This design comes from an exercise in tuning for small area on the open sky130 flow, not from production work. Function was checked by simulation only, so behaviour that the tests miss may differ from the original. The series may have gaps, and a smaller design here may also do less where the tests do not look. No driver is modelled on the clock port, so clocking that relies on it looks cheaper here than on a real chip.

**flow/config.mk**
```make
export PLATFORM = sky130hd
export DESIGN_NAME = audiotrans
export DESIGN_NICKNAME = audiotrans
export VERILOG_FILES = /design/flow/design.v
export SDC_FILE = /design/flow/constraint.sdc
export NUM_CORES = 4
export LEC_CHECK = 0
export CAP_MARGIN = 20
export CORE_MARGIN = 2
export CORE_UTILIZATION = 40
export SLEW_MARGIN = 20
```
**flow/run.sh**
```bash
#!/bin/bash
# synth_recipe.tcl (not shown) runs the flow's synth.tcl, then flattens the netlist and writes it again
# the make line also repeats each setting of config.mk as NAME=value (left out here)
make -C /OpenROAD-flow-scripts/flow DESIGN_CONFIG=/design/flow/config.mk WORK_HOME=/design/flow/orfs CLKGATE_MAP_FILE= SYNTH_SCRIPT=/design/flow/synth_recipe.tcl finish
```
**flow/design.v**
```verilog
module displayLogic(input logic [3:0] dispNum, output logic [6:0] dispOut); 
always_comb
	begin
		case (dispNum)
			4'd0: dispOut=7'b1000000; 
			4'd1: dispOut=7'b1111001; 
			4'd2: dispOut=7'b0100100; 
			4'd3: dispOut=7'b0110000; 
			4'd4: dispOut=7'b0011001; 
			4'd5: dispOut=7'b0010010; 
			4'd6: dispOut=7'b0000010; 
			4'd7: dispOut=7'b1111000; 
			4'd8: dispOut=7'b0000000; 
			4'd9: dispOut=7'b0011000; 
			4'd15: dispOut=7'b0111111; 
			default: dispOut=7'b0111111; 
		endcase
	end
endmodule
module dualDisp(input logic [3:0] inputValue, output logic [6:0] disp1, disp2);
logic [3:0] inDisp1, inDisp2;
logic [3:0] inValue;
always_comb
begin
			inValue = inputValue; 
end
always_comb 
begin
		if(inValue>=4'd10) begin 
			inDisp2 = inValue % 4'd10;
			inDisp1 = inValue/(4'd10);
		end else begin 
			inDisp1=0;
			inDisp2=inValue;
		end
end
displayLogic display1(.dispNum(inDisp1),.dispOut(disp1));
displayLogic display2(.dispNum(inDisp2),.dispOut(disp2));
endmodule
module bitcrush(input logic [32:1] inleft, inright,  
                    input logic reset, clock, slow_tick,
                    output logic [32:1] outleft, outright);		  
always_ff @(posedge clock or negedge reset) begin
	if(~reset) begin
		outleft<=32'd0;
		outright<=32'd0;
	end else if(slow_tick) begin
		outleft<=inleft;
		outright<=inright;
	end
end
endmodule
module compressor(input logic [31:0] inleft, inright, 				 
                        input logic clock, reset,     				 
                        output logic [31:0] outleft, outright); 	 
		localparam logic [31:0] threshold = 32'd4294967295/32'd2;  
		logic [31:0] rcomp0, rcomp1, rcomp2, rcomp3, rcomp4, rcomp5, rcomp6, rcomp7, rcomp8, rcomp9,rcomp10, rcomp11, rcomp12, rcomp13, rcomp14, rcomp15, rcomp16, rcomp17, rcomp18, rcomp19, rcomp;
		logic [31:0] lcomp0, lcomp1, lcomp2, lcomp3, lcomp4, lcomp5, lcomp6, lcomp7, lcomp8, lcomp9, lcomp10, lcomp11, lcomp12, lcomp13, lcomp14, lcomp15, lcomp16, lcomp17, lcomp18, lcomp19, lcomp;
		always_comb begin
			if (inleft<threshold) begin 
				outleft = (inleft);
			end else begin
				outleft = threshold+(lcomp-threshold);
			end
			if (inright<threshold) begin  
				outright = (inright);
			end else begin
				outright = threshold+(rcomp-threshold); 
			end
		end
		always_ff @(posedge clock or negedge reset)begin
			if(~reset) begin
				rcomp19<=32'd0;
				rcomp18<=32'd0;
				rcomp17<=32'd0;
				rcomp16<=32'd0;
				rcomp15<=32'd0;
				rcomp14<=32'd0;
				rcomp13<=32'd0;
				rcomp12<=32'd0;
				rcomp11<=32'd0;
				rcomp10<=32'd0;
				rcomp9<=32'd0;
				rcomp8<=32'd0;
				rcomp7<=32'd0;
				rcomp6<=32'd0;
				rcomp5<=32'd0;
				rcomp4<=32'd0;
				rcomp3<=32'd0;
				rcomp2<=32'd0;
				rcomp1<=32'd0;
				rcomp0<=32'd0;
				rcomp<=32'd0;
			end else begin
				rcomp19<=rcomp18;
				rcomp18<=rcomp17;
				rcomp17<=rcomp16;
				rcomp16<=rcomp15;
				rcomp15<=rcomp14;
				rcomp14<=rcomp13;
				rcomp13<=rcomp12;
				rcomp12<=rcomp11;
				rcomp11<=rcomp10;
				rcomp10<=rcomp9;
				rcomp9<=rcomp8;
				rcomp8<=rcomp7;
				rcomp7<=rcomp6;
				rcomp6<=rcomp5;
				rcomp5<=rcomp4;
				rcomp4<=rcomp3;
				rcomp3<=rcomp2;
				rcomp2<=rcomp1;
				rcomp1<=rcomp0;
				rcomp0<=inright;  
				rcomp <= ({5'd0,rcomp0} +rcomp1+rcomp2+rcomp3+rcomp4+rcomp5+rcomp6+rcomp7+rcomp8+rcomp9+rcomp10+rcomp11+rcomp12+rcomp13+rcomp14+rcomp15+rcomp16+rcomp17+rcomp18+rcomp19) / 37'd20;
			end
		end
		always_ff @(posedge clock or negedge reset)begin
			if(~reset) begin
				lcomp19<=32'd0;
				lcomp18<=32'd0;
				lcomp17<=32'd0;
				lcomp16<=32'd0;
				lcomp15<=32'd0;
				lcomp14<=32'd0;
				lcomp13<=32'd0;
				lcomp12<=32'd0;
				lcomp11<=32'd0;
				lcomp10<=32'd0;
				lcomp9<=32'd0;
				lcomp8<=32'd0;
				lcomp7<=32'd0;
				lcomp6<=32'd0;
				lcomp5<=32'd0;
				lcomp4<=32'd0;
				lcomp3<=32'd0;
				lcomp2<=32'd0;
				lcomp1<=32'd0;
				lcomp0<=32'd0;
				lcomp<=32'd0;
			end else begin
				lcomp19<=lcomp18;
				lcomp18<=lcomp17;
				lcomp17<=lcomp16;
				lcomp16<=lcomp15;
				lcomp15<=lcomp14;
				lcomp14<=lcomp13;
				lcomp13<=lcomp12;
				lcomp12<=lcomp11;
				lcomp11<=lcomp10;
				lcomp10<=lcomp9;
				lcomp9<=lcomp8;
				lcomp8<=lcomp7;
				lcomp7<=lcomp6;
				lcomp6<=lcomp5;
				lcomp5<=lcomp4;
				lcomp4<=lcomp3;
				lcomp3<=lcomp2;
				lcomp2<=lcomp1;
				lcomp1<=lcomp0;
				lcomp0<=inleft;  
				lcomp <= ({5'd0,lcomp0} +lcomp1+lcomp2+lcomp3+lcomp4+lcomp5+lcomp6+lcomp7+lcomp8+lcomp9+lcomp10+lcomp11+lcomp12+lcomp13+lcomp14+lcomp15+lcomp16+lcomp17+lcomp18+lcomp19) / 37'd20;
			end
		end
endmodule
module visualizer(input logic clock, com_tick, reset,			 
						input logic [31:0] right, left,
						output logic [25:0] lights);
		int i;
		logic [31:0] rms0, rms1, rms2, rms3, rms4, rms5, rms6, rms7, rms8, rms9, rms;
		logic [25:0] temp;
		always_comb begin
		rms0 = ({1'b0,left} + {1'b0,right}) / 33'd2;
		 for(i = 25; i >= 0; i = i - 1)
			  begin
				temp[i] = ( rms > (600000/2*i) ) ? 1'b1 : 1'b0;  
			  end
		end
		always_ff @(posedge clock or negedge reset)begin
			if(~reset) begin
				rms9<=32'd0;
				rms8<=32'd0;
				rms7<=32'd0;
				rms6<=32'd0;
				rms5<=32'd0;
				rms4<=32'd0;
				rms3<=32'd0;
				rms2<=32'd0;
				rms1<=32'd0;
				rms<=32'd0;
				lights<=26'd0;
			end else if(com_tick) begin
				rms9<=rms8;
				rms8<=rms7;
				rms7<=rms6;
				rms6<=rms5;
				rms5<=rms4;
				rms4<=rms3;
				rms3<=rms2;
				rms2<=rms1;
				rms1<=rms0;
				lights<=temp;  
				rms <= ({4'd0,rms0} +rms1+rms2+rms3+rms4+rms5+rms6+rms7+rms8+rms9) / 36'd10;
			end
		end
endmodule
module fxfsm(input logic clock, slow_tick, reset,  
					input logic [3:0] sel,
					input logic [31:0] leftin,rightin,
					output logic [31:0] leftout,rightout);
	logic [31:0] bcright, bcleft, compright, compleft; 
	typedef enum logic [3:0] {IDLE, BCRUSH, MONO, BIT8, COMP} statetype;  
	statetype presentState, nextState;
	always_ff@(posedge clock or negedge reset)
		begin
		if(~reset) begin
			presentState<=IDLE;
		end else begin
			presentState<=nextState;
		end
		end
	always_comb
		begin
			case(presentState)
			IDLE: if(sel==4'b0001)  
							nextState=BCRUSH;
					else if(sel==4'b0010)  
							nextState=MONO;
							else if(sel==4'b0100)  
								nextState=BIT8;
								else if(sel==4'b1000)  
									nextState=COMP;
									else
										nextState=IDLE;  
			BCRUSH: if(sel==4'b0000)
							nextState=IDLE;
					else
							nextState=BCRUSH;  
			MONO: if(sel==4'b0000)
							nextState=IDLE;
					else
							nextState=MONO;  
			BIT8: if(sel==4'b0000)
							nextState=IDLE;
					else
							nextState=BIT8;  
			COMP: if(sel==4'b0000)
							nextState=IDLE;
					else
							nextState=COMP;  
			default: nextState=IDLE;
			endcase
		end
	always_ff@(posedge clock or negedge reset)
		begin
		if(~reset) begin
		leftout<=32'd0;
		rightout<=32'd0;
		end else begin
			case(presentState)
				IDLE: begin  
				leftout<=leftin;
				rightout<=rightin;
				end
				BCRUSH: begin  
				leftout<=bcleft;
				rightout<=bcright;
				end
				MONO: begin  
				leftout<=leftin;
				rightout<=leftin;
				end
				BIT8: begin  
				leftout<=leftin/(32'd256);
				rightout<=rightin/(32'd256);
				end
				COMP: begin
				leftout<=compleft;
				rightout<=compright;
				end
			endcase
			end
		end
		compressor comp(.inleft(leftin), .inright(rightin),  
								.clock(clock), .reset(reset),
								.outleft(compleft), .outright(compright));
		bitcrush bc(.inright(rightin), .inleft(leftin), .clock(clock), .slow_tick(slow_tick),  
						.reset(reset),
						.outright(bcright),.outleft(bcleft));	
endmodule
module reset(input logic clk, rst,
					output logic rstSync);
	logic intRst;
	always_ff@(posedge clk or negedge rst) begin
		if(~rst) begin
			intRst<=1'b0;
			rstSync<=1'b0;
		end else begin
			intRst<=1'b1;
			rstSync<=intRst;
		end
	end
endmodule
module audiotrans(		input logic CLOCK_50, reset_in,
						input logic slow_tick, com_tick,
						input logic [0:3] volume,
						input logic [3:0] sel,
						input logic [31:0] left_in, right_in,
						output logic [31:0] left_out, right_out,
						output logic [25:0] lights,
						output logic [6:0] vol0, vol1);
	logic reset;
	logic [31:0] right_internal, left_internal;
	always_comb begin
		right_out = right_internal*volume;
		left_out = left_internal*volume;
	end
	reset rst(.clk(CLOCK_50), .rst(reset_in),.rstSync(reset));
	fxfsm fx(.clock(CLOCK_50), .slow_tick(slow_tick), .reset(reset),
						 .sel(sel),
						.leftin(left_in),.rightin(right_in),
						.leftout(left_internal),.rightout(right_internal));
	visualizer viz(.clock(CLOCK_50), .com_tick(com_tick), .reset(reset), .right(right_internal), .left(left_internal), .lights(lights));
	dualDisp dispVolume(.inputValue(volume), .disp1(vol0), .disp2(vol1));
endmodule
```
**flow/constraint.sdc**
```tcl
create_clock -name core_clock -period 30.0 [get_ports {CLOCK_50}]
set_input_delay 6.0000 -clock core_clock [delete_from_list [all_inputs] [get_ports {CLOCK_50}]]
set_output_delay 6.0000 -clock core_clock [all_outputs]
set_load 0.01 [all_outputs]
```
==> flow_summary_export.csv, run 1 <==
group,metric,value,unit
worst_setup_path,cp_slowest_stage_delay,0.73,ns
synth,ys_ff_latch,1823,
placement,post-place-ws,4.37,ns
synth,synth_area_leader_cell,"dfrtp_1",
placement,place_hpwl,225000,microns
min_path,min_to,"fx.comp.lcomp6[11]$_DFF_PN0_",
drt,top_layer_used,"met5",
clock_network,cts_buffer_depth,4,
synth,ys_top_cells_by_count,"1823 x dfrtp_1, 1479 x fa_1, 1345 x inv_1",
worst_setup_path,end_kind,"flip-flop",
clock_network,cts_tree,"done",
drt,drt-initial-drc-count,6047,
worst_setup_path,worstPathArrival,26.18,ns
drt,wl_per_cell,20.5,microns
timing,finClkSkew,0.0726,ns
finish,fin_nets,12086,
finish,area_delta_synth_final,11.7,%
synth,synth_area_per_cell,11.6,sq um
worst_setup_path,start_kind,"flip-flop",
floorplan,io_pins,180,
finish,drive_gt1_share,10.2,%
outcome,status,"timing/DRC/antenna clean",
synth,synth_flop_cell,"dfrtp_1",
timing,timing.setup.tns,0,ns
synth,syn_inst,10112,
drt,drc_errors,0,
worst_setup_path,reg2reg_to,"viz.rms[0]$_DFFE_PN0P_",
min_path,hp-start,"fx.comp.lcomp5[11]$_DFF_PN0_",
grt,busiest_layer,"met2",
finish,final_area,0.131,sq mm
placement,placed_cell_area,0.124,sq mm
synth,synthTopCellsByArea,"dfrtp_1 39%, fa_1 25%, inv_1 4.3%, mux2_2 3.4%, ha_1 3.0%",
timing,final_min_period_over_clock_period,84.7,%
synth,ys_seq_area_share,38.8,%
clock_network,cts-root-buf,"clkbuf_16",
worst_setup_path,rr_worst_depth,87,
synth,synth-xor-area-share,2.42,%
synth,synth-async-reset-ratio,100,%
drt,wl_met2,140000,microns
placement,gp_congestion,0.899,
finish,fin_cells,14349,
drt,wl_met1,126000,microns
min_path,holdPathStages,0,
-- run 1: final cells by class --
type                       count  area (sq um)  area share [%]
antenna                        8          20.0          0.0152
clock buffer                 282          5910            4.50
clock inverter                99          1450            1.10
inverter                    1358          5100            3.88
multi-input combinational   6546         65500            49.8
sequential                  1823         45600            34.7
tap                         3919          4900            3.73
timing repair buffer         314          2900            2.20
-- run 1: how the worst max path moves through the flow --
stage | startpoint | end | slack, ns | depth (start not counted)
final | fx.rightout[1]$_DFFE_PN0P_ | viz.rms[0]$_DFFE_PN0P_ | 4.59 | 87
after global placement | fx.rightout[1]$_DFFE_PN0P_ | viz.rms[0]$_DFFE_PN0P_ | 4.86 | 87
after CTS | fx.rightout[1]$_DFFE_PN0P_ | viz.rms[0]$_DFFE_PN0P_ | 4.28 | 87
after floorplan | rst.rstSync$_DFF_PN0_ | fx.bc.outleft[10]$_DFFE_PN0P_ | 0.48 | 0
after global routing | fx.rightout[1]$_DFFE_PN0P_ | viz.rms[0]$_DFFE_PN0P_ | 2.13 | 89
after detailed placement | fx.rightout[1]$_DFFE_PN0P_ | viz.rms[0]$_DFFE_PN0P_ | 4.37 | 87
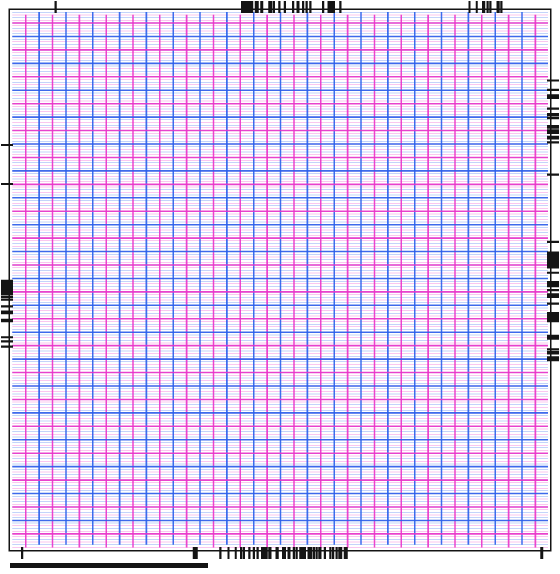
Run 1: power grid
Bar = 200 microns. Pins as bars on the die edge.
VSS: in magenta. VDD: in blue.
180 signal pins sit on the boundary. 39 straps on met4.

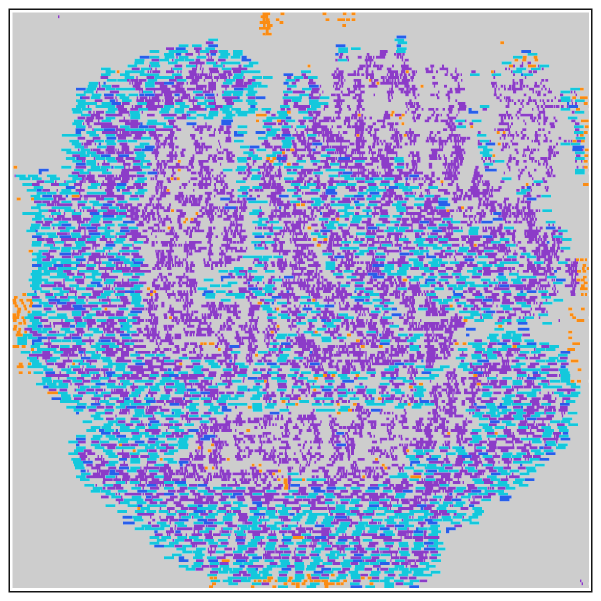
Run 1: cells colored by class
Fill, decap, tap and diode cells in gray.
remaining buffers and delay cells: in orange, cells 314, share of their area 2.3%. clock drivers and dummy loads: in blue, cells 381, share of their area 5.8%. sequential cells: in cyan, cells 1823, share of their area 36%. remaining logic cells: in purple, cells 7904, share of their area 56%.
row cnt: 199
Core Area: 0.293 sq mm
sequential cell area share: 34.7%

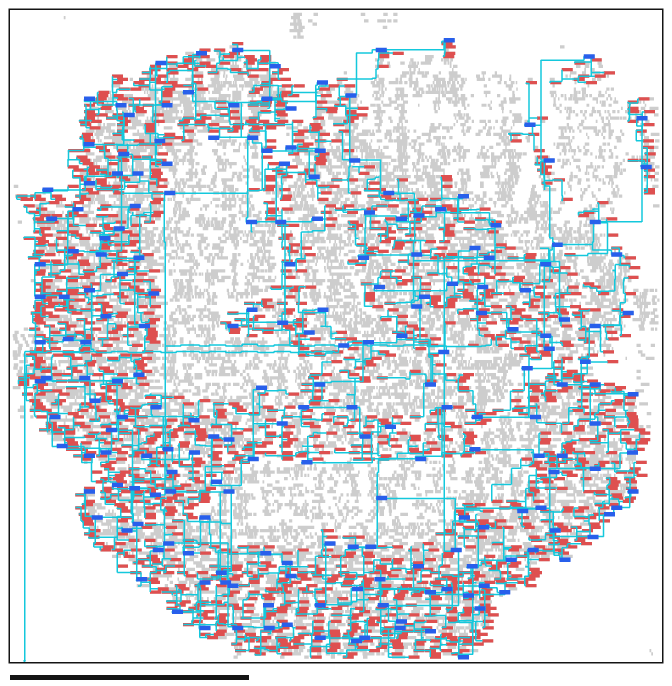
Run 1: clock distribution
Bar = 200 microns.
clock wires: in cyan, length 26.1 mm. clock-net drivers: in blue, count 208. flip-flops: in red, count 1823.
Position of the flops: widely spread. There are 209 routed clock nets.
Clk Latency, worst-skew pair: 0.92 ns

## Run 2: files that changed since run 1, shown whole
==> flow/design.v <==
module displayLogic(input logic [3:0] dispNum, output logic [6:0] dispOut);	 
always_comb
	begin
		case (dispNum)
			4'd0: dispOut=7'b1000000;
			4'd1: dispOut=7'b1111001;
			4'd2: dispOut=7'b0100100;
			4'd3: dispOut=7'b0110000;
			4'd4: dispOut=7'b0011001;
			4'd5: dispOut=7'b0010010;
			4'd6: dispOut=7'b0000010;
			4'd7: dispOut=7'b1111000;
			4'd8: dispOut=7'b0000000;
			4'd9: dispOut=7'b0011000;
			default: dispOut=7'bxxxxxxx;	 
		endcase
	end
endmodule
module dualDisp(input logic [3:0] inputValue, output logic [6:0] disp1, disp2);
logic ten;
logic [3:0] units;
always_comb begin
	ten = inputValue >= 4'd10;
	units = ten ? inputValue - 4'd10 : inputValue;
end
assign disp1 = ten ? 7'b1111001 : 7'b1000000;
displayLogic display2(.dispNum(units), .dispOut(disp2));
endmodule
module bitcrush(input logic [31:0] inleft, inright,	 
				input logic reset, clock, slow_tick,
				output logic [31:0] outleft, outright,
				output logic valid);	 
always_ff @(posedge clock) begin
	if(slow_tick) begin
		outleft<=inleft;
		outright<=inright;
	end
end
always_ff @(posedge clock or negedge reset) begin
	if(~reset) valid<=1'b0;
	else if(slow_tick) valid<=1'b1;
end
endmodule
module compressor(input logic [31:0] inleft, inright,	 
				  input logic clock, reset,
				  output logic [31:0] avgleft, avgright);
	logic [4:0] cnt;
	logic full;
	assign full = (cnt == 5'd20);
	always_ff @(posedge clock or negedge reset) begin
		if (~reset) cnt <= 5'd0;
		else if (!full) cnt <= cnt + 5'd1;
	end
	avg20 l(.clock(clock), .reset(reset), .full(full), .in(inleft), .avg(avgleft));
	avg20 r(.clock(clock), .reset(reset), .full(full), .in(inright), .avg(avgright));
endmodule
module avg20(input logic clock, reset, full,
			 input logic [31:0] in,
			 output logic [31:0] avg);
	logic [31:0] h [0:19];	 
	logic [36:0] s, sn;		 
	logic [36:0] cs, cc;	 
	logic [31:0] nh;
	logic unused;
	assign nh = ~(h[19] & {32{full}});
	always_comb begin
		for (int i = 0; i < 32; i++) begin
			cs[i] = s[i] ^ in[i] ^ nh[i];
			cc[i+1] = (s[i] & in[i]) | (s[i] & nh[i]) | (in[i] & nh[i]);
		end
		for (int i = 32; i < 37; i++) cs[i] = ~s[i];
		for (int i = 32; i < 36; i++) cc[i+1] = s[i];
		cc[0] = 1'b1;
	end
	rca #(37) add(.a(cs), .b(cc), .ci(1'b0), .s(sn), .co(unused));
	always_ff @(posedge clock) begin
		h[0] <= in;
		for (int k = 1; k < 20; k++) h[k] <= h[k-1];
		avg <= div20(s);
	end
	always_ff @(posedge clock or negedge reset) begin
		if (~reset) s <= 37'd0;
		else s <= sn;
	end
	function automatic logic [2:0] mod5(input logic [34:0] x);
		logic [6:0] ds;
		logic [4:0] f;
		ds = 7'(x[3:0]) + 7'(x[7:4]) + 7'(x[11:8]) + 7'(x[15:12]) + 7'(x[19:16])
		   + 7'(x[23:20]) + 7'(x[27:24]) + 7'(x[31:28]) + 7'(x[34:32]);
		f = 5'(ds[3:0]) + 5'(ds[6:4]);
		mod5 = 3'(f % 5'd5);
	endfunction
	function automatic logic [31:0] div20(input logic [36:0] v);
		logic [34:0] x;
		logic [2:0] r;
		logic [31:0] q;
		logic c, a, rc;
		x = v[36:2];
		r = mod5(x);
		q[0] = x[0] ^ r[0];
		c = q[0] & r[0];
		q[1] = x[1] ^ r[1] ^ c;
		c = (q[1] & r[1]) | (q[1] & c) | (r[1] & c);
		rc = r[2] | c;		 
		q[2] = x[2] ^ q[0] ^ rc;
		c = (q[2] & q[0]) | (q[2] & rc) | (q[0] & rc);
		for (int i = 3; i < 32; i++) begin
			a = q[i-2];
			q[i] = x[i] ^ a ^ c;
			c = (~x[i] & a) | (~x[i] & c) | (a & c);
		end
		div20 = q;
	endfunction
endmodule
module visualizer(input logic clock, com_tick, reset,	 
				  input logic [31:0] right, left,
				  output logic [25:0] lights);
	logic [32:0] both;
	logic [26:0] m;
	logic [26:0] g [1:9];	 
	logic [3:0] vcnt;
	logic vfull;
	logic [30:0] t, tn;		 
	logic [31:0] sum10;
	logic [4:0] lvl;		 
	logic [4:0] rmsLvl, litLvl;
	logic [25:0] ge;
	logic unused1, unused2;
	rca #(32) addlr(.a(left), .b(right), .ci(1'b0), .s(both[31:0]), .co(both[32]));
	assign m = (|both[32:28]) ? {27{1'b1}} : both[27:1];
	assign vfull = (vcnt == 4'd9);
	rca #(31) add10(.a({4'd0, m}), .b(t), .ci(1'b0), .s(sum10[30:0]), .co(sum10[31]));
	rca #(31) sub9(.a(sum10[30:0]), .b(~{4'd0, g[9] & {27{vfull}}}), .ci(1'b1), .s(tn), .co(unused1));
	function automatic logic ge_k(input logic [31:0] x, input logic [31:0] k);
		logic r;
		r = 1'b1;
		for (int i = 0; i < 32; i++) r = k[i] ? (x[i] & r) : (x[i] | r);
		ge_k = r;
	endfunction
	always_comb begin
		for (int i = 0; i < 26; i++) ge[i] = ge_k(sum10, 32'(3000000*i + 10));
		lvl = 5'd0;
		for (int i = 0; i < 26; i++) if (ge[i]) lvl = 5'(i + 1);
	end
	always_ff @(posedge clock) begin
		if (com_tick) begin
			g[1] <= m;
			for (int k = 2; k <= 9; k++) g[k] <= g[k-1];
		end
	end
	always_ff @(posedge clock or negedge reset) begin
		if (~reset) begin
			vcnt <= 4'd0;
			t <= 31'd0;
			rmsLvl <= 5'd0;
			litLvl <= 5'd0;
		end else if (com_tick) begin
			if (!vfull) vcnt <= vcnt + 4'd1;
			t <= tn;
			rmsLvl <= lvl;
			litLvl <= rmsLvl;
		end
	end
	always_comb
		for (int i = 0; i < 26; i++) lights[i] = (litLvl > 5'(i));
endmodule
module fxfsm(input logic clock, slow_tick, reset,	 
			 input logic [3:0] sel,
			 input logic [31:0] leftin, rightin,
			 output logic [31:0] leftout, rightout);
	logic [31:0] bcright, bcleft, avgleft, avgright;
	logic bcvalid;
	logic sBC, sMONO, sB8, sCOMP, idle, selz;
	assign idle = ~(sBC | sMONO | sB8 | sCOMP);
	assign selz = (sel == 4'b0000);
	always_ff @(posedge clock or negedge reset) begin
		if (~reset) begin
			sBC <= 1'b0; sMONO <= 1'b0; sB8 <= 1'b0; sCOMP <= 1'b0;
		end else begin
			sBC   <= idle ? (sel == 4'b0001) : (sBC   & ~selz);
			sMONO <= idle ? (sel == 4'b0010) : (sMONO & ~selz);
			sB8   <= idle ? (sel == 4'b0100) : (sB8   & ~selz);
			sCOMP <= idle ? (sel == 4'b1000) : (sCOMP & ~selz);
		end
	end
	logic lbig, rbig;	 
	assign lbig = leftin[31] | (&leftin[30:0]);
	assign rbig = rightin[31] | (&rightin[30:0]);
	logic lIn, lBc, lB8, lAvg, rIn, rBc, rL, rB8, rAvg;
	assign lIn  = idle | sMONO | (sCOMP & ~lbig);
	assign lBc  = sBC & bcvalid;
	assign lB8  = sB8;
	assign lAvg = sCOMP & lbig;
	assign rIn  = idle | (sCOMP & ~rbig);
	assign rBc  = sBC & bcvalid;
	assign rL   = sMONO;
	assign rB8  = sB8;
	assign rAvg = sCOMP & rbig;
	logic [31:0] nl, nr;
	assign nl = (leftin & {32{lIn}}) | (bcleft & {32{lBc}}) | ({8'd0, leftin[31:8]} & {32{lB8}})
			  | (avgleft & {32{lAvg}});
	assign nr = (rightin & {32{rIn}}) | (bcright & {32{rBc}}) | (leftin & {32{rL}})
			  | ({8'd0, rightin[31:8]} & {32{rB8}}) | (avgright & {32{rAvg}});
	always_ff @(posedge clock or negedge reset) begin
		if (~reset) begin
			leftout <= 32'd0;
			rightout <= 32'd0;
		end else begin
			leftout <= nl;
			rightout <= nr;
		end
	end
	compressor comp(.inleft(leftin), .inright(rightin), .clock(clock), .reset(reset),
					.avgleft(avgleft), .avgright(avgright));
	bitcrush bc(.inright(rightin), .inleft(leftin), .clock(clock), .slow_tick(slow_tick),
				.reset(reset), .outright(bcright), .outleft(bcleft), .valid(bcvalid));
endmodule
module reset(input logic clk, rst,
					output logic rstSync);
	logic intRst;
	always_ff@(posedge clk or negedge rst) begin
		if(~rst) begin
			intRst<=1'b0;
			rstSync<=1'b0;
		end else begin
			intRst<=1'b1;
			rstSync<=intRst;
		end
	end
endmodule
module audiotrans(		input logic CLOCK_50, reset_in,
						input logic slow_tick, com_tick,
						input logic [0:3] volume,
						input logic [3:0] sel,
						input logic [31:0] left_in, right_in,
						output logic [31:0] left_out, right_out,
						output logic [25:0] lights,
						output logic [6:0] vol0, vol1);
	logic reset;
	logic [31:0] right_internal, left_internal;
	logic [3:0] vol;
	assign vol = {volume[0], volume[1], volume[2], volume[3]};
	volmul lmul(.a(left_internal), .v(vol), .y(left_out));
	volmul rmul(.a(right_internal), .v(vol), .y(right_out));
	reset rst(.clk(CLOCK_50), .rst(reset_in), .rstSync(reset));
	fxfsm fx(.clock(CLOCK_50), .slow_tick(slow_tick), .reset(reset), .sel(sel),
			 .leftin(left_in), .rightin(right_in),
			 .leftout(left_internal), .rightout(right_internal));
	visualizer viz(.clock(CLOCK_50), .com_tick(com_tick), .reset(reset),
				   .right(right_internal), .left(left_internal), .lights(lights));
	dualDisp dispVolume(.inputValue(vol), .disp1(vol0), .disp2(vol1));
endmodule
module rca #(parameter int W = 32) (input logic [W-1:0] a, b, input logic ci,
									output logic [W-1:0] s, output logic co);
	logic [W:0] c;
	assign c[0] = ci;
	for (genvar i = 0; i < W; i++) begin : bit_
		assign s[i] = a[i] ^ b[i] ^ c[i];
		assign c[i+1] = (a[i] & b[i]) | (a[i] & c[i]) | (b[i] & c[i]);
	end
	assign co = c[W];
endmodule
module volmul(input logic [31:0] a, input logic [3:0] v, output logic [31:0] y);
	logic [31:0] p0, p1, p2, p3, s1, s2;
	logic unused1, unused2, unused3;
	assign p0 = a & {32{v[0]}};
	assign p1 = {a[30:0], 1'b0} & {32{v[1]}};
	assign p2 = {a[29:0], 2'b0} & {32{v[2]}};
	assign p3 = {a[28:0], 3'b0} & {32{v[3]}};
	rca #(32) r1(.a(p0), .b(p1), .ci(1'b0), .s(s1), .co(unused1));
	rca #(32) r2(.a(s1), .b(p2), .ci(1'b0), .s(s2), .co(unused2));
	rca #(32) r3(.a(s2), .b(p3), .ci(1'b0), .s(y), .co(unused3));
endmodule
==> flow/config.mk <==
export PLATFORM = sky130hd
export DESIGN_NAME = audiotrans
export DESIGN_NICKNAME = audiotrans
export VERILOG_FILES = /design/flow/design.v
export SDC_FILE = /design/flow/constraint.sdc
export NUM_CORES = 4
export LEC_CHECK = 0
export CAP_MARGIN = 20
export CORE_MARGIN = 2
export CORE_UTILIZATION = 65
export CTS_BUF_LIST = sky130_fd_sc_hd__clkbuf_8
export CTS_CLUSTER_SIZE = 40
export SLEW_MARGIN = 20
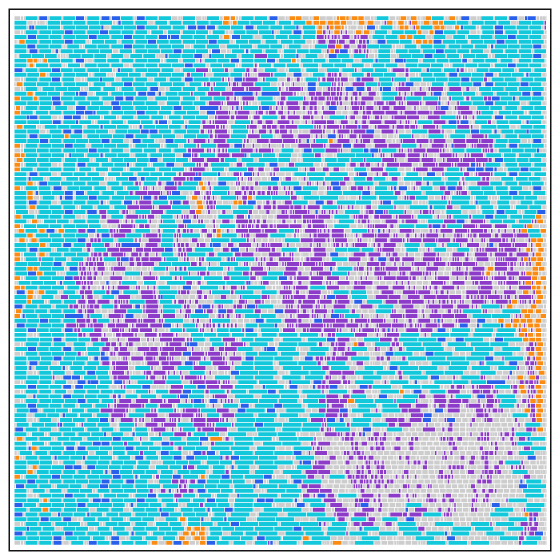
Run 2: cells colored by class
Fill, decap, tap and diode cells in gray.
clock drivers and dummy loads: in blue, cells 494, share of their area 8.2%. sequential cells: in cyan, cells 1846, share of their area 60%. remaining buffers and delay cells: in orange, cells 229, share of their area 3.1%. remaining logic cells: in purple, cells 2331, share of their area 29%.
sequential cell area share: 58.6%
fin util: 75.0%
row cnt: 112
fin area: 0.0700 sq mm
Core Area: 0.0933 sq mm

==> run 2 against run 1 <==
Against the previous run: largest cell class is now sequential cells; still clean on timing, DRC and antenna; final cell count is 57% lower; flip-flop and latch count is 23 higher; setup slack worse by 3.5 ns; hold slack worse by 0.061 ns.
==> flow_summary_export.csv, run 2 <==
group,metric,value,unit
outcome,status,"timing/DRC/antenna clean",
placement,gp_congestion,0.883,
synth,synth_area_leader_cell,"dfxtp_1",
grt,busiest_layer,"met2",
finish,drive_gt1_share,11.0,%
synth,synth-xor-area-share,0.743,%
finish,seq_area,0.0410,sq mm
worst_setup_path,crit_cells,82,
drt,wl_met2,56500,microns
finish,multi_input_area,0.0173,sq mm
drt,top_layer_used,"met5",
timing,timing.setup.tns,0,ns
worst_setup_path,start_kind,"flip-flop",
synth,synth_area_per_cell,14.3,sq um
min_path,hp-start,"fx.comp.l.h[5][26]$_DFF_P_",
worst_setup_path,cp_num_buf_inv,7,
placement,place_hpwl,83800,microns
finish,area_delta_synth_final,14.6,%
min_path,hold_class,"flip-flop to flip-flop",
drt,drt-initial-drc-count,2722,
worst_setup_path,reg2reg_to,"viz.rmsLvl[0]$_DFFE_PN0P_",
worst_setup_path,worstPathArrival,29.74,ns
worst_setup_path,rr_worst_depth,82,
placement,placed_cell_area,0.0644,sq mm
clock_network,cts-root-buf,"clkbuf_8",
min_path,holdPathStages,0,
floorplan,io_pins,180,
synth,synth_flop_cell,"dfxtp_1",
drt,wl_met1,55200,microns
synth,synthTopCellsByArea,"dfxtp_1 44%, fa_1 16%, edfxtp_1 15%, dfrtp_1 8.0%, inv_1 3.9%",
drt,drc_errors,0,
timing,finClkSkew,0.0747,ns
worst_setup_path,cp_slowest_stage_delay,0.50,ns
clock_network,cts_tree,"done",
clock_network,cts_buffer_depth,4,
synth,syn_inst,4289,
synth,ys_seq_area_share,67.1,%
synth,ys_ff_latch,1846,
timing,final_min_period_over_clock_period,96.5,%
finish,fin_cells,6156,
finish,fin_nets,5330,
clock_network,insertion_delay,0.92,ns
grt,grt_pass1_wl,193000,microns
min_path,min_to,"fx.comp.l.h[6][26]$_DFF_P_",
placement,post-place-ws,0.876,ns
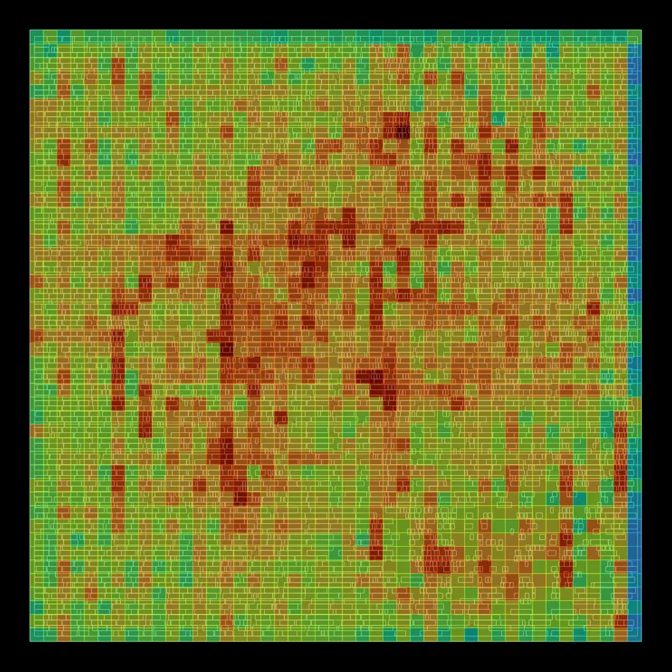
Run 2: track usage over the die
DR WL/cell: 20.3 microns
met1 usage: 37.9%

==> run 2: changes by cell type after synthesis, sizes merged, moves of 201 or more <==
cell    before   now
fa        1479   489
dfxtp        0  1344
a21oi      465    60
nor2       380    71
inv       1356   629
dfrtp     1823   195
nand2      653   373
ha         280    71
o21ai      395    40
edfxtp       0   307
mux2       361    29
clkbuf     300    99
==> run 2: area by class of cell <==
| cell class | count | area share [%] |
|---|---|---|
| timing repair buffer | 229 | 3.08 |
| tap | 1254 | 2.24 |
| multi-input combinational | 1702 | 24.7 |
| clock buffer | 350 | 6.88 |
| sequential | 1846 | 58.6 |
| inverter | 629 | 3.37 |
| antenna | 2 | 0.00715 |
| clock inverter | 144 | 1.13 |
==> run 2: logic make-up (layout without fill, tap and decap cells) <==
logic type	after synthesis	count (layout)
AOI/OAI and AO/OA	295	295
xor gates and xnor gates	51	51
adders and majority gates	562	562
buffers and inverters	743	1352
DFF	1846	1846
muxes	34	34
other	2	6
and+or+nand+nor	756	756
--- run 3 (diff from run 2) ---
--- a/flow/config.mk
+++ b/flow/config.mk
@@ -8,6 +8,4 @@
 export CAP_MARGIN = 20
 export CORE_MARGIN = 2
-export CORE_UTILIZATION = 65
-export CTS_BUF_LIST = sky130_fd_sc_hd__clkbuf_8
-export CTS_CLUSTER_SIZE = 40
+export CORE_UTILIZATION = 40
 export SLEW_MARGIN = 20
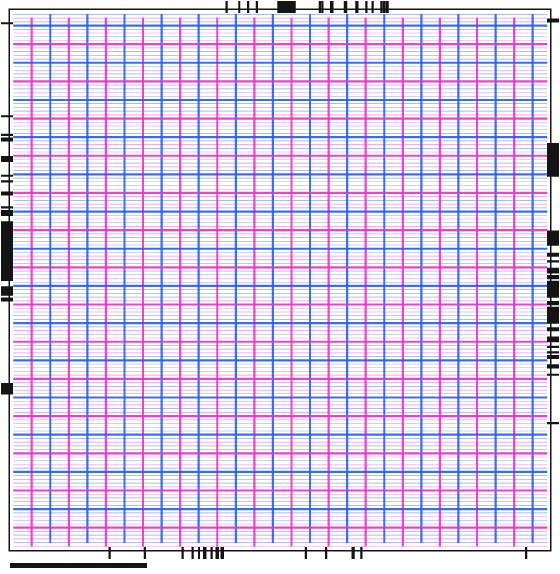
Run 3: power grid
Bar = 100 microns. Pins as bars on the die edge.
VDD: in blue. VSS: in magenta.
144 met1 rails follow the rows. 28 straps on met5. 180 signal pins sit on the boundary. The core has 143 rows.
Vert. Die Dim: 395 microns

==> run 3 against run 2 <==
Against the previous run: setup slack gained 0.18 ns; highest routed layer unchanged.
==> flow_summary_export.csv, run 3 <==
group,metric,value,unit
worst_setup_path,cp_slowest_stage_delay,0.49,ns
drt,postRouteAntennaNets,0,
finish,area_delta_synth_final,17.4,%
synth,ys_ff_latch,1846,
drt,wl_met2,56600,microns
grt,grt_use_met1,22.1,%
drt,wl_met1,55700,microns
placement,place_hpwl,89000,microns
timing,final_min_period_over_clock_period,95.9,%
synth,synth_area_per_cell,14.3,sq um
min_path,hold_class,"flip-flop to flip-flop",
worst_setup_path,start_kind,"flip-flop",
clock_network,cts-root-buf,"clkbuf_16",
finish,seq_cells,1846,
synth,synth-xor-area-share,0.743,%
finish,multi_input_area,0.0173,sq mm
finish,seq_area_share,57.1,%
grt,grt_pass1_wl,188000,microns
placement,post-place-ws,0.820,ns
floorplan,nWellTaps,2030,
finish,buffers,234,
drt,drt-initial-drc-count,2335,
synth,synth_area_leader_cell,"dfxtp_1",
synth,synth_flop_cell,"dfxtp_1",
timing,hold_ws,0.300,ns
floorplan,rows,143,
worst_setup_path,crit_family,"adder cells",
finish,dominant_cells,"sequential cells",
clock_network,cts_tree,"done",
finish,n_clock_buffer,237,
finish,area_share_nonclk_buffers,3.07,%
finish,multi_input_area_share,24.2,%
timing,finClkSkew,0.0461,ns
worst_setup_path,cp_slowest_cell,"fa_1",
synth,synthTopCellsByArea,"dfxtp_1 44%, fa_1 16%, edfxtp_1 15%, dfrtp_1 8.0%, inv_1 3.9%",
worst_setup_path,worstPathArrival,29.48,ns
finish,fin_nets,5224,
floorplan,io_pins,180,
drt,wl_per_cell,18.1,microns
outcome,status,"timing/DRC/antenna clean",
finish,fin_cells,6779,
finish,drive_gt1_share,9.57,%
finish,final_area,0.0718,sq mm
clock_network,cts_buffer_depth,3,
drt,top_layer_used,"met5",
synth,syn_inst,4289,
placement,gp_congestion,0.846,
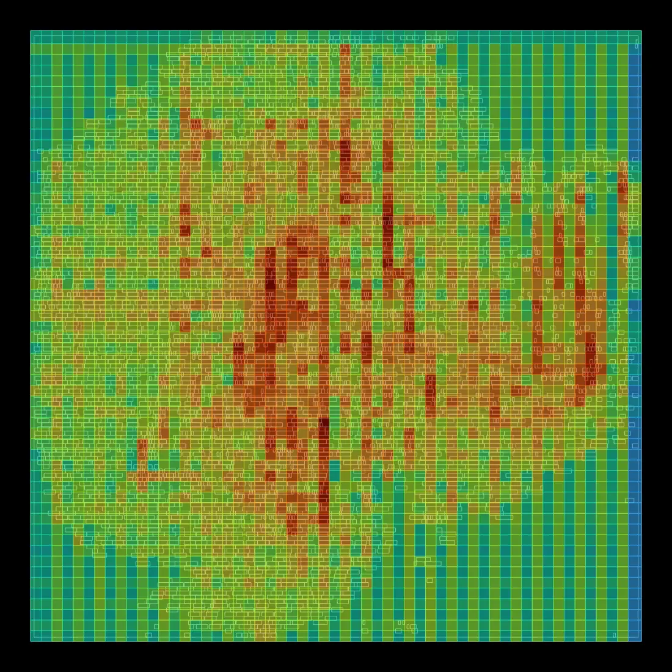
Run 3: track usage over the die
GR Layer Usage met3: 3.60%
Total GRT Usage: 16.0%
Most Crowded Layer GR: met2
met2 Track Usage GR: 25.2%

==> run 3: cell counts after synthesis <==
Identical to the previous run, type by type.
==> run 3: final timing paths <==
check	start	endpoint	slack (ns)	depth (start not counted)
worst max register to register	fx.rightout[0]$_DFF_PN0_	viz.rmsLvl[0]$_DFFE_PN0P_	1.24	83
max in group asynchronous	reset_in	rst.rstSync$_DFF_PN0_	24.47	1
worst min-delay path	fx.comp.r.h[0][30]$_DFF_P_	fx.comp.r.h[1][30]$_DFF_P_	0.30	0
min in group asynchronous	rst.rstSync$_DFF_PN0_	viz.t[4]$_DFFE_PN0P_	0.36	0
worst max-delay path	fx.rightout[0]$_DFF_PN0_	viz.rmsLvl[0]$_DFFE_PN0P_	1.24	83
worst min register to register	fx.comp.r.h[0][30]$_DFF_P_	fx.comp.r.h[1][30]$_DFF_P_	0.30	0
==> run 3: what timing repair did <==
item / in CTS / in global routing
resized for setup: 0 / 4
hold buffers: 0 / 0
endpoints found under the setup margin: 0 / 2
setup buffers: 0 / 3
--- run 4 (diff from run 3) ---
--- a/flow/config.mk
+++ b/flow/config.mk
@@ -9,3 +9,5 @@
 export CORE_MARGIN = 2
 export CORE_UTILIZATION = 40
+export CTS_BUF_LIST = sky130_fd_sc_hd__clkbuf_4
+export CTS_CLUSTER_SIZE = 30
 export SLEW_MARGIN = 20
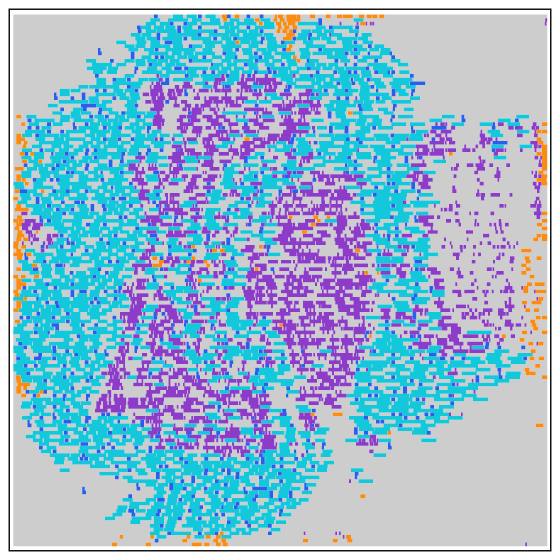
Run 4: cells colored by class
Fill, decap, tap and diode cells in gray.
clock drivers and dummy loads: in blue, cells 768, share of their area 8.0%. remaining logic cells: in purple, cells 2331, share of their area 29%. sequential cells: in cyan, cells 1846, share of their area 60%. remaining buffers and delay cells: in orange, cells 234, share of their area 3.2%.
fin area: 0.0710 sq mm
sequential cell area share: 57.8%
row cnt: 143
fin util: 46.7%

==> run 4 against run 3 <==
Against the previous run: critical path type unchanged; sequential share of layout area up 0.63 points; setup slack worse by 0.062 ns; fmax down 0.22%; clock skew up 0.072 ns; largest cell class unchanged.
==> flow_summary_export.csv, run 4 <==
group,metric,value,unit
outcome,status,"timing/DRC/antenna clean",
synth,synth_area_leader_cell,"dfxtp_1",
finish,multi_input_area_share,24.4,%
drt,postRouteAntennaNets,0,
finish,multi_input_area,0.0173,sq mm
synth,synth_area_per_cell,14.3,sq um
worst_setup_path,worstPathArrival,30.00,ns
min_path,hp-start,"fx.comp.l.h[2][14]$_DFF_P_",
finish,buffers,234,
worst_setup_path,reg2reg_slack,1.18,ns
synth,syn_inst,4289,
placement,gp_congestion,0.846,
worst_setup_path,start_kind,"flip-flop",
grt,busiest_layer,"met2",
clock_network,cts_tree,"done",
finish,area_share_nonclk_buffers,3.11,%
grt,grt_usage,16.3,%
grt,use_met2,25.5,%
placement,post-place-ws,0.820,ns
timing,hold_ws,0.235,ns
drt,wl_met2,57800,microns
floorplan,io_pins,180,
placement,place_hpwl,89000,microns
drt,wl_per_cell,17.2,microns
worst_setup_path,reg2reg_to,"viz.rmsLvl[0]$_DFFE_PN0P_",
worst_setup_path,setup.worst_path.end,"viz.rmsLvl[0]$_DFFE_PN0P_",
grt,met3_usage,4.40,%
min_path,holdPathStages,0,
worst_setup_path,startpoint,"fx.rightout[0]$_DFF_PN0_",
timing,final_min_period_over_clock_period,96.1,%
synth,ys_ff_latch,1846,
grt,grt_use_met1,21.7,%
min_path,hold_class,"flip-flop to flip-flop",
finish,fin_nets,5495,
finish,dominant_cells,"sequential cells",
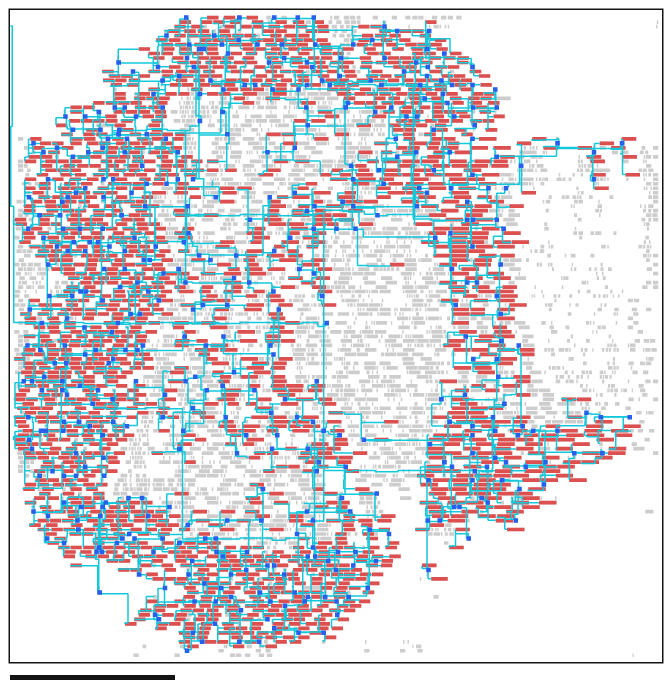
Run 4: clock distribution
Bar = 100 microns.
clock wires: in cyan, length 21.2 mm. clock-net drivers: in blue, count 446. flip-flops: in red, count 1846.
There are 447 routed clock nets.

run 4: cell families (layout without fill, tap and decap cells):
logic type / count (synthesis) / count (layout)
xor+xnor: 51 / 51
mux: 34 / 34
fa+ha+maj: 562 / 562
compound gates: 295 / 295
other cells: 2 / 23
flops: 1846 / 1846
buf+inv: 743 / 1631
simple gates: 756 / 756
run 4: critical path: cells and delay by family (launching register included):
family / cells / cell delay (ns)
flip-flops: 1 / 0.41
adder cells (fa/ha/maj): 62 / 25.15
buffers and inverters: 8 / 0.67
AND/OR/NAND/NOR: 7 / 1.48
AO/OA/AOI/OAI: 6 / 1.05
run 4: what timing repair did:
| action | in CTS | in global routing |
|---|---|---|
| setup buffers | 0 | 3 |
| endpoints found under the setup margin | 0 | 2 |
| gates resized for setup | 0 | 3 |
--- run 5 (diff from run 4) ---
==> flow/flow/run.sh (new file) <==
#!/bin/bash
bash standard.sh CTS_ARGS="-sink_clustering_enable -repair_clock_nets -dont_use_dummy_load -buf_list sky130_fd_sc_hd__clkbuf_16 -sink_clustering_size 26 -sink_clustering_max_diameter 100" > standard_run.log 2>&1
==> flow/standard.sh (new file) <==
#!/bin/bash
# synth_recipe.tcl (not shown) runs the flow's synth.tcl, then flattens the netlist and writes it again
# the make line also repeats each setting of config.mk as NAME=value (left out here)
make -C /OpenROAD-flow-scripts/flow DESIGN_CONFIG=/design/flow/config.mk WORK_HOME=/design/flow/orfs CLKGATE_MAP_FILE= SYNTH_SCRIPT=/design/flow/synth_recipe.tcl "${@:-finish}"
--- a/flow/config.mk
+++ b/flow/config.mk
@@ -9,5 +9,3 @@
 export CORE_MARGIN = 2
 export CORE_UTILIZATION = 40
-export CTS_BUF_LIST = sky130_fd_sc_hd__clkbuf_4
-export CTS_CLUSTER_SIZE = 30
 export SLEW_MARGIN = 20
removed: flow/run.sh
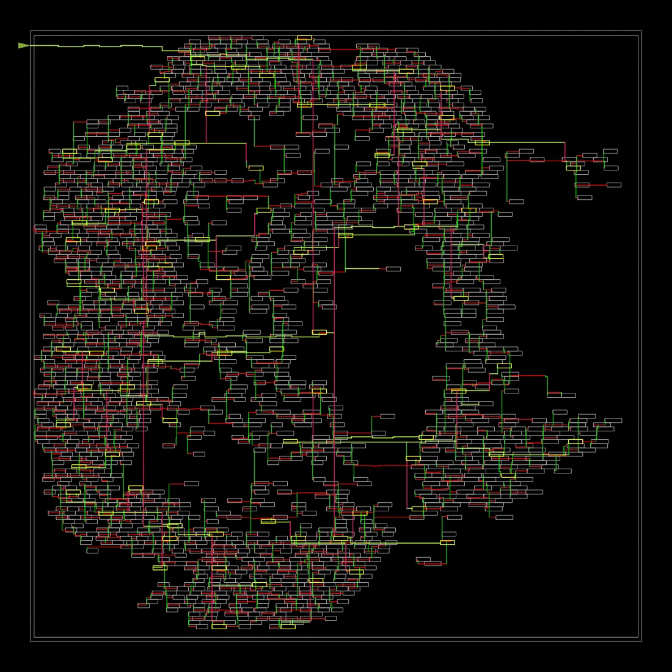
Run 5: clock nets
num sequential: 1846
Clk Latency, worst-skew pair: 0.71 ns

==> run 5 against run 4 <==
Against the previous run: core utilization shrank 2.2 points; setup slack gained 0.068 ns; still clean; non-clock buffer count stayed put; fmax increased by 0.24%; first-iteration DRC count is 4.5% lower; final area decreased by 4.8%; synthesized cell count stayed put; critical path depth stayed put; routed wire length down 3.8%.
==> flow_summary_export.csv, run 5 <==
group,metric,value,unit
outcome,status,"timing/DRC/antenna clean",
synth,ys_ff_latch,1846,
finish,multi_input_area_share,25.7,%
synth,synth_area_per_cell,14.3,sq um
finish,fin_nets,5133,
worst_setup_path,reg2reg_slack,1.24,ns
finish,buffers,234,
finish,final_area,0.0676,sq mm
finish,multi_input_area,0.0173,sq mm
drt,postRouteAntennaNets,0,
drt,wl_per_cell,18.3,microns
synth,synth_area_leader_cell,"dfxtp_1",
grt,grt_usage,15.5,%
timing,final_min_period_over_clock_period,95.9,%
synth,syn_inst,4289,
finish,dominant_cells,"sequential cells",
timing,hold_ws,0.267,ns
grt,busiest_layer,"met2",
finish,seq_area_share,60.7,%
worst_setup_path,worstPathArrival,29.36,ns
worst_setup_path,start_kind,"flip-flop",
placement,place_hpwl,89000,microns
placement,post-place-ws,0.820,ns
clock_network,cts_tree,"done",
min_path,hold_class,"flip-flop to asynchronous set/reset pin",
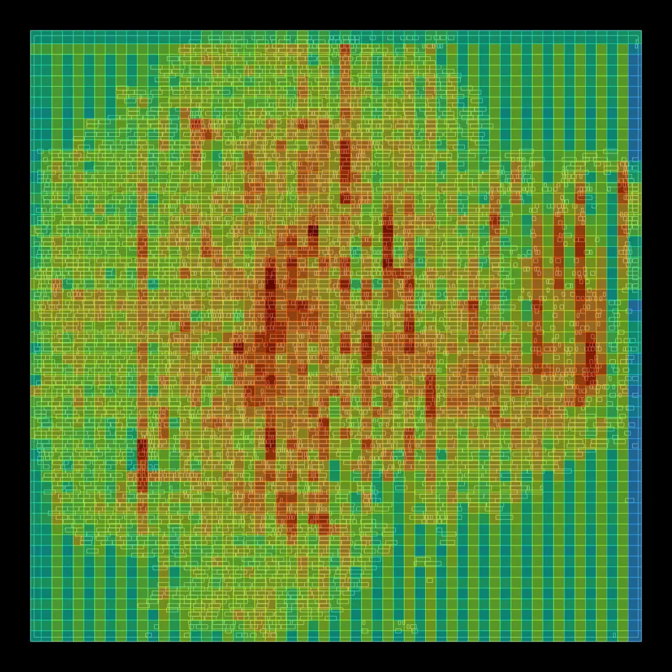
Run 5: track usage over the die
fin util: 44.5%
GR Layer Usage met3: 2.54%

## run 5: changes by cell type in the layout (fill, tap and decap cells not counted), sizes merged
cell      delta
diode       -11
clkinvlp     -3
inv          -2
clkinv     -109
clkbuf     -565
bufinv       -5
## run 5: timing repair
action,CTS,global route
resized for setup,0,5
endpoints found under the setup margin,0,2
buffers inserted,0,3
## run 5: path summary, 6_finish.rpt
path	startpoint	endpoint	cells after the start
max	fx.rightout[0]$_DFF_PN0_	viz.rmsLvl[0]$_DFFE_PN0P_	83
min	rst.rstSync$_DFF_PN0_	viz.vcnt[0]$_DFFE_PN0P_	0
max reg2reg	fx.rightout[0]$_DFF_PN0_	viz.rmsLvl[0]$_DFFE_PN0P_	83
min reg2reg	rst.rstSync$_DFF_PN0_	viz.vcnt[0]$_DFFE_PN0P_	0
max in group asynchronous	reset_in	rst.rstSync$_DFF_PN0_	1
min in group core_clock	fx.comp.r.h[14][29]$_DFF_P_	fx.comp.r.h[15][29]$_DFF_P_	0
## run 5: critical path, delay by kind of cell (launching register included)
family	cells	cell delay, ns
buffers and inverters	8	0.67
and+or+nand+nor	7	1.42
adders and majority gates	62	25.13
DFF	1	0.42
AOI/OAI and AO/OA	6	1.01
--- run 6 (diff from run 5) ---
==> flow/flow/run.sh (replaced) <==
#!/bin/bash
bash standard.sh CTS_ARGS="-sink_clustering_enable -repair_clock_nets -dont_use_dummy_load -buf_list sky130_fd_sc_hd__clkbuf_8 -sink_clustering_size 16 -sink_clustering_max_diameter 80" > standard_run.log 2>&1
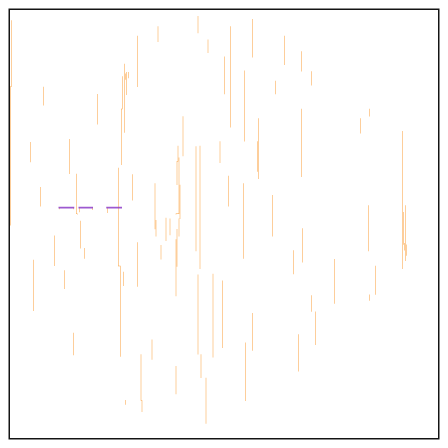
Run 6: metal layers overlaid
Only two layers are drawn.
M5: in purple, wire length 37.7 microns. M4: in orange, wire length 3160 microns.

==> run 6 against run 5 <==
Against the previous run: synthesized cell count did not move; flip-flop and latch count did not move; routed wire length rose by 0.95%; critical endpoint unchanged; critical path type unchanged; still clean on timing, DRC and antenna; non-clock buffer count did not move; final cell count rose by 0.96%.
==> flow_summary_export.csv, run 6 <==
group,metric,value,unit
grt,busiest_layer,"met2",
clock_network,cts_tree,"done",
timing,hold_ws,0.281,ns
timing,final_min_period_over_clock_period,96.0,%
worst_setup_path,r2r-start,"fx.rightout[0]$_DFF_PN0_",
worst_setup_path,setup.worst_path.end,"viz.rmsLvl[0]$_DFFE_PN0P_",
worst_setup_path,worstPathArrival,29.57,ns
min_path,hold_class,"flip-flop to flip-flop",
placement,post-place-ws,0.820,ns
drt,drc_errors,0,
finish,final_util,44.4,%
synth,ys_ff_latch,1846,
finish,fin_nets,5189,
synth,synth_area_per_cell,14.3,sq um
outcome,status,"timing/DRC/antenna clean",
clock_network,insertion_delay,0.89,ns
finish,reg_top3,"fx.comp.l.h (640), fx.comp.r.h (640), viz.g (243)",
drt,wl_per_cell,18.3,microns
worst_setup_path,reg2reg_to,"viz.rmsLvl[0]$_DFFE_PN0P_",
worst_setup_path,rr_worst_depth,83,
drt,wl_met1,55200,microns
grt,met3_usage,3.17,%
min_path,hp-start,"fx.comp.r.h[16][16]$_DFF_P_",
drt,postRouteAntennaNets,0,
synth,ys_top_cells_by_count,"1344 x dfxtp_1, 627 x inv_1, 489 x fa_1",
floorplan,rows,143,
synth,syn_inst,4289,
worst_setup_path,start_kind,"flip-flop",
finish,final_area,0.0674,sq mm
synth,synth-xor-area-share,0.743,%
worst_setup_path,crit_cells,83,
min_path,min_to,"fx.comp.r.h[17][16]$_DFF_P_",
min_path,holdPathStages,0,
grt,use_met2,24.7,%
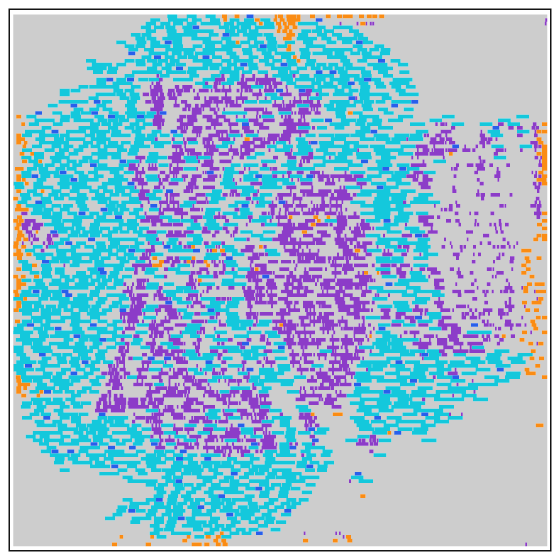
Run 6: cells colored by class
Fill, decap, tap and diode cells in gray.
clock-net drivers: in blue, cells 140, share of their area 3.0%. remaining logic cells: in purple, cells 2331, share of their area 30%. remaining buffers and delay cells: in orange, cells 234, share of their area 3.4%. sequential cells: in cyan, cells 1846, share of their area 63%.

## run 6: cell count changes in the layout (fill, tap and decap cells not counted), sizes merged
cell    previous run  this run
clkbuf            84       140
diode              8        15
## run 6: final cells by class
| class | count | area (sq um) | share of cell area, % |
|---|---|---|---|
| flip-flops and latches | 1846 | 41000 | 60.8 |
| multi-input cells | 1702 | 17300 | 25.7 |
| well taps | 2030 | 2540 | 3.77 |
| inverters | 629 | 2360 | 3.50 |
| repair buffers | 234 | 2210 | 3.27 |
| clock buffers | 140 | 1930 | 2.86 |
| diodes | 15 | 37.5 | 0.0557 |
## run 6: worst register-to-register path: cells and delay by family, from the launching register on
| family | cells | cell delay (ns) |
|---|---|---|
| compound gates | 6 | 1.05 |
| fa+ha+maj | 62 | 25.16 |
| buf+inv | 8 | 0.67 |
| flops | 1 | 0.42 |
| simple gates | 7 | 1.43 |
## run 6: repair_timing
action	4_1_cts	5_1_grt
buffers inserted	0	3
endpoints found under the setup margin	0	2
resized for setup	0	4
--- run 7 (diff from run 6) ---
==> flow/flow/run.sh (replaced) <==
#!/bin/bash
# Standard layout with two changes:
#  - after synthesis, invopt.py re-chooses the polarity of each full adder so
#    fewer inverters are needed (the logic is unchanged, registers untouched);
#  - clock tree from smaller buffers in larger sink clusters, no dummy loads.
set -euo pipefail
RES=$PWD/orfs/results/sky130hd/audiotrans/base
bash standard.sh $RES/1_2_yosys.v > synth_run.log 2>&1
cp $RES/1_2_yosys.v $RES/1_2_yosys_std.v
python3 flow/invopt.py $RES/1_2_yosys_std.v $RES/1_2_yosys.v > invopt.log 2>&1
bash standard.sh CTS_ARGS="-sink_clustering_enable -repair_clock_nets -dont_use_dummy_load -buf_list sky130_fd_sc_hd__clkbuf_16 -sink_clustering_size 32 -sink_clustering_max_diameter 100" finish > standard_run.log 2>&1
==> flow/flow/invopt.py (new file) <==
#!/usr/bin/env python3
"""Inverter minimisation on a Yosys gate netlist (sky130hd).

A full adder computes the same function with every input and both outputs
inverted: fa(~a,~b,~c) = (~cout, ~sum).  This script removes every plain
inverter, chooses for each full adder whether it works on true or inverted
signals so that as few signals as possible need an inverter, and then puts
back one inverter for each signal that some pin needs inverted.

usage: invopt.py IN.v OUT.v
"""
import re
import sys
import random

INV = re.compile(r'^sky130_fd_sc_hd__(inv|clkinv)_\d+$')
FA = re.compile(r'^sky130_fd_sc_hd__fa_\d+$')
OUTPINS = {'X', 'Y', 'Q', 'Q_N', 'SUM', 'COUT', 'HI', 'LO'}


def parse(text):
    m = re.search(r'^module\s+(\S+)\s*\((.*?)\);', text, re.S | re.M)
    body_start = m.end()
    end = text.rindex('endmodule')
    body = text[body_start:end]
    decls = []
    cells = []
    pos = 0
    cell_re = re.compile(r'\s*(\S+)\s+(\S+)\s*\((.*?)\);', re.S)
    for stmt in re.finditer(r'(.*?);', body, re.S):
        s = stmt.group(1).strip()
        if not s:
            continue
        first = s.split()[0]
        if first in ('wire', 'input', 'output', 'inout', 'reg'):
            decls.append(s + ' ;')
        elif first == 'assign':
            raise SystemExit('assign statements not supported')
        else:
            mm = re.match(r'(\S+)\s+(\S+)\s*\((.*)\)$', s, re.S)
            if not mm:
                raise SystemExit('cannot parse: ' + s[:200])
            typ, name, pins = mm.groups()
            pd = {}
            for pm in re.finditer(r'\.(\w+)\s*\(\s*(.*?)\s*\)\s*(,|$)', pins, re.S):
                pd[pm.group(1)] = pm.group(2)
            cells.append([typ, name, pd])
    return text[:body_start], decls, cells, text[end:]


def main():
    src, dst = sys.argv[1], sys.argv[2]
    text = open(src).read()
    head, decls, cells, tail = parse(text)

    outputs = set()
    for d in decls:
        if d.startswith('output'):
            mm = re.match(r'output\s+(\[(\d+):(\d+)\]\s+)?(\S+) ;', d)
            name = mm.group(4)
            if mm.group(1):
                a, b = int(mm.group(2)), int(mm.group(3))
                for i in range(min(a, b), max(a, b) + 1):
                    outputs.add('%s[%d]' % (name, i))
            else:
                outputs.add(name)

    driver = {}
    for ci, (typ, name, pd) in enumerate(cells):
        for p, n in pd.items():
            if p in OUTPINS:
                driver[n] = (ci, p)

    inv_in = {}
    for ci, (typ, name, pd) in enumerate(cells):
        if INV.match(typ):
            inv_in[pd['Y']] = pd['A']

    def resolve(n):
        pol = 0
        while n in inv_in:
            n = inv_in[n]
            pol ^= 1
        return n, pol

    # inverter outputs that are ports must stay as they are
    keep_inv = set()
    for ci, (typ, name, pd) in enumerate(cells):
        if INV.match(typ) and pd['Y'] in outputs:
            keep_inv.add(ci)

    fa_ids = [ci for ci, c in enumerate(cells) if FA.match(c[0])
              and c[2]['SUM'] not in outputs and c[2]['COUT'] not in outputs]
    flip = {ci: 0 for ci in fa_ids}

    def root_flip(root):
        d = driver.get(root)
        if d is None:
            return 0
        return flip.get(d[0], 0)

    # consumers: (cell index or None for port, pin, root, logical pol)
    consumers = []
    for ci, (typ, name, pd) in enumerate(cells):
        if INV.match(typ) and ci not in keep_inv:
            continue
        for p, n in pd.items():
            if p in OUTPINS:
                continue
            root, pol = resolve(n)
            consumers.append((ci, p, root, pol))
    # port outputs driven through removed inverters keep their inverter (keep_inv)

    by_root = {}
    for k, (ci, p, root, pol) in enumerate(consumers):
        by_root.setdefault(root, []).append(k)
    fa_roots = {}
    for ci in fa_ids:
        pd = cells[ci][2]
        rs = set()
        for p in ('A', 'B', 'CIN'):
            rs.add(resolve(pd[p])[0])
        rs.add(pd['SUM'])
        rs.add(pd['COUT'])
        fa_roots[ci] = rs

    def need(k):
        ci, p, root, pol = consumers[k]
        f = flip.get(ci, 0) if ci is not None else 0
        return pol ^ root_flip(root) ^ f

    def root_cost(root):
        for k in by_root.get(root, ()):
            if need(k):
                return 1
        return 0

    def total():
        return sum(root_cost(r) for r in by_root)

    before = total()
    improved = True
    passes = 0
    order = list(fa_ids)
    while improved and passes < 50:
        improved = False
        passes += 1
        random.Random(passes).shuffle(order)
        for ci in order:
            rs = fa_roots[ci]
            c0 = sum(root_cost(r) for r in rs)
            flip[ci] ^= 1
            c1 = sum(root_cost(r) for r in rs)
            if c1 < c0:
                improved = True
            else:
                flip[ci] ^= 1
    after = total()

    # rebuild
    new_cells = []
    new_decls = list(decls)
    inv_of = {}
    cnt = [0]


    # nets of flipped full adders carry the complement of their old value:
    # give them new names so no name keeps a different meaning
    phys = {}
    for ci in fa_ids:
        if flip[ci]:
            for p in ('SUM', 'COUT'):
                cnt[0] += 1
                n2 = '_invoptn_%d_' % cnt[0]
                new_decls.append('wire %s ;' % n2)
                phys[cells[ci][2][p]] = n2

    def inverted(root):
        if root not in inv_of:
            cnt[0] += 1
            net = '_invopt_%d_' % cnt[0]
            new_decls.append('wire %s ;' % net)
            inv_of[root] = net
            new_cells.append(['sky130_fd_sc_hd__inv_1', '_invopt_c%d_' % cnt[0],
                              {'A': phys.get(root, root), 'Y': net}])
        return inv_of[root]

    pins_new = {}
    for k, (ci, p, root, pol) in enumerate(consumers):
        pins_new[(ci, p)] = inverted(root) if need(k) else phys.get(root, root)
    for ci in fa_ids:
        if flip[ci]:
            for p in ('SUM', 'COUT'):
                pins_new[(ci, p)] = phys[cells[ci][2][p]]
    for ci, (typ, name, pd) in enumerate(cells):
        if INV.match(typ) and ci not in keep_inv:
            continue
        pd2 = dict(pd)
        for p in pd:
            if (ci, p) in pins_new:
                pd2[p] = pins_new[(ci, p)]
        new_cells.append([typ, name, pd2])

    # drop declarations of nets no longer used
    used = set()
    for typ, name, pd in new_cells:
        used.update(pd.values())
    out_decls = []
    for d in new_decls:
        mm = re.match(r'wire\s+(\S+) ;$', d)
        if mm and mm.group(1) not in used and not mm.group(1).startswith('['):
            continue
        out_decls.append(d)

    with open(dst, 'w') as f:
        f.write(head + '\n')
        for d in out_decls:
            f.write('  ' + d + '\n')
        for typ, name, pd in new_cells:
            f.write('  %s %s (\n' % (typ, name))
            f.write(',\n'.join('    .%s(%s )' % (p, n) for p, n in pd.items()))
            f.write('\n  );\n')
        f.write(tail)
    ninv_before = sum(1 for c in cells if INV.match(c[0]))
    ninv_after = sum(1 for c in new_cells if INV.match(c[0]))
    sys.stderr.write('invopt: inverters %d -> %d (model %d -> %d), %d FAs flipped, %d passes\n'
                     % (ninv_before, ninv_after, before, after, sum(flip.values()), passes))


if __name__ == '__main__':
    main()
--- a/flow/config.mk
+++ b/flow/config.mk
@@ -8,4 +8,4 @@
 export CAP_MARGIN = 20
 export CORE_MARGIN = 2
-export CORE_UTILIZATION = 40
+export CORE_UTILIZATION = 55
 export SLEW_MARGIN = 20
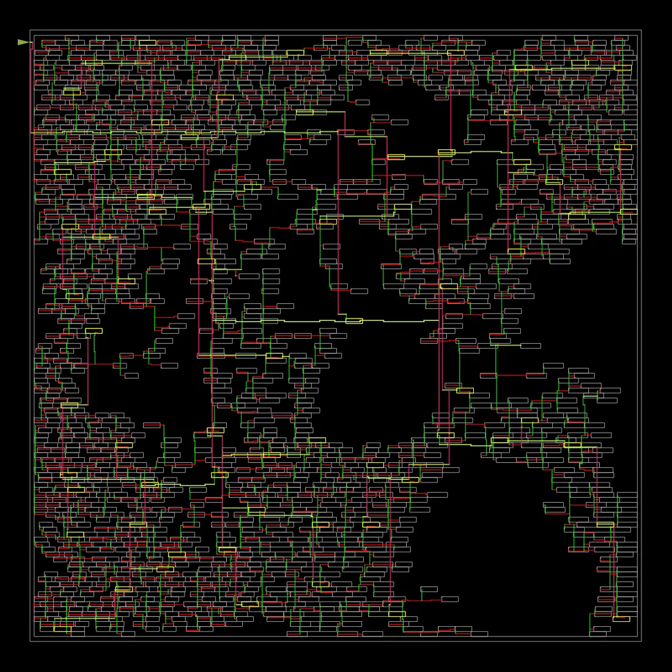
Run 7: clock nets
Num CTS Buffers: 71
# clk buffers: 71
Clk Latency, worst-skew pair: 0.68 ns
Clock Sinks: 1846

==> run 7 against run 6 <==
Against the previous run: count of clock-buffer cells in the layout shrank 69; register-to-register slack lost 0.19 ns; setup slack lost 0.19 ns; via count shrank 4.0%; synthesized cell count shrank 5.8%; clock skew shrank 0.0016 ns; still clean on timing, DRC and antenna; flip-flop and latch count is the same.
==> flow_summary_export.csv, run 7 <==
group,metric,value,unit
min_path,hold_class,"flip-flop to asynchronous set/reset pin",
worst_setup_path,r2r-start,"fx.rightout[0]$_DFF_PN0_",
worst_setup_path,rr_worst_depth,76,
finish,final_util,60.4,%
worst_setup_path,worst_ep_required_time,30.49,ns
clock_network,cts_buffer_depth,3,
finish,fin_nets,4880,
floorplan,core,0.109,sq mm
drt,routed_via_density,5.10,
synth,synth_area_per_cell,14.9,sq um
worst_setup_path,start_kind,"flip-flop",
timing,timing.setup.tns,0,ns
floorplan,die_y,335,microns
drt,drc_errors,0,
finish,fin_cells,5659,
timing,hold_viol_final,0,
worst_setup_path,crit_cells,76,
drt,drt-initial-drc-count,2332,
timing,hold_ws,0.203,ns
timing,setup_viol,0,
placement,dp.cells,5582,
worst_setup_path,worstPathMaxFanout,4,
finish,multi_input_area,0.0174,sq mm
finish,final_area,0.0656,sq mm
worst_setup_path,setup.worst_path.end,"viz.rmsLvl[0]$_DFFE_PN0P_",
clock_network,htree_levels,3,
placement,place_hpwl,87300,microns
placement,placed_cell_area,0.0638,sq mm
drt,wl_met1,55800,microns
timing,rsz0062_at_grt,"no",
finish,layout_commonest_cell,"dfxtp_1",
synth,syn_inst,4039,
timing,min_period,29.00,ns
timing,fmax,34.5,MHz
worst_setup_path,startpoint,"fx.rightout[0]$_DFF_PN0_",
outcome,status,"timing/DRC/antenna clean",
placement,post-place-ws,-0.0178,ns
grt,antenna_found_initial,12,
timing,finClkSkew,0.116,ns
finish,seq_area,0.0410,sq mm
synth,netlist_area,0.0602,sq mm
grt,grt_pass1_wl,179000,microns
clock_network,cts_tree,"done",
finish,reg_top3,"fx.comp.l.h (640), fx.comp.r.h (640), viz.g (243)",
drt,wl_per_cell,20.8,microns
timing,final_min_period_over_clock_period,96.7,%
worst_setup_path,worstPathArrival,29.49,ns
worst_setup_path,reg2reg_to,"viz.rmsLvl[0]$_DFFE_PN0P_",
finish,final_cell_mix,"1344 x dfxtp_1, 475 x fa_1, 379 x inv_1",
floorplan,rows,121,
drt,postRouteAntennaNets,0,
drt,wirelength,118000,microns
finish,drive_gt1_share,5.94,%
floorplan,initial_core_util,55.4,%
floorplan,die_w,335,microns
worst_setup_path,cp_slowest_cell,"fa_1",
drt,route.met3.wl,6310,microns
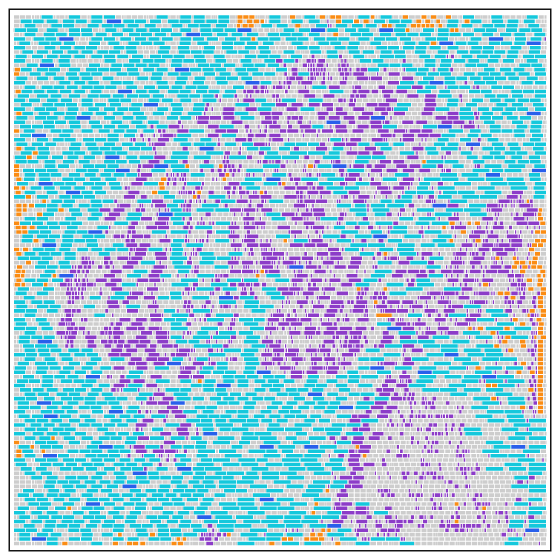
Run 7: cells colored by class
Fill, decap, tap and diode cells in gray.
remaining buffers and delay cells: in orange, cells 244, share of their area 3.6%. remaining logic cells: in purple, cells 2081, share of their area 29%. sequential cells: in cyan, cells 1846, share of their area 64%. clock-net drivers: in blue, cells 71, share of their area 2.8%.

[run 7: changes by cell type in the layout (fill, tap and decap cells not counted), moves of 12 or more]
| cell | change |
|---|---|
| diode_2 | -12 |
| fa_2 | +14 |
| clkbuf_8 | -140 |
| fa_1 | -14 |
| buf_4 | +12 |
| clkbuf_16 | +71 |
| inv_1 | -248 |
[run 7: what timing repair did]
item,CTS,global route
setup buffers,0,2
resized for setup,3,17
hold endpoints to repair,0,0
pin swaps,1,2
endpoints found under the setup margin,2,5
[run 7: layout make-up]
cell class	instances	area share, %
Timing Repair Buffer	244	3.46
Tap cell	1414	2.70
Clock buffer	71	2.71
Multi-Input combinational cell	1702	26.5
Inverter	379	2.17
Sequential cell	1846	62.5
Antenna cell	3	0.0114
[run 7: routing by layer]
layer / track usage (%) / vias up
met1: 32.6 / 14715
met2: 32.5 / 743
met5: 0.478 / -
li1: - / 13270
met3: 3.44 / 148
met4: 6.46 / 10
--- run 8 (diff from run 7) ---
==> flow/flow/run.sh (replaced) <==
#!/bin/bash
# Standard layout (standard.sh, ORFS) with three changes:
#  - after the standard synthesis, invopt2.py re-chooses the polarity of full
#    adders and of gates that have an inverting twin (and2/nand2, ...) so that
#    fewer inverters are needed; the logic and the registers are unchanged;
#  - the clock tree is built from clkbuf_16 in clusters of up to 32 sinks,
#    without dummy loads;
#  - the port buffers are buf_1 cells.
# Each step writes its full output to its own log in this folder.
set -euo pipefail
RES=$PWD/orfs/results/sky130hd/audiotrans/base
LIB=$FLOW_HOME/platforms/sky130hd/lib/sky130_fd_sc_hd__tt_025C_1v80.lib
CTS="-sink_clustering_enable -repair_clock_nets -dont_use_dummy_load -buf_list sky130_fd_sc_hd__clkbuf_16 -sink_clustering_size 32 -sink_clustering_max_diameter 100 -root_buf sky130_fd_sc_hd__clkbuf_8 -tree_buf sky130_fd_sc_hd__clkbuf_8"
bash standard.sh $RES/1_2_yosys.v > synth_run.log 2>&1
cp $RES/1_2_yosys.v $RES/1_2_yosys_std.v
python3 flow/invopt2.py $LIB $RES/1_2_yosys_std.v $RES/1_2_yosys.v > invopt.log 2>&1
bash standard.sh CTS_ARGS="$CTS" BUFFER_PORTS_ARGS="-buffer_cell sky130_fd_sc_hd__buf_1" finish > layout_run.log 2>&1
==> flow/flow/invopt2.py (new file) <==
#!/usr/bin/env python3
"""Inverter minimisation on a Yosys gate netlist (sky130hd).

Two ways to move an inversion without changing the logic:
  - a full adder computes the same with every input and both outputs
    inverted: fa(~a,~b,~c) = (~cout, ~sum);
  - a gate with an inverting twin (and2/nand2, or2/nor2, a21o/a21oi, ...)
    can be swapped for its twin, which inverts its output.
This script removes every plain inverter, chooses for each full adder and
each such gate whether to invert, so that the cell area plus the inverters
still needed is smallest, and then puts back one inverter for each signal
that some pin needs inverted.  Registers and ports are left as they are.

usage: invopt2.py LIBERTY IN.v OUT.v
"""
import math
import random
import re
import sys

P = 'sky130_fd_sc_hd__'
INV = re.compile(r'^sky130_fd_sc_hd__(inv|clkinv)_\d+$')
FA = re.compile(r'^sky130_fd_sc_hd__fa_\d+$')
OUTPINS = {'X', 'Y', 'Q', 'Q_N', 'SUM', 'COUT', 'HI', 'LO'}
TWINS = [('and2', 'nand2'), ('and3', 'nand3'), ('and4', 'nand4'),
         ('or2', 'nor2'), ('or3', 'nor3'), ('or4', 'nor4'),
         ('xor2', 'xnor2'), ('xor3', 'xnor3'),
         ('a21o', 'a21oi'), ('a22o', 'a22oi'), ('a31o', 'a31oi'), ('a32o', 'a32oi'),
         ('a41o', 'a41oi'), ('a211o', 'a211oi'), ('a221o', 'a221oi'), ('a311o', 'a311oi'),
         ('a2111o', 'a2111oi'), ('a2bb2o', 'a2bb2oi'), ('a21bo', 'a21boi'),
         ('o21a', 'o21ai'), ('o22a', 'o22ai'), ('o31a', 'o31ai'), ('o32a', 'o32ai'),
         ('o41a', 'o41ai'), ('o211a', 'o211ai'), ('o221a', 'o221ai'), ('o311a', 'o311ai'),
         ('o2111a', 'o2111ai'), ('o2bb2a', 'o2bb2ai'), ('o21ba', 'o21bai'),
         ('and2b', 'nand2b'), ('or2b', 'nor2b'), ('and3b', 'nand3b'), ('or3b', 'nor3b'),
         ('and4b', 'nand4b'), ('or4b', 'nor4b'), ('and4bb', 'nand4bb'), ('or4bb', 'nor4bb')]


def lib_cells(path):
    txt = open(path).read()
    cells = {}
    for m in re.finditer(r'\n\s*cell\s*\(\s*"?(\w+)"?\s*\)\s*\{', txt):
        name = m.group(1)
        start = m.end()
        am = re.search(r'\barea\s*:\s*([\d.]+)', txt[start:start + 3000])
        pins = []
        nxt = txt.find('\n    cell (', start)
        body = txt[start:nxt if nxt > 0 else len(txt)]
        for pm in re.finditer(r'\n\s*pin\s*\(\s*"?(\w+)"?\s*\)\s*\{(.*?)direction\s*:\s*"?(\w+)"?', body, re.S):
            pins.append((pm.group(1), pm.group(3)))
        cells[name] = (float(am.group(1)) if am else 0.0, pins)
    return cells


def parse(text):
    m = re.search(r'^module\s+(\S+)\s*\((.*?)\);', text, re.S | re.M)
    body_start = m.end()
    end = text.rindex('endmodule')
    body = text[body_start:end]
    decls = []
    cells = []
    for stmt in re.finditer(r'(.*?);', body, re.S):
        s = stmt.group(1).strip()
        if not s:
            continue
        first = s.split()[0]
        if first in ('wire', 'input', 'output', 'inout', 'reg'):
            decls.append(s + ' ;')
        elif first == 'assign':
            raise SystemExit('assign statements not supported')
        else:
            mm = re.match(r'(\S+)\s+(\S+)\s*\((.*)\)$', s, re.S)
            if not mm:
                raise SystemExit('cannot parse: ' + s[:200])
            typ, name, pins = mm.groups()
            pd = {}
            for pm in re.finditer(r'\.(\w+)\s*\(\s*(.*?)\s*\)\s*(,|$)', pins, re.S):
                pd[pm.group(1)] = pm.group(2)
            cells.append([typ, name, pd])
    return text[:body_start], decls, cells, text[end:]


def main():
    lib, src, dst = sys.argv[1], sys.argv[2], sys.argv[3]
    lc = lib_cells(lib)
    area = {k: v[0] for k, v in lc.items()}
    inv_area = area[P + 'inv_1']

    # twin cell for each cell of a twin pair, when both exist with the same inputs
    twin = {}
    for a, b in TWINS:
        for sfx in ('_0', '_1', '_2', '_4'):
            ca, cb = P + a + sfx, P + b + sfx
            if ca in lc and cb in lc:
                ia = sorted(p for p, d in lc[ca][1] if d == 'input')
                ib = sorted(p for p, d in lc[cb][1] if d == 'input')
                oa = [p for p, d in lc[ca][1] if d == 'output']
                ob = [p for p, d in lc[cb][1] if d == 'output']
                if ia == ib and len(oa) == 1 and len(ob) == 1:
                    twin[ca] = (cb, oa[0], ob[0])
                    twin[cb] = (ca, ob[0], oa[0])

    text = open(src).read()
    head, decls, cells, tail = parse(text)

    outputs = set()
    inputs = set()
    for d in decls:
        for kind, sset in (('output', outputs), ('input', inputs)):
            if d.startswith(kind):
                mm = re.match(kind + r'\s+(\[(\d+):(\d+)\]\s+)?(\S+) ;', d)
                name = mm.group(4)
                if mm.group(1):
                    a, b = int(mm.group(2)), int(mm.group(3))
                    for i in range(min(a, b), max(a, b) + 1):
                        sset.add('%s[%d]' % (name, i))
                else:
                    sset.add(name)

    driver = {}
    for ci, (typ, name, pd) in enumerate(cells):
        for p, n in pd.items():
            if p in OUTPINS:
                driver[n] = ci

    inv_in = {}
    for ci, (typ, name, pd) in enumerate(cells):
        if INV.match(typ):
            inv_in[pd['Y']] = pd['A']

    def resolve(n):
        pol = 0
        while n in inv_in:
            n = inv_in[n]
            pol ^= 1
        return n, pol

    # flippable nodes: full adders and gates with a twin; not if an output is a port
    kind = {}
    for ci, (typ, name, pd) in enumerate(cells):
        outs = [n for p, n in pd.items() if p in OUTPINS]
        if any(n in outputs for n in outs):
            continue
        if FA.match(typ):
            kind[ci] = 'fa'
        elif typ in twin:
            kind[ci] = 'gate'
    flip = {ci: 0 for ci in kind}
    nodes = list(kind)

    def area_delta(ci):
        # area change of the flipped cell relative to its current cell
        if kind[ci] != 'gate':
            return 0.0
        typ = cells[ci][0]
        return area[twin[typ][0]] - area[typ]

    def root_flip(root):
        ci = driver.get(root)
        if ci is None:
            return 0
        return flip.get(ci, 0)

    # consumers: every input pin of every cell but removed inverters, and each
    # output port driven through inverters (port consumers: cell index -1)
    consumers = []
    for ci, (typ, name, pd) in enumerate(cells):
        if INV.match(typ):
            continue
        for p, n in pd.items():
            if p in OUTPINS:
                continue
            root, pol = resolve(n)
            consumers.append((ci, p, root, pol))
    port_inv = {}
    for ci, (typ, name, pd) in enumerate(cells):
        if INV.match(typ) and pd['Y'] in outputs:
            root, pol = resolve(pd['A'])
            consumers.append((-1, pd['Y'], root, pol ^ 1))
            port_inv[pd['Y']] = ci
    # a port can take its driver's net directly only if that net has no other
    # port and is the output of a cell we may rename
    port_roots = {}
    for k, (ci, p, root, pol) in enumerate(consumers):
        if ci == -1:
            port_roots.setdefault(root, []).append(k)
    direct_ok = set()
    for root, ks in port_roots.items():
        d = driver.get(root)
        if len(ks) == 1 and d is not None and root not in outputs and root not in inputs \
                and (FA.match(cells[d][0]) or cells[d][0] in twin or
                     any(cells[d][0].startswith(P + x) for x in ('a2', 'a3', 'o2', 'o3', 'nand', 'nor', 'and', 'or', 'xor', 'xnor', 'mux2', 'maj3', 'ha_'))):
            direct_ok.add(ks[0])

    by_root = {}
    for k, (ci, p, root, pol) in enumerate(consumers):
        by_root.setdefault(root, []).append(k)

    node_roots = {}
    for ci in nodes:
        typ, name, pd = cells[ci]
        rs = set()
        for p, n in pd.items():
            if p in OUTPINS:
                rs.add(n)
            elif kind[ci] == 'fa':
                rs.add(resolve(n)[0])
        node_roots[ci] = rs

    def need(k):
        ci, p, root, pol = consumers[k]
        f = flip.get(ci, 0) if (ci >= 0 and kind.get(ci) == 'fa') else 0
        return pol ^ root_flip(root) ^ f

    def root_cost(root):
        # inverters needed for this root (a port needing the inverse has its own)
        c = 0
        shared = False
        for k in by_root.get(root, ()):
            ci = consumers[k][0]
            if ci == -1:
                if need(k) or k not in direct_ok:
                    c += 1
            elif need(k):
                shared = True
        return (c + (1 if shared else 0)) * inv_area

    def node_cost(ci):
        return sum(root_cost(r) for r in node_roots[ci]) + (area_delta(ci) if flip[ci] else 0.0)

    def total():
        return sum(root_cost(r) for r in by_root) + sum(area_delta(ci) for ci in nodes if flip[ci])

    before = total()
    order = list(nodes)
    passes = 0
    improved = True
    while improved and passes < 50:
        improved = False
        passes += 1
        random.Random(passes).shuffle(order)
        for ci in order:
            c0 = node_cost(ci)
            flip[ci] ^= 1
            c1 = node_cost(ci)
            if c1 < c0 - 1e-9:
                improved = True
            else:
                flip[ci] ^= 1
    rng = random.Random(1)
    cur = total()
    best = cur
    best_flip = dict(flip)
    if nodes:
        steps = 300000
        for it in range(steps):
            temp = 2.0 * (1.0 - it / steps) + 0.05
            ci = nodes[rng.randrange(len(nodes))]
            c0 = node_cost(ci)
            flip[ci] ^= 1
            c1 = node_cost(ci)
            d = c1 - c0
            if d <= 0 or rng.random() < math.exp(-d / temp):
                cur += d
                if cur < best - 1e-9:
                    best = cur
                    best_flip = dict(flip)
            else:
                flip[ci] ^= 1
        flip.update(best_flip)
    after = total()

    # rebuild
    new_decls = list(decls)
    cnt = [0]

    def fresh():
        cnt[0] += 1
        n = '_invopt_%d_' % cnt[0]
        new_decls.append('wire %s ;' % n)
        return n

    # physical name of each root: flipped drivers get new names (their nets
    # now carry the inverse), and a port fed directly takes over the name
    phys = {}
    for ci in nodes:
        if flip[ci]:
            for p, n in cells[ci][2].items():
                if p in OUTPINS:
                    phys[n] = fresh()
    direct = {}
    for k, (ci, p, root, pol) in enumerate(consumers):
        if ci == -1 and k in direct_ok and not need(k):
            direct[root] = p
            phys[root] = p

    new_cells = []
    inv_of = {}

    def inverted(root):
        if root not in inv_of:
            net = fresh()
            inv_of[root] = net
            cnt[0] += 1
            new_cells.append([P + 'inv_1', '_invopt_c%d_' % cnt[0],
                              {'A': phys.get(root, root), 'Y': net}])
        return inv_of[root]

    pins_new = {}
    for k, (ci, p, root, pol) in enumerate(consumers):
        if ci == -1:
            if need(k):
                cnt[0] += 1
                new_cells.append([P + 'inv_1', '_invopt_c%d_' % cnt[0],
                                  {'A': phys.get(root, root), 'Y': p}])
            elif k not in direct_ok:
                # keep an inverter pair as before: should not happen often
                mid = inverted(root)
                cnt[0] += 1
                new_cells.append([P + 'inv_1', '_invopt_c%d_' % cnt[0], {'A': mid, 'Y': p}])
            continue
        pins_new[(ci, p)] = inverted(root) if need(k) else phys.get(root, root)
    for ci, (typ, name, pd) in enumerate(cells):
        if INV.match(typ):
            continue
        pd2 = {}
        for p, n in pd.items():
            if p in OUTPINS:
                n2 = phys.get(n, n)
                if ci in flip and flip[ci] and kind[ci] == 'gate':
                    p = twin[typ][2]
                pd2[p] = n2
            else:
                pd2[p] = pins_new.get((ci, p), n)
        if ci in flip and flip[ci] and kind[ci] == 'gate':
            typ = twin[typ][0]
        new_cells.append([typ, name, pd2])

    used = set()
    for typ, name, pd in new_cells:
        used.update(pd.values())
    out_decls = []
    for d in new_decls:
        mm = re.match(r'wire\s+(\S+) ;$', d)
        if mm and mm.group(1) not in used:
            continue
        out_decls.append(d)

    with open(dst, 'w') as f:
        f.write(head + '\n')
        for d in out_decls:
            f.write('  ' + d + '\n')
        for typ, name, pd in new_cells:
            f.write('  %s %s (\n' % (typ, name))
            f.write(',\n'.join('    .%s(%s )' % (p, n) for p, n in pd.items()))
            f.write('\n  );\n')
        f.write(tail)

    def tot_area(cs):
        return sum(area.get(c[0], 0.0) for c in cs)
    ninv0 = sum(1 for c in cells if INV.match(c[0]))
    ninv1 = sum(1 for c in new_cells if INV.match(c[0]))
    sys.stderr.write('invopt2: inverters %d -> %d, area %.1f -> %.1f (model %.1f -> %.1f), '
                     '%d FAs and %d gates flipped, %d greedy passes\n'
                     % (ninv0, ninv1, tot_area(cells), tot_area(new_cells), before, after,
                        sum(1 for c in nodes if flip[c] and kind[c] == 'fa'),
                        sum(1 for c in nodes if flip[c] and kind[c] == 'gate'), passes))


if __name__ == '__main__':
    main()
removed: flow/flow/invopt.py
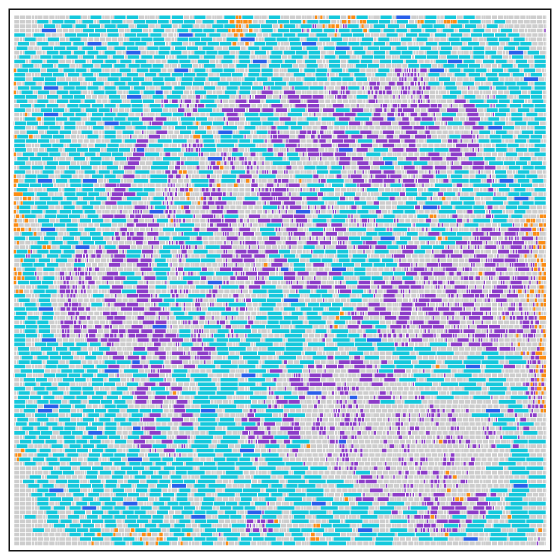
Run 8: cells colored by class
Fill, decap, tap and diode cells in gray.
remaining logic cells: in purple, cells 1908, share of their area 29%. clock-net drivers: in blue, cells 69, share of their area 2.6%. sequential cells: in cyan, cells 1846, share of their area 66%. remaining buffers and delay cells: in orange, cells 260, share of their area 2.1%.
fin area: 0.0636 sq mm
row cnt: 120

==> run 8 against run 7 <==
Against the previous run: critical path type unchanged; global-route usage is 0.56 points lower; still clean on timing, DRC and antenna; highest routed layer unchanged; via count is 2.4% lower.
==> flow_summary_export.csv, run 8 <==
group,metric,value,unit
outcome,status,"timing/DRC/antenna clean",
finish,inv_count,206,
finish,dominant_cells,"sequential cells",
finish,final_cell_mix,"1344 x dfxtp_1, 488 x nand2_1, 468 x fa_1",
finish,reg_top3,"fx.comp.l.h (640), fx.comp.r.h (640), viz.g (243)",
worst_setup_path,start_kind,"flip-flop",
finish,buffers,260,
timing,timing.setup.tns,0,ns
grt,busiest_layer,"met1",
timing,fmax,34.5,MHz
clock_network,postCtsSetupBuffers,0,
finish,seq_area_share,64.5,%
finish,layout_commonest_cell,"dfxtp_1",
drt,postRouteAntennaNets,0,
grt,grt_use_met1,32.2,%
worst_setup_path,worstPathMaxFanout,10,
timing,setup_viol,0,
finish,drive_gt1_share,6.69,%
timing,hold_ws,0.290,ns
drt,wl_per_cell,20.7,microns
timing,min_period,28.97,ns
floorplan,die_w,332,microns
grt,met3_usage,3.75,%
worst_setup_path,cp_slowest_cell,"or4_4",
clock_network,htree_levels,3,
timing,rsz0062_at_grt,"no",
finish,fin_cells,5491,
drt,routed_via_density,5.13,
drt,drt-initial-drc-count,2060,
clock_network,cts_buffers,69,
worst_setup_path,reg2reg_to,"viz.rmsLvl[0]$_DFFE_PN0P_",
worst_setup_path,rr_worst_depth,77,
drt,wirelength,113000,microns
clock_network,cts_buffer_depth,3,
timing,finClkSkew,0.0746,ns
clock_network,cts_sinks,1846,
min_path,hold_class,"flip-flop to flip-flop",
synth,synth_area_per_cell,15.3,sq um
finish,multi_input_area_share,26.9,%
clock_network,insertion_delay,0.78,ns
finish,multi_input_area,0.0171,sq mm
worst_setup_path,worstPathArrival,29.61,ns
drt,wl_met1,54000,microns
worst_setup_path,worst_ep_required_time,30.64,ns
placement,place_hpwl,82800,microns
placement,placed_cell_area,0.0619,sq mm
timing,final_min_period_over_clock_period,96.6,%
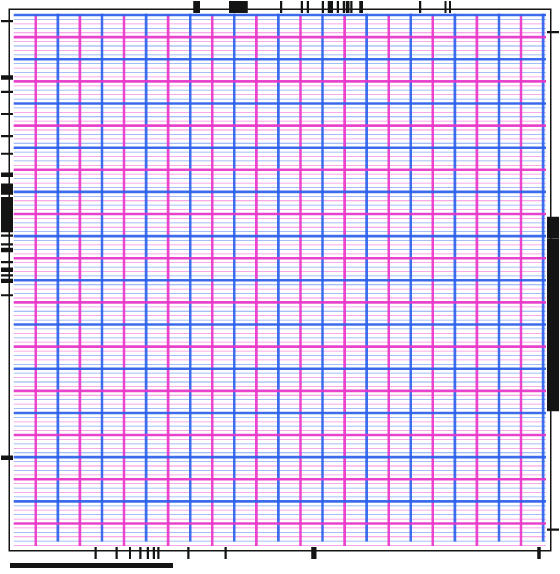
Run 8: power grid
Bar = 100 microns. Pins as bars on the die edge.
VSS: in magenta. VDD: in blue.
24 straps on met4. 24 straps on met5. 121 met1 rails follow the rows. 180 signal pins sit on the boundary. The core has 120 rows.

==> run 8: worst max path at each step <==
stage	cells past startpoint	startpoint	endpoint	slack [ns]
after floorplan	75	fx.rightout[0]$_DFF_PN0_	viz.rmsLvl[0]$_DFFE_PN0P_	0.94
after global placement	77	fx.rightout[0]$_DFF_PN0_	viz.rmsLvl[0]$_DFFE_PN0P_	-0.06
after detailed placement	77	fx.rightout[0]$_DFF_PN0_	viz.rmsLvl[0]$_DFFE_PN0P_	-0.18
after CTS	77	fx.rightout[0]$_DFF_PN0_	viz.rmsLvl[0]$_DFFE_PN0P_	0.02
after global routing	77	fx.rightout[0]$_DFF_PN0_	viz.rmsLvl[0]$_DFFE_PN0P_	0.03
final	77	fx.rightout[0]$_DFF_PN0_	viz.rmsLvl[0]$_DFFE_PN0P_	1.03
--- run 9 (diff from run 8) ---
--- a/flow/flow/run.sh
+++ b/flow/flow/run.sh
@@ -11,5 +11,5 @@
 RES=$PWD/orfs/results/sky130hd/audiotrans/base
 LIB=$FLOW_HOME/platforms/sky130hd/lib/sky130_fd_sc_hd__tt_025C_1v80.lib
-CTS="-sink_clustering_enable -repair_clock_nets -dont_use_dummy_load -buf_list sky130_fd_sc_hd__clkbuf_16 -sink_clustering_size 32 -sink_clustering_max_diameter 100 -root_buf sky130_fd_sc_hd__clkbuf_8 -tree_buf sky130_fd_sc_hd__clkbuf_8"
+CTS="-sink_clustering_enable -repair_clock_nets -dont_use_dummy_load -buf_list sky130_fd_sc_hd__clkbuf_16 -sink_clustering_size 32 -sink_clustering_max_diameter 100"
 bash standard.sh $RES/1_2_yosys.v > synth_run.log 2>&1
 cp $RES/1_2_yosys.v $RES/1_2_yosys_std.v
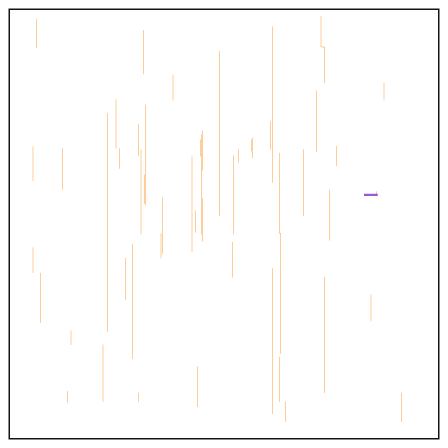
Run 9: metal layers overlaid
Only two layers are drawn.
M5: in purple, wire length 9.20 microns. M4: in orange, wire length 2210 microns.
DR WL/cell: 20.6 microns
Via Count: 28121
Total GRT Usage: 21.1%

==> run 9 against run 8 <==
Against the previous run: still clean on timing, DRC and antenna; via count decreased by 0.25%; register-to-register slack worse by 0.04 ns; first-iteration DRC count up 7.8%; die area did not move; routed wire length fell by 0.13%; largest cell class unchanged.
==> flow_summary_export.csv, run 9 <==
group,metric,value,unit
outcome,status,"timing/DRC/antenna clean",
worst_setup_path,reg2reg_to,"viz.rmsLvl[0]$_DFFE_PN0P_",
placement,place_hpwl,82800,microns
worst_setup_path,setup.worst_path.end,"viz.rmsLvl[0]$_DFFE_PN0P_",
finish,reg_top3,"fx.comp.l.h (640), fx.comp.r.h (640), viz.g (243)",
floorplan,die_w,332,microns
worst_setup_path,worst_ep_required_time,30.54,ns
timing,hold_ws,0.306,ns
finish,fin_cells,5488,
timing,setup_viol,0,
finish,multi_input_area,0.0171,sq mm
min_path,hold_class,"flip-flop to flip-flop",
drt,drt-initial-drc-count,2220,
finish,final_cell_mix,"1344 x dfxtp_1, 488 x nand2_1, 469 x fa_1",
worst_setup_path,start_kind,"flip-flop",
finish,final_area,0.0637,sq mm
drt,wirelength,113000,microns
timing,fmax,34.5,MHz
worst_setup_path,cp_slowest_cell,"or4_4",
worst_setup_path,worstPathArrival,29.56,ns
placement,placed_cell_area,0.0619,sq mm
timing,timing.setup.tns,0,ns
finish,layout_commonest_cell,"dfxtp_1",
timing,min_period,29.01,ns
finish,drive_gt1_share,6.66,%
clock_network,postCtsSetupBuffers,0,
worst_setup_path,worstPathMaxFanout,10,
drt,postRouteAntennaNets,0,
floorplan,rows,120,
synth,synth_area_per_cell,15.3,sq um
drt,routed_via_density,5.12,
clock_network,htree_levels,3,
worst_setup_path,startpoint,"fx.rightout[0]$_DFF_PN0_",
clock_network,cts_sinks,1846,
worst_setup_path,crit_cells,77,
clock_network,cts_buffer_depth,3,
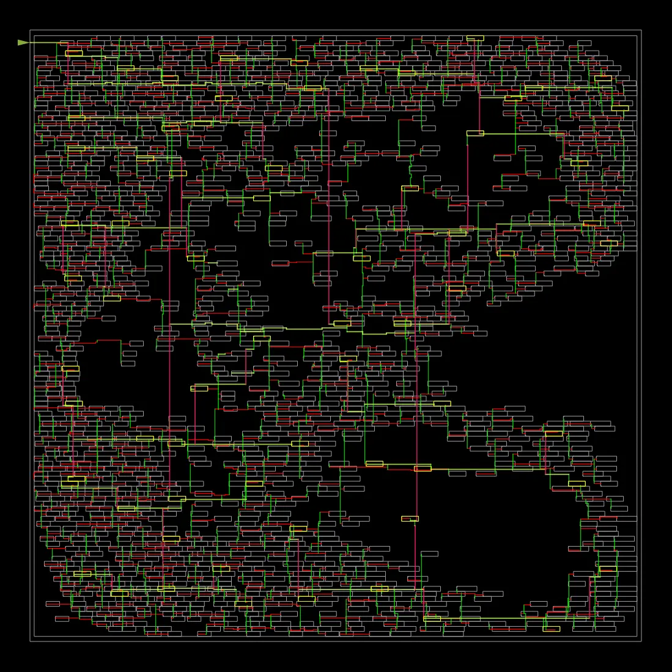
Run 9: clock nets
Num CTS Buffers: 69
Clk Latency, worst-skew pair: 0.67 ns
Final Skew: 0.0662 ns
# clk buffers: 69

run 9: worst register-to-register path, delay by kind of cell (launching register included):
| kind | cells | cell delay, ns |
|---|---|---|
| buffers and inverters | 2 | 0.25 |
| flip-flops | 1 | 0.39 |
| AO/OA/AOI/OAI | 6 | 1.06 |
| AND/OR/NAND/NOR | 7 | 1.51 |
| adder cells (fa/ha/maj) | 62 | 25.71 |
run 9: area by class of cell:
class                           instances  share of cell area (%)
Sequential cell                      1846                    64.4
Antenna cell                            2                 0.00786
Clock buffer                           69                    2.71
Tap cell                             1403                    2.76
Multi-Input combinational cell       1702                    26.9
Timing Repair Buffer                  260                    2.04
Inverter                              206                    1.21
run 9: metal layers:
layer / share of wire (%) / up-vias / track usage (%) / routed length [microns]
li1: - / 12970 / - / -
met1: 48 / 14285 / 32.2 / 53800
met2: 44 / 744 / 31.5 / 49800
met3: 6.5 / 120 / 3.78 / 7410
met4: 2.0 / 2 / 5.06 / 2210
met5: 0.0079 / - / 0 / 9
--- run 10 (diff from run 9) ---
--- a/flow/flow/run.sh
+++ b/flow/flow/run.sh
@@ -4,5 +4,6 @@
 #    adders and of gates that have an inverting twin (and2/nand2, ...) so that
 #    fewer inverters are needed; the logic and the registers are unchanged;
-#  - the clock tree is built from clkbuf_16 in clusters of up to 32 sinks,
+#  - the clock tree is built from clkbuf_16 in clusters of up to 28 sinks
+#    (clkbuf_8 for the root and the upper levels),
 #    without dummy loads;
 #  - the port buffers are buf_1 cells.
@@ -11,5 +12,5 @@
 RES=$PWD/orfs/results/sky130hd/audiotrans/base
 LIB=$FLOW_HOME/platforms/sky130hd/lib/sky130_fd_sc_hd__tt_025C_1v80.lib
-CTS="-sink_clustering_enable -repair_clock_nets -dont_use_dummy_load -buf_list sky130_fd_sc_hd__clkbuf_16 -sink_clustering_size 32 -sink_clustering_max_diameter 100"
+CTS="-sink_clustering_enable -repair_clock_nets -dont_use_dummy_load -buf_list sky130_fd_sc_hd__clkbuf_16 -sink_clustering_size 28 -sink_clustering_max_diameter 100 -root_buf sky130_fd_sc_hd__clkbuf_8 -tree_buf sky130_fd_sc_hd__clkbuf_8"
 bash standard.sh $RES/1_2_yosys.v > synth_run.log 2>&1
 cp $RES/1_2_yosys.v $RES/1_2_yosys_std.v
--- a/flow/flow/invopt2.py
+++ b/flow/flow/invopt2.py
@@ -32,5 +32,5 @@
          ('o41a', 'o41ai'), ('o211a', 'o211ai'), ('o221a', 'o221ai'), ('o311a', 'o311ai'),
          ('o2111a', 'o2111ai'), ('o2bb2a', 'o2bb2ai'), ('o21ba', 'o21bai'),
-         ('and2b', 'nand2b'), ('or2b', 'nor2b'), ('and3b', 'nand3b'), ('or3b', 'nor3b'),
+         ('mux2', 'mux2i'), ('and2b', 'nand2b'), ('or2b', 'nor2b'), ('and3b', 'nand3b'), ('or3b', 'nor3b'),
          ('and4b', 'nand4b'), ('or4b', 'nor4b'), ('and4bb', 'nand4bb'), ('or4bb', 'nor4bb')]
 
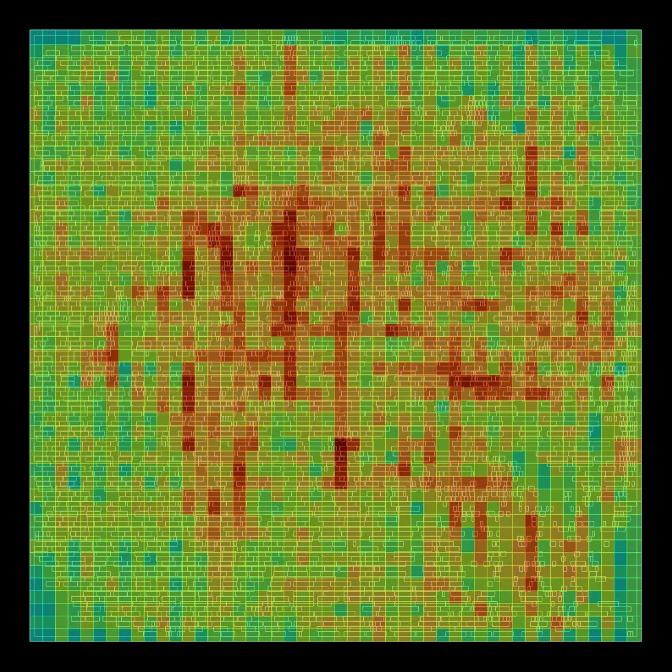
Run 10: track usage over the die
Total GRT Usage: 21.3%
Most Crowded Layer GR: met1
GR Layer Usage met3: 5.96%

==> run 10 against run 9 <==
Against the previous run: synthesized cell count about the same; critical endpoint unchanged; count of clock-buffer cells in the layout up 9; final area up 0.17%; non-clock buffer count down 2; global-route usage up 0.20 points; core utilization up 0.10 points; final cell count up 0.20%; still clean on timing, DRC and antenna; clock skew up 0.040 ns; routed wire length up 1.3%; hold slack worse by 0.040 ns.
==> flow_summary_export.csv, run 10 <==
group,metric,value,unit
worst_setup_path,worstPathMaxFanout,3,
floorplan,rows,120,
floorplan,die_w,332,microns
placement,place_hpwl,83100,microns
synth,synth_area_per_cell,15.3,sq um
worst_setup_path,startpoint,"fx.rightout[0]$_DFF_PN0_",
grt,grt_use_met1,31.3,%
finish,diodes,4,
outcome,status,"timing/DRC/antenna clean",
finish,area_share_nonclk_buffers,2.02,%
drt,wl_met1,53300,microns
timing,fmax,34.5,MHz
worst_setup_path,setup.worst_path.end,"viz.rmsLvl[0]$_DFFE_PN0P_",
clock_network,cts_sinks,1846,
finish,multi_input_area,0.0171,sq mm
grt,use_met2,31.1,%
finish,n_clock_buffer,78,
finish,dominant_cells,"sequential cells",
timing,timing.setup.tns,0,ns
drt,drt-initial-drc-count,2283,
drt,wl_met2,49300,microns
timing,finClkSkew,0.106,ns
finish,inv_count,208,
worst_setup_path,worstPathArrival,29.64,ns
worst_setup_path,start_kind,"flip-flop",
drt,routed_via_density,5.15,
clock_network,cts_buffers,78,
finish,clk_share,2.90,%
finish,layout_commonest_cell,"dfxtp_1",
worst_setup_path,worst_ep_required_time,30.68,ns
clock_network,htree_levels,3,
min_path,hold_class,"flip-flop to flip-flop",
finish,reg_top3,"fx.comp.l.h (640), fx.comp.r.h (640), viz.g (243)",
drt,postRouteAntennaNets,0,
finish,buffers,258,
finish,fin_cells,5499,
drt,route.vias.total,28299,
finish,seq_cells,1846,
floorplan,nWellTaps,1403,
clock_network,insertion_delay,0.83,ns
drt,wl_per_cell,20.9,microns
timing,min_period,28.95,ns
drt,route.met3.wl,8940,microns
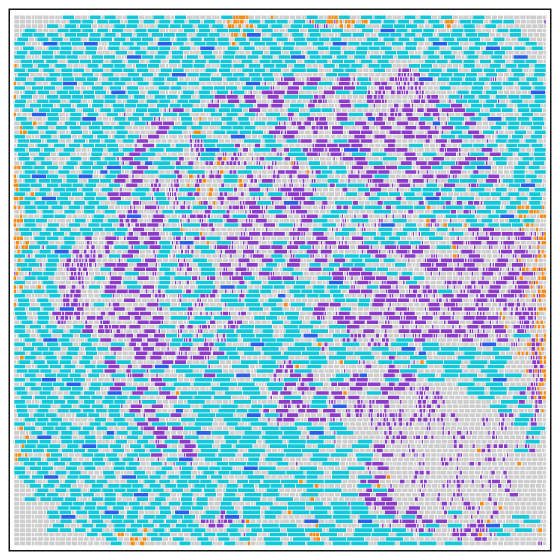
Run 10: cells colored by class
Fill, decap, tap and diode cells in gray.
remaining logic cells: in purple, cells 1910, share of their area 29%. clock-net drivers: in blue, cells 78, share of their area 3.0%. sequential cells: in cyan, cells 1846, share of their area 66%. remaining buffers and delay cells: in orange, cells 258, share of their area 2.1%.
fin util: 59.7%
Core Area: 0.107 sq mm
sequential cell area share: 64.3%
fin area: 0.0638 sq mm

## run 10: worst min-delay path by stage
stage,end,slack [ns],start,cells past startpoint
global placement,viz.t[19]$_DFFE_PN0P_,0.27,rst.rstSync$_DFF_PN0_,0
finish,fx.comp.r.h[16][0]$_DFF_P_,0.27,fx.comp.r.h[15][0]$_DFF_P_,0
CTS,fx.comp.r.h[16][0]$_DFF_P_,0.24,fx.comp.r.h[15][0]$_DFF_P_,0
global route,fx.comp.r.h[16][0]$_DFF_P_,0.25,fx.comp.r.h[15][0]$_DFF_P_,0
floorplan,fx.comp.l.h[10][0]$_DFF_P_,0.31,fx.comp.l.h[9][0]$_DFF_P_,0
detailed placement,viz.t[21]$_DFFE_PN0P_,0.27,rst.rstSync$_DFF_PN0_,0
## run 10: timing repair
| action | CTS | global route |
|---|---|---|
| setup buffers | 0 | 0 |
| gates resized for setup | 7 | 17 |
| setup endpoints to repair | 2 | 5 |
| hold buffers | 0 | 0 |
| pin swaps | 1 | 1 |
## run 10: worst max-delay path: cells and delay by family (launching register included)
kind            cells  cell delay [ns]
compound gates      6             1.04
fa+ha+maj          62            25.90
buf+inv             1             0.06
flops               1             0.39
simple gates        7             1.48
--- run 11 (diff from run 10) ---
--- a/flow/flow/run.sh
+++ b/flow/flow/run.sh
@@ -4,5 +4,5 @@
 #    adders and of gates that have an inverting twin (and2/nand2, ...) so that
 #    fewer inverters are needed; the logic and the registers are unchanged;
-#  - the clock tree is built from clkbuf_16 in clusters of up to 28 sinks
+#  - the clock tree is built from clkbuf_16 in clusters of up to 30 sinks
 #    (clkbuf_8 for the root and the upper levels),
 #    without dummy loads;
@@ -12,5 +12,5 @@
 RES=$PWD/orfs/results/sky130hd/audiotrans/base
 LIB=$FLOW_HOME/platforms/sky130hd/lib/sky130_fd_sc_hd__tt_025C_1v80.lib
-CTS="-sink_clustering_enable -repair_clock_nets -dont_use_dummy_load -buf_list sky130_fd_sc_hd__clkbuf_16 -sink_clustering_size 28 -sink_clustering_max_diameter 100 -root_buf sky130_fd_sc_hd__clkbuf_8 -tree_buf sky130_fd_sc_hd__clkbuf_8"
+CTS="-sink_clustering_enable -repair_clock_nets -dont_use_dummy_load -buf_list sky130_fd_sc_hd__clkbuf_16 -sink_clustering_size 30 -sink_clustering_max_diameter 100 -root_buf sky130_fd_sc_hd__clkbuf_8 -tree_buf sky130_fd_sc_hd__clkbuf_8"
 bash standard.sh $RES/1_2_yosys.v > synth_run.log 2>&1
 cp $RES/1_2_yosys.v $RES/1_2_yosys_std.v
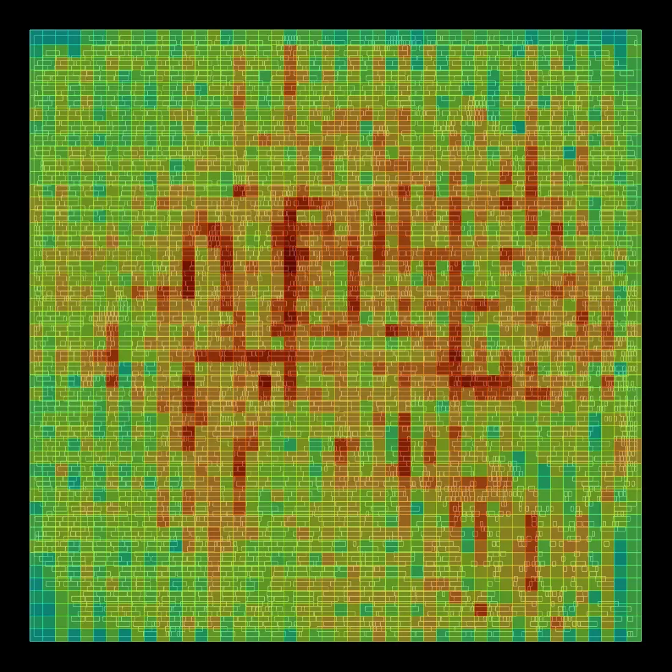
Run 11: track usage over the die
Total GRT Usage: 21.2%
met2 Track Usage GR: 31.1%
fin util: 59.6%

==> run 11 against run 10 <==
Against the previous run: global-route usage hardly changed; largest cell class unchanged; routed wire length about the same; register-to-register slack hardly changed; highest routed layer unchanged; still clean; hold slack got worse by 0.00061 ns; setup slack worse by 0.012 ns.
==> flow_summary_export.csv, run 11 <==
group,metric,value,unit
finish,fin_cells,5493,
drt,drt-initial-drc-count,2249,
clock_network,cts_resized,7,
finish,layout_commonest_cell,"dfxtp_1",
clock_network,cts_buffers,73,
grt,met3_usage,5.96,%
clock_network,cts_sinks,1846,
finish,area_share_nonclk_buffers,2.02,%
placement,place_hpwl,83100,microns
outcome,status,"timing/DRC/antenna clean",
finish,diodes,3,
worst_setup_path,crit_family,"adder cells",
timing,fmax,34.5,MHz
drt,routed_via_density,5.14,
finish,n_clock_buffer,73,
floorplan,die_w,332,microns
floorplan,core,0.107,sq mm
timing,finClkSkew,0.0991,ns
drt,wl_met2,49300,microns
finish,final_area,0.0637,sq mm
worst_setup_path,worst_ep_required_time,30.68,ns
clock_network,hold_buffers,0,
drt,postRouteAntennaNets,0,
finish,multi_input_area,0.0171,sq mm
finish,buffers,258,
worst_setup_path,worstPathArrival,29.64,ns
finish,seq_area_share,64.4,%
drt,wl_per_cell,20.9,microns
timing,min_period,28.96,ns
synth,synth_area_per_cell,15.3,sq um
drt,wl_met1,53200,microns
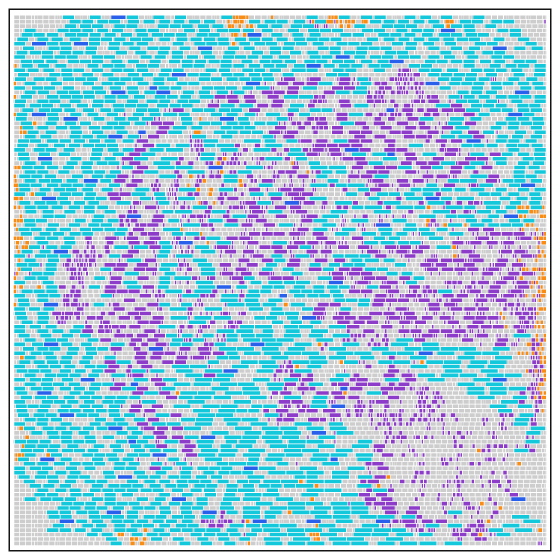
Run 11: cells colored by class
Fill, decap, tap and diode cells in gray.
sequential cells: in cyan, cells 1846, share of their area 66%. remaining logic cells: in purple, cells 1910, share of their area 29%. remaining buffers and delay cells: in orange, cells 258, share of their area 2.1%. clock-net drivers: in blue, cells 73, share of their area 2.8%.

## run 11: worst reg2reg max path, delay by kind of cell, from the launching register on
kind	cells	cell delay, ns
DFF	1	0.38
adders and majority gates	62	25.94
buffers and inverters	1	0.06
AOI/OAI and AO/OA	6	1.04
and+or+nand+nor	7	1.48
## run 11: worst max path at each step
stage	start	end	slack, ns
3_5_place_dp	fx.rightout[0]$_DFF_PN0_	viz.rmsLvl[1]$_DFFE_PN0P_	-0.14
3_3_place_gp	fx.rightout[0]$_DFF_PN0_	viz.rmsLvl[1]$_DFFE_PN0P_	-0.13
6_report	fx.rightout[0]$_DFF_PN0_	viz.rmsLvl[0]$_DFFE_PN0P_	1.04
5_1_grt	fx.rightout[0]$_DFF_PN0_	viz.rmsLvl[0]$_DFFE_PN0P_	0.02
2_1_floorplan	fx.rightout[0]$_DFF_PN0_	viz.rmsLvl[0]$_DFFE_PN0P_	0.94
4_1_cts	fx.rightout[0]$_DFF_PN0_	viz.rmsLvl[0]$_DFFE_PN0P_	0.02
--- run 12 (diff from run 11) ---
--- a/flow/design.v
+++ b/flow/design.v
@@ -131,5 +131,7 @@
 	assign vfull = (vcnt == 4'd9);
 	rca #(31) add10(.a({4'd0, m}), .b(t), .ci(1'b0), .s(sum10[30:0]), .co(sum10[31]));
-	rca #(31) sub9(.a(sum10[30:0]), .b(~{4'd0, g[9] & {27{vfull}}}), .ci(1'b1), .s(tn), .co(unused1));
+	logic [26:0] leave;
+	assign leave = com_tick ? (g[9] & {27{vfull}}) : m;
+	rca #(31) sub9(.a(sum10[30:0]), .b(~{4'd0, leave}), .ci(1'b1), .s(tn), .co(unused1));
 	function automatic logic ge_k(input logic [31:0] x, input logic [31:0] k);
 		logic r;
@@ -155,9 +157,11 @@
 			rmsLvl <= 5'd0;
 			litLvl <= 5'd0;
-		end else if (com_tick) begin
-			if (!vfull) vcnt <= vcnt + 4'd1;
+		end else begin
 			t <= tn;
-			rmsLvl <= lvl;
-			litLvl <= rmsLvl;
+			if (com_tick) begin
+				if (!vfull) vcnt <= vcnt + 4'd1;
+				rmsLvl <= lvl;
+				litLvl <= rmsLvl;
+			end
 		end
 	end
--- a/flow/flow/invopt2.py
+++ b/flow/flow/invopt2.py
@@ -42,8 +42,8 @@
         name = m.group(1)
         start = m.end()
-        am = re.search(r'\barea\s*:\s*([\d.]+)', txt[start:start + 3000])
         pins = []
         nxt = txt.find('\n    cell (', start)
         body = txt[start:nxt if nxt > 0 else len(txt)]
+        am = re.search(r'\n\s*area\s*:\s*([\d.]+)', body)
         for pm in re.finditer(r'\n\s*pin\s*\(\s*"?(\w+)"?\s*\)\s*\{(.*?)direction\s*:\s*"?(\w+)"?', body, re.S):
             pins.append((pm.group(1), pm.group(3)))
--- a/flow/config.mk
+++ b/flow/config.mk
@@ -8,4 +8,4 @@
 export CAP_MARGIN = 20
 export CORE_MARGIN = 2
-export CORE_UTILIZATION = 55
+export CORE_UTILIZATION = 60
 export SLEW_MARGIN = 20
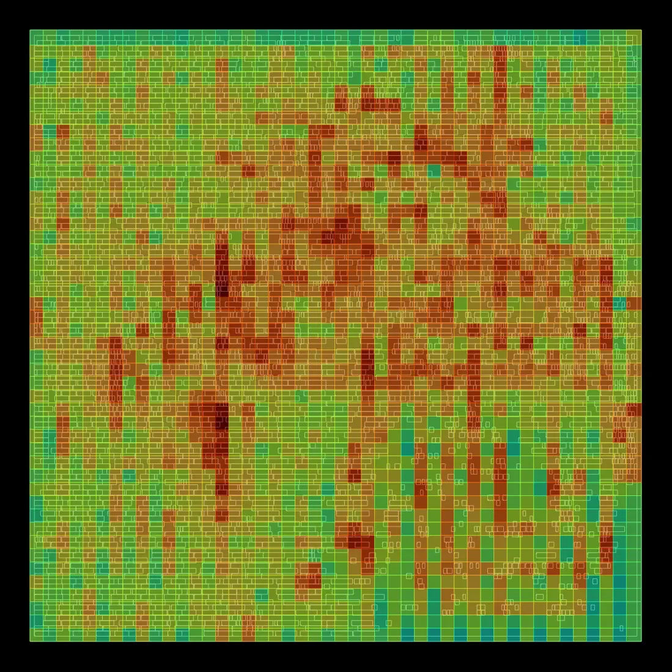
Run 12: track usage over the die
GR Layer Usage met3: 4.86%
Most Crowded Layer GR: met2
met1 usage: 37.0%
met2 Track Usage GR: 39.8%

==> run 12 against run 11 <==
Against the previous run: final cell count down 2.2%; highest routed layer unchanged; core utilization grew 5.3 points; flip-flop and latch count unchanged; first-iteration DRC count up 48%; clock skew is 0.065 ns higher; die area shrank 8.2%; global-route usage is 4.1 points higher; critical endpoint unchanged.
==> flow_summary_export.csv, run 12 <==
group,metric,value,unit
worst_setup_path,worst_ep_required_time,30.57,ns
grt,grt_usage,25.3,%
synth,synth_area_per_cell,15.4,sq um
grt,grt_overflow_total,0,
worst_setup_path,setup.worst_path.end,"viz.rmsLvl[0]$_DFFE_PN0P_",
clock_network,hold_buffers,0,
drt,drt-initial-drc-count,3332,
worst_setup_path,startpoint,"fx.rightout[0]$_DFF_PN0_",
placement,place_hpwl,91200,microns
drt,wl_met1,54600,microns
drt,routed_via_density,5.47,
timing,min_period,29.03,ns
worst_setup_path,reg2reg_slack,0.97,ns
clock_network,cts_sinks,1846,
finish,fin_cells,5372,
finish,layout_commonest_cell,"dfxtp_1",
floorplan,die_w,318,microns
floorplan,core,0.0981,sq mm
worst_setup_path,worstPathArrival,29.60,ns
placement,placed_cell_area,0.0617,sq mm
min_path,hold_class,"flip-flop to flip-flop",
clock_network,cts_buffers,75,
outcome,status,"timing/DRC/antenna clean",
drt,wl_met2,58700,microns
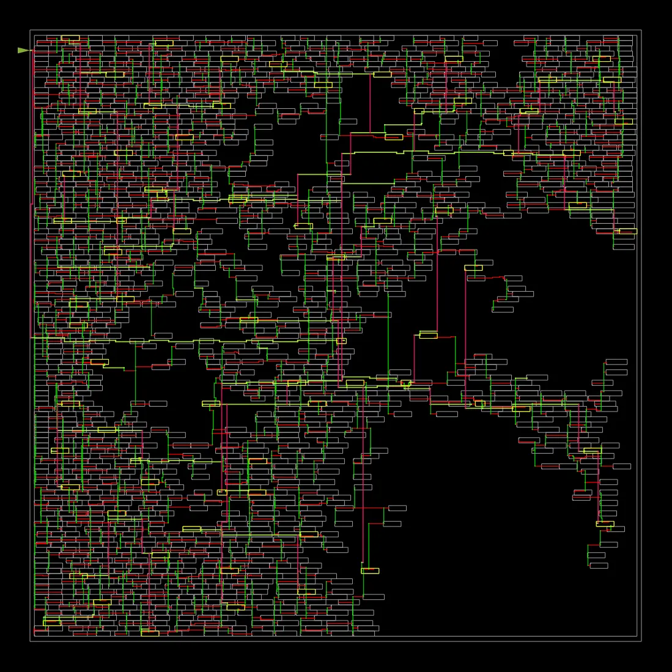
Run 12: clock nets
Final Skew: 0.164 ns
Clk Latency, worst-skew pair: 0.82 ns
# clk buffers: 75

-- run 12: cell count changes in the layout (fill, tap and decap cells not counted), sizes merged, moves of 6 or more --
cell	delta
nor2	-7
a21oi	-14
nand3	+8
o21ai	-6
a21o	+6
mux2	-23
nand2b	+7
a22oi	+26
nand2	-25
a31o	+6
-- run 12: area by class of cell --
type,instances,area (sq um)
clock buffers,75,1780
diodes,7,17.5
flip-flops and latches,1846,41000
fillers,6888,34500
multi-input cells,1687,17100
well taps,1287,1610
repair buffers,259,1310
inverters,211,792
-- run 12: critical path: cells and delay by family, from the launching register on --
kind	cells	cell delay [ns]
buffers and inverters	4	0.49
flip-flops	1	0.42
adder cells (fa/ha/maj)	62	26.12
AO/OA/AOI/OAI	4	1.00
AND/OR/NAND/NOR	5	0.84

==> screenshots <==
Clock nets.
(a)
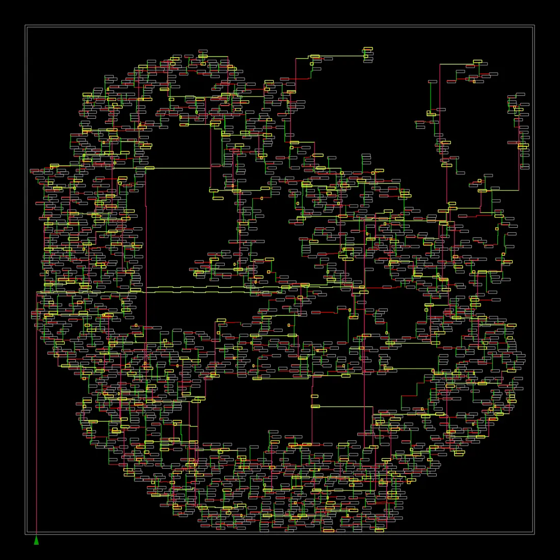
(b)
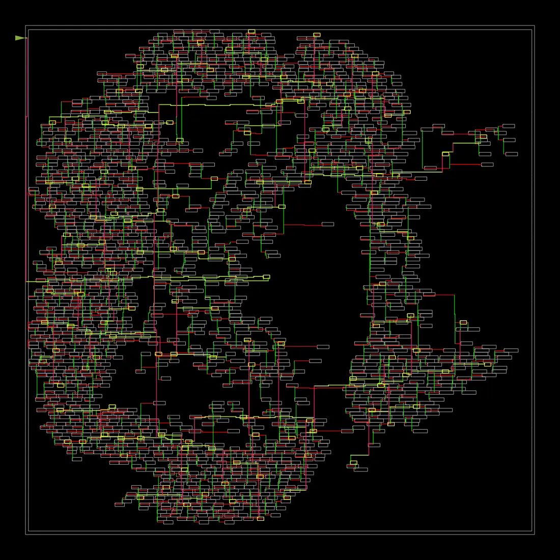
(c)
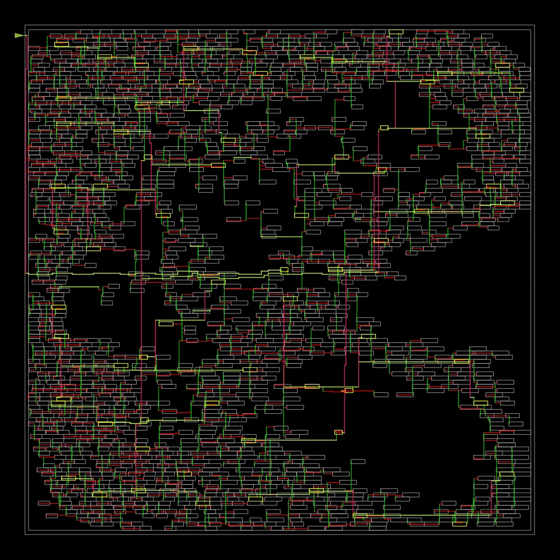
(c): run 8
(a): run 1
(b): run 6


==> screenshots <==
Clock nets.
image #1
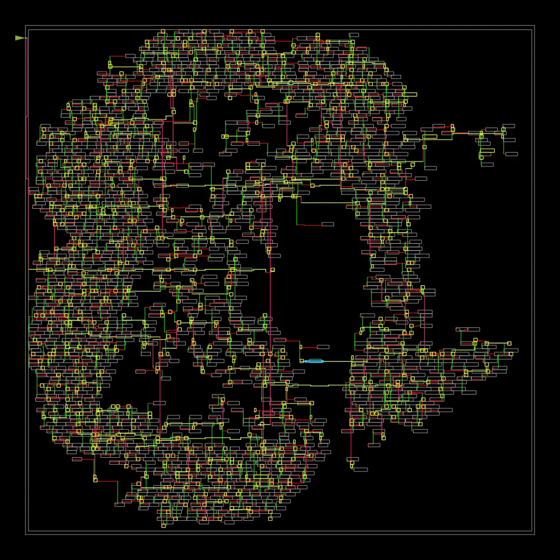
image #2
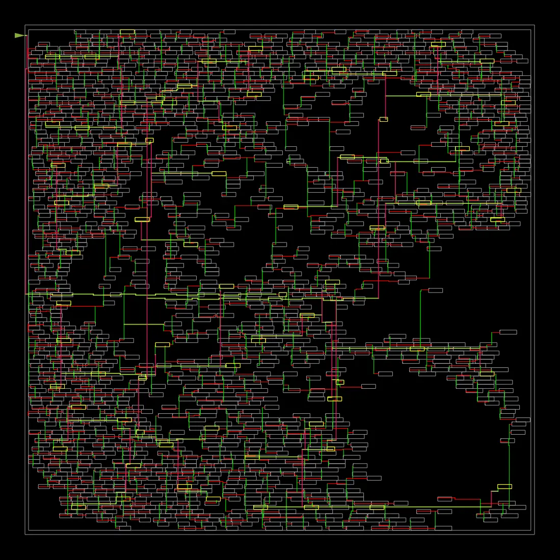
- most clock buffers: image #1
- image #1 = run 4
- image #2 = run 11

what the ideal ports hide:
No port has a modelled driver above. Below, the same layouts with a new extraction and two added sets of constraints.
Step 1, drivers: a clkbuf_16 drives CLOCK_50 and a buf_2 each remaining input, both assumed.
Step 2 adds t to the input delays and takes it off the output delays; t is the mean of the earliest and latest rising clock arrival at the registers after step 1. Input paths then give back, and output paths get back, about the clock's delay inside the block.
Slacks: ideal ports / drivers / drivers and shift; pairs: ideal ports / drivers.
run | t (ns) | slack for setup (ns) | hold slack, ns | worst register clock-pin slew, ns | cell pins on the clock port's net
run 1 | 0.987 | 4.589 / 4.589 / 4.589 | 0.348 / 0.348 / 0.348 | 0.07 / 0.07 | 1
run 2 | 0.968 | 1.062 / 1.062 / 1.062 | 0.286 / 0.286 / 0.286 | 0.07 / 0.07 | 1
run 3 | 0.863 | 1.239 / 1.239 / 1.239 | 0.300 / 0.300 / 0.300 | 0.07 / 0.07 | 1
run 4 | 1.299 | 1.177 / 1.177 / 1.177 | 0.235 / 0.235 / 0.235 | 0.08 / 0.08 | 1
run 5 | 0.738 | 1.244 / 1.244 / 1.244 | 0.267 / 0.267 / 0.267 | 0.10 / 0.10 | 1
run 6 | 0.902 | 1.197 / 1.197 / 1.197 | 0.281 / 0.281 / 0.281 | 0.11 / 0.11 | 1
run 7 | 0.700 | 1.003 / 1.003 / 1.003 | 0.203 / 0.203 / 0.203 | 0.12 / 0.12 | 1
run 8 | 0.827 | 1.026 / 1.026 / 1.026 | 0.290 / 0.290 / 0.290 | 0.12 / 0.12 | 1
run 9 | 0.714 | 0.987 / 0.987 / 0.987 | 0.306 / 0.306 / 0.306 | 0.12 / 0.12 | 1
run 10 | 0.853 | 1.048 / 1.048 / 1.048 | 0.266 / 0.266 / 0.266 | 0.11 / 0.11 | 1
run 11 | 0.841 | 1.036 / 1.036 / 1.036 | 0.265 / 0.265 / 0.265 | 0.12 / 0.12 | 1
run 12 | 0.817 | 0.972 / 0.972 / 0.972 | 0.288 / 0.288 / 0.288 | 0.12 / 0.12 | 1
After both steps every run listed still meets setup and hold.
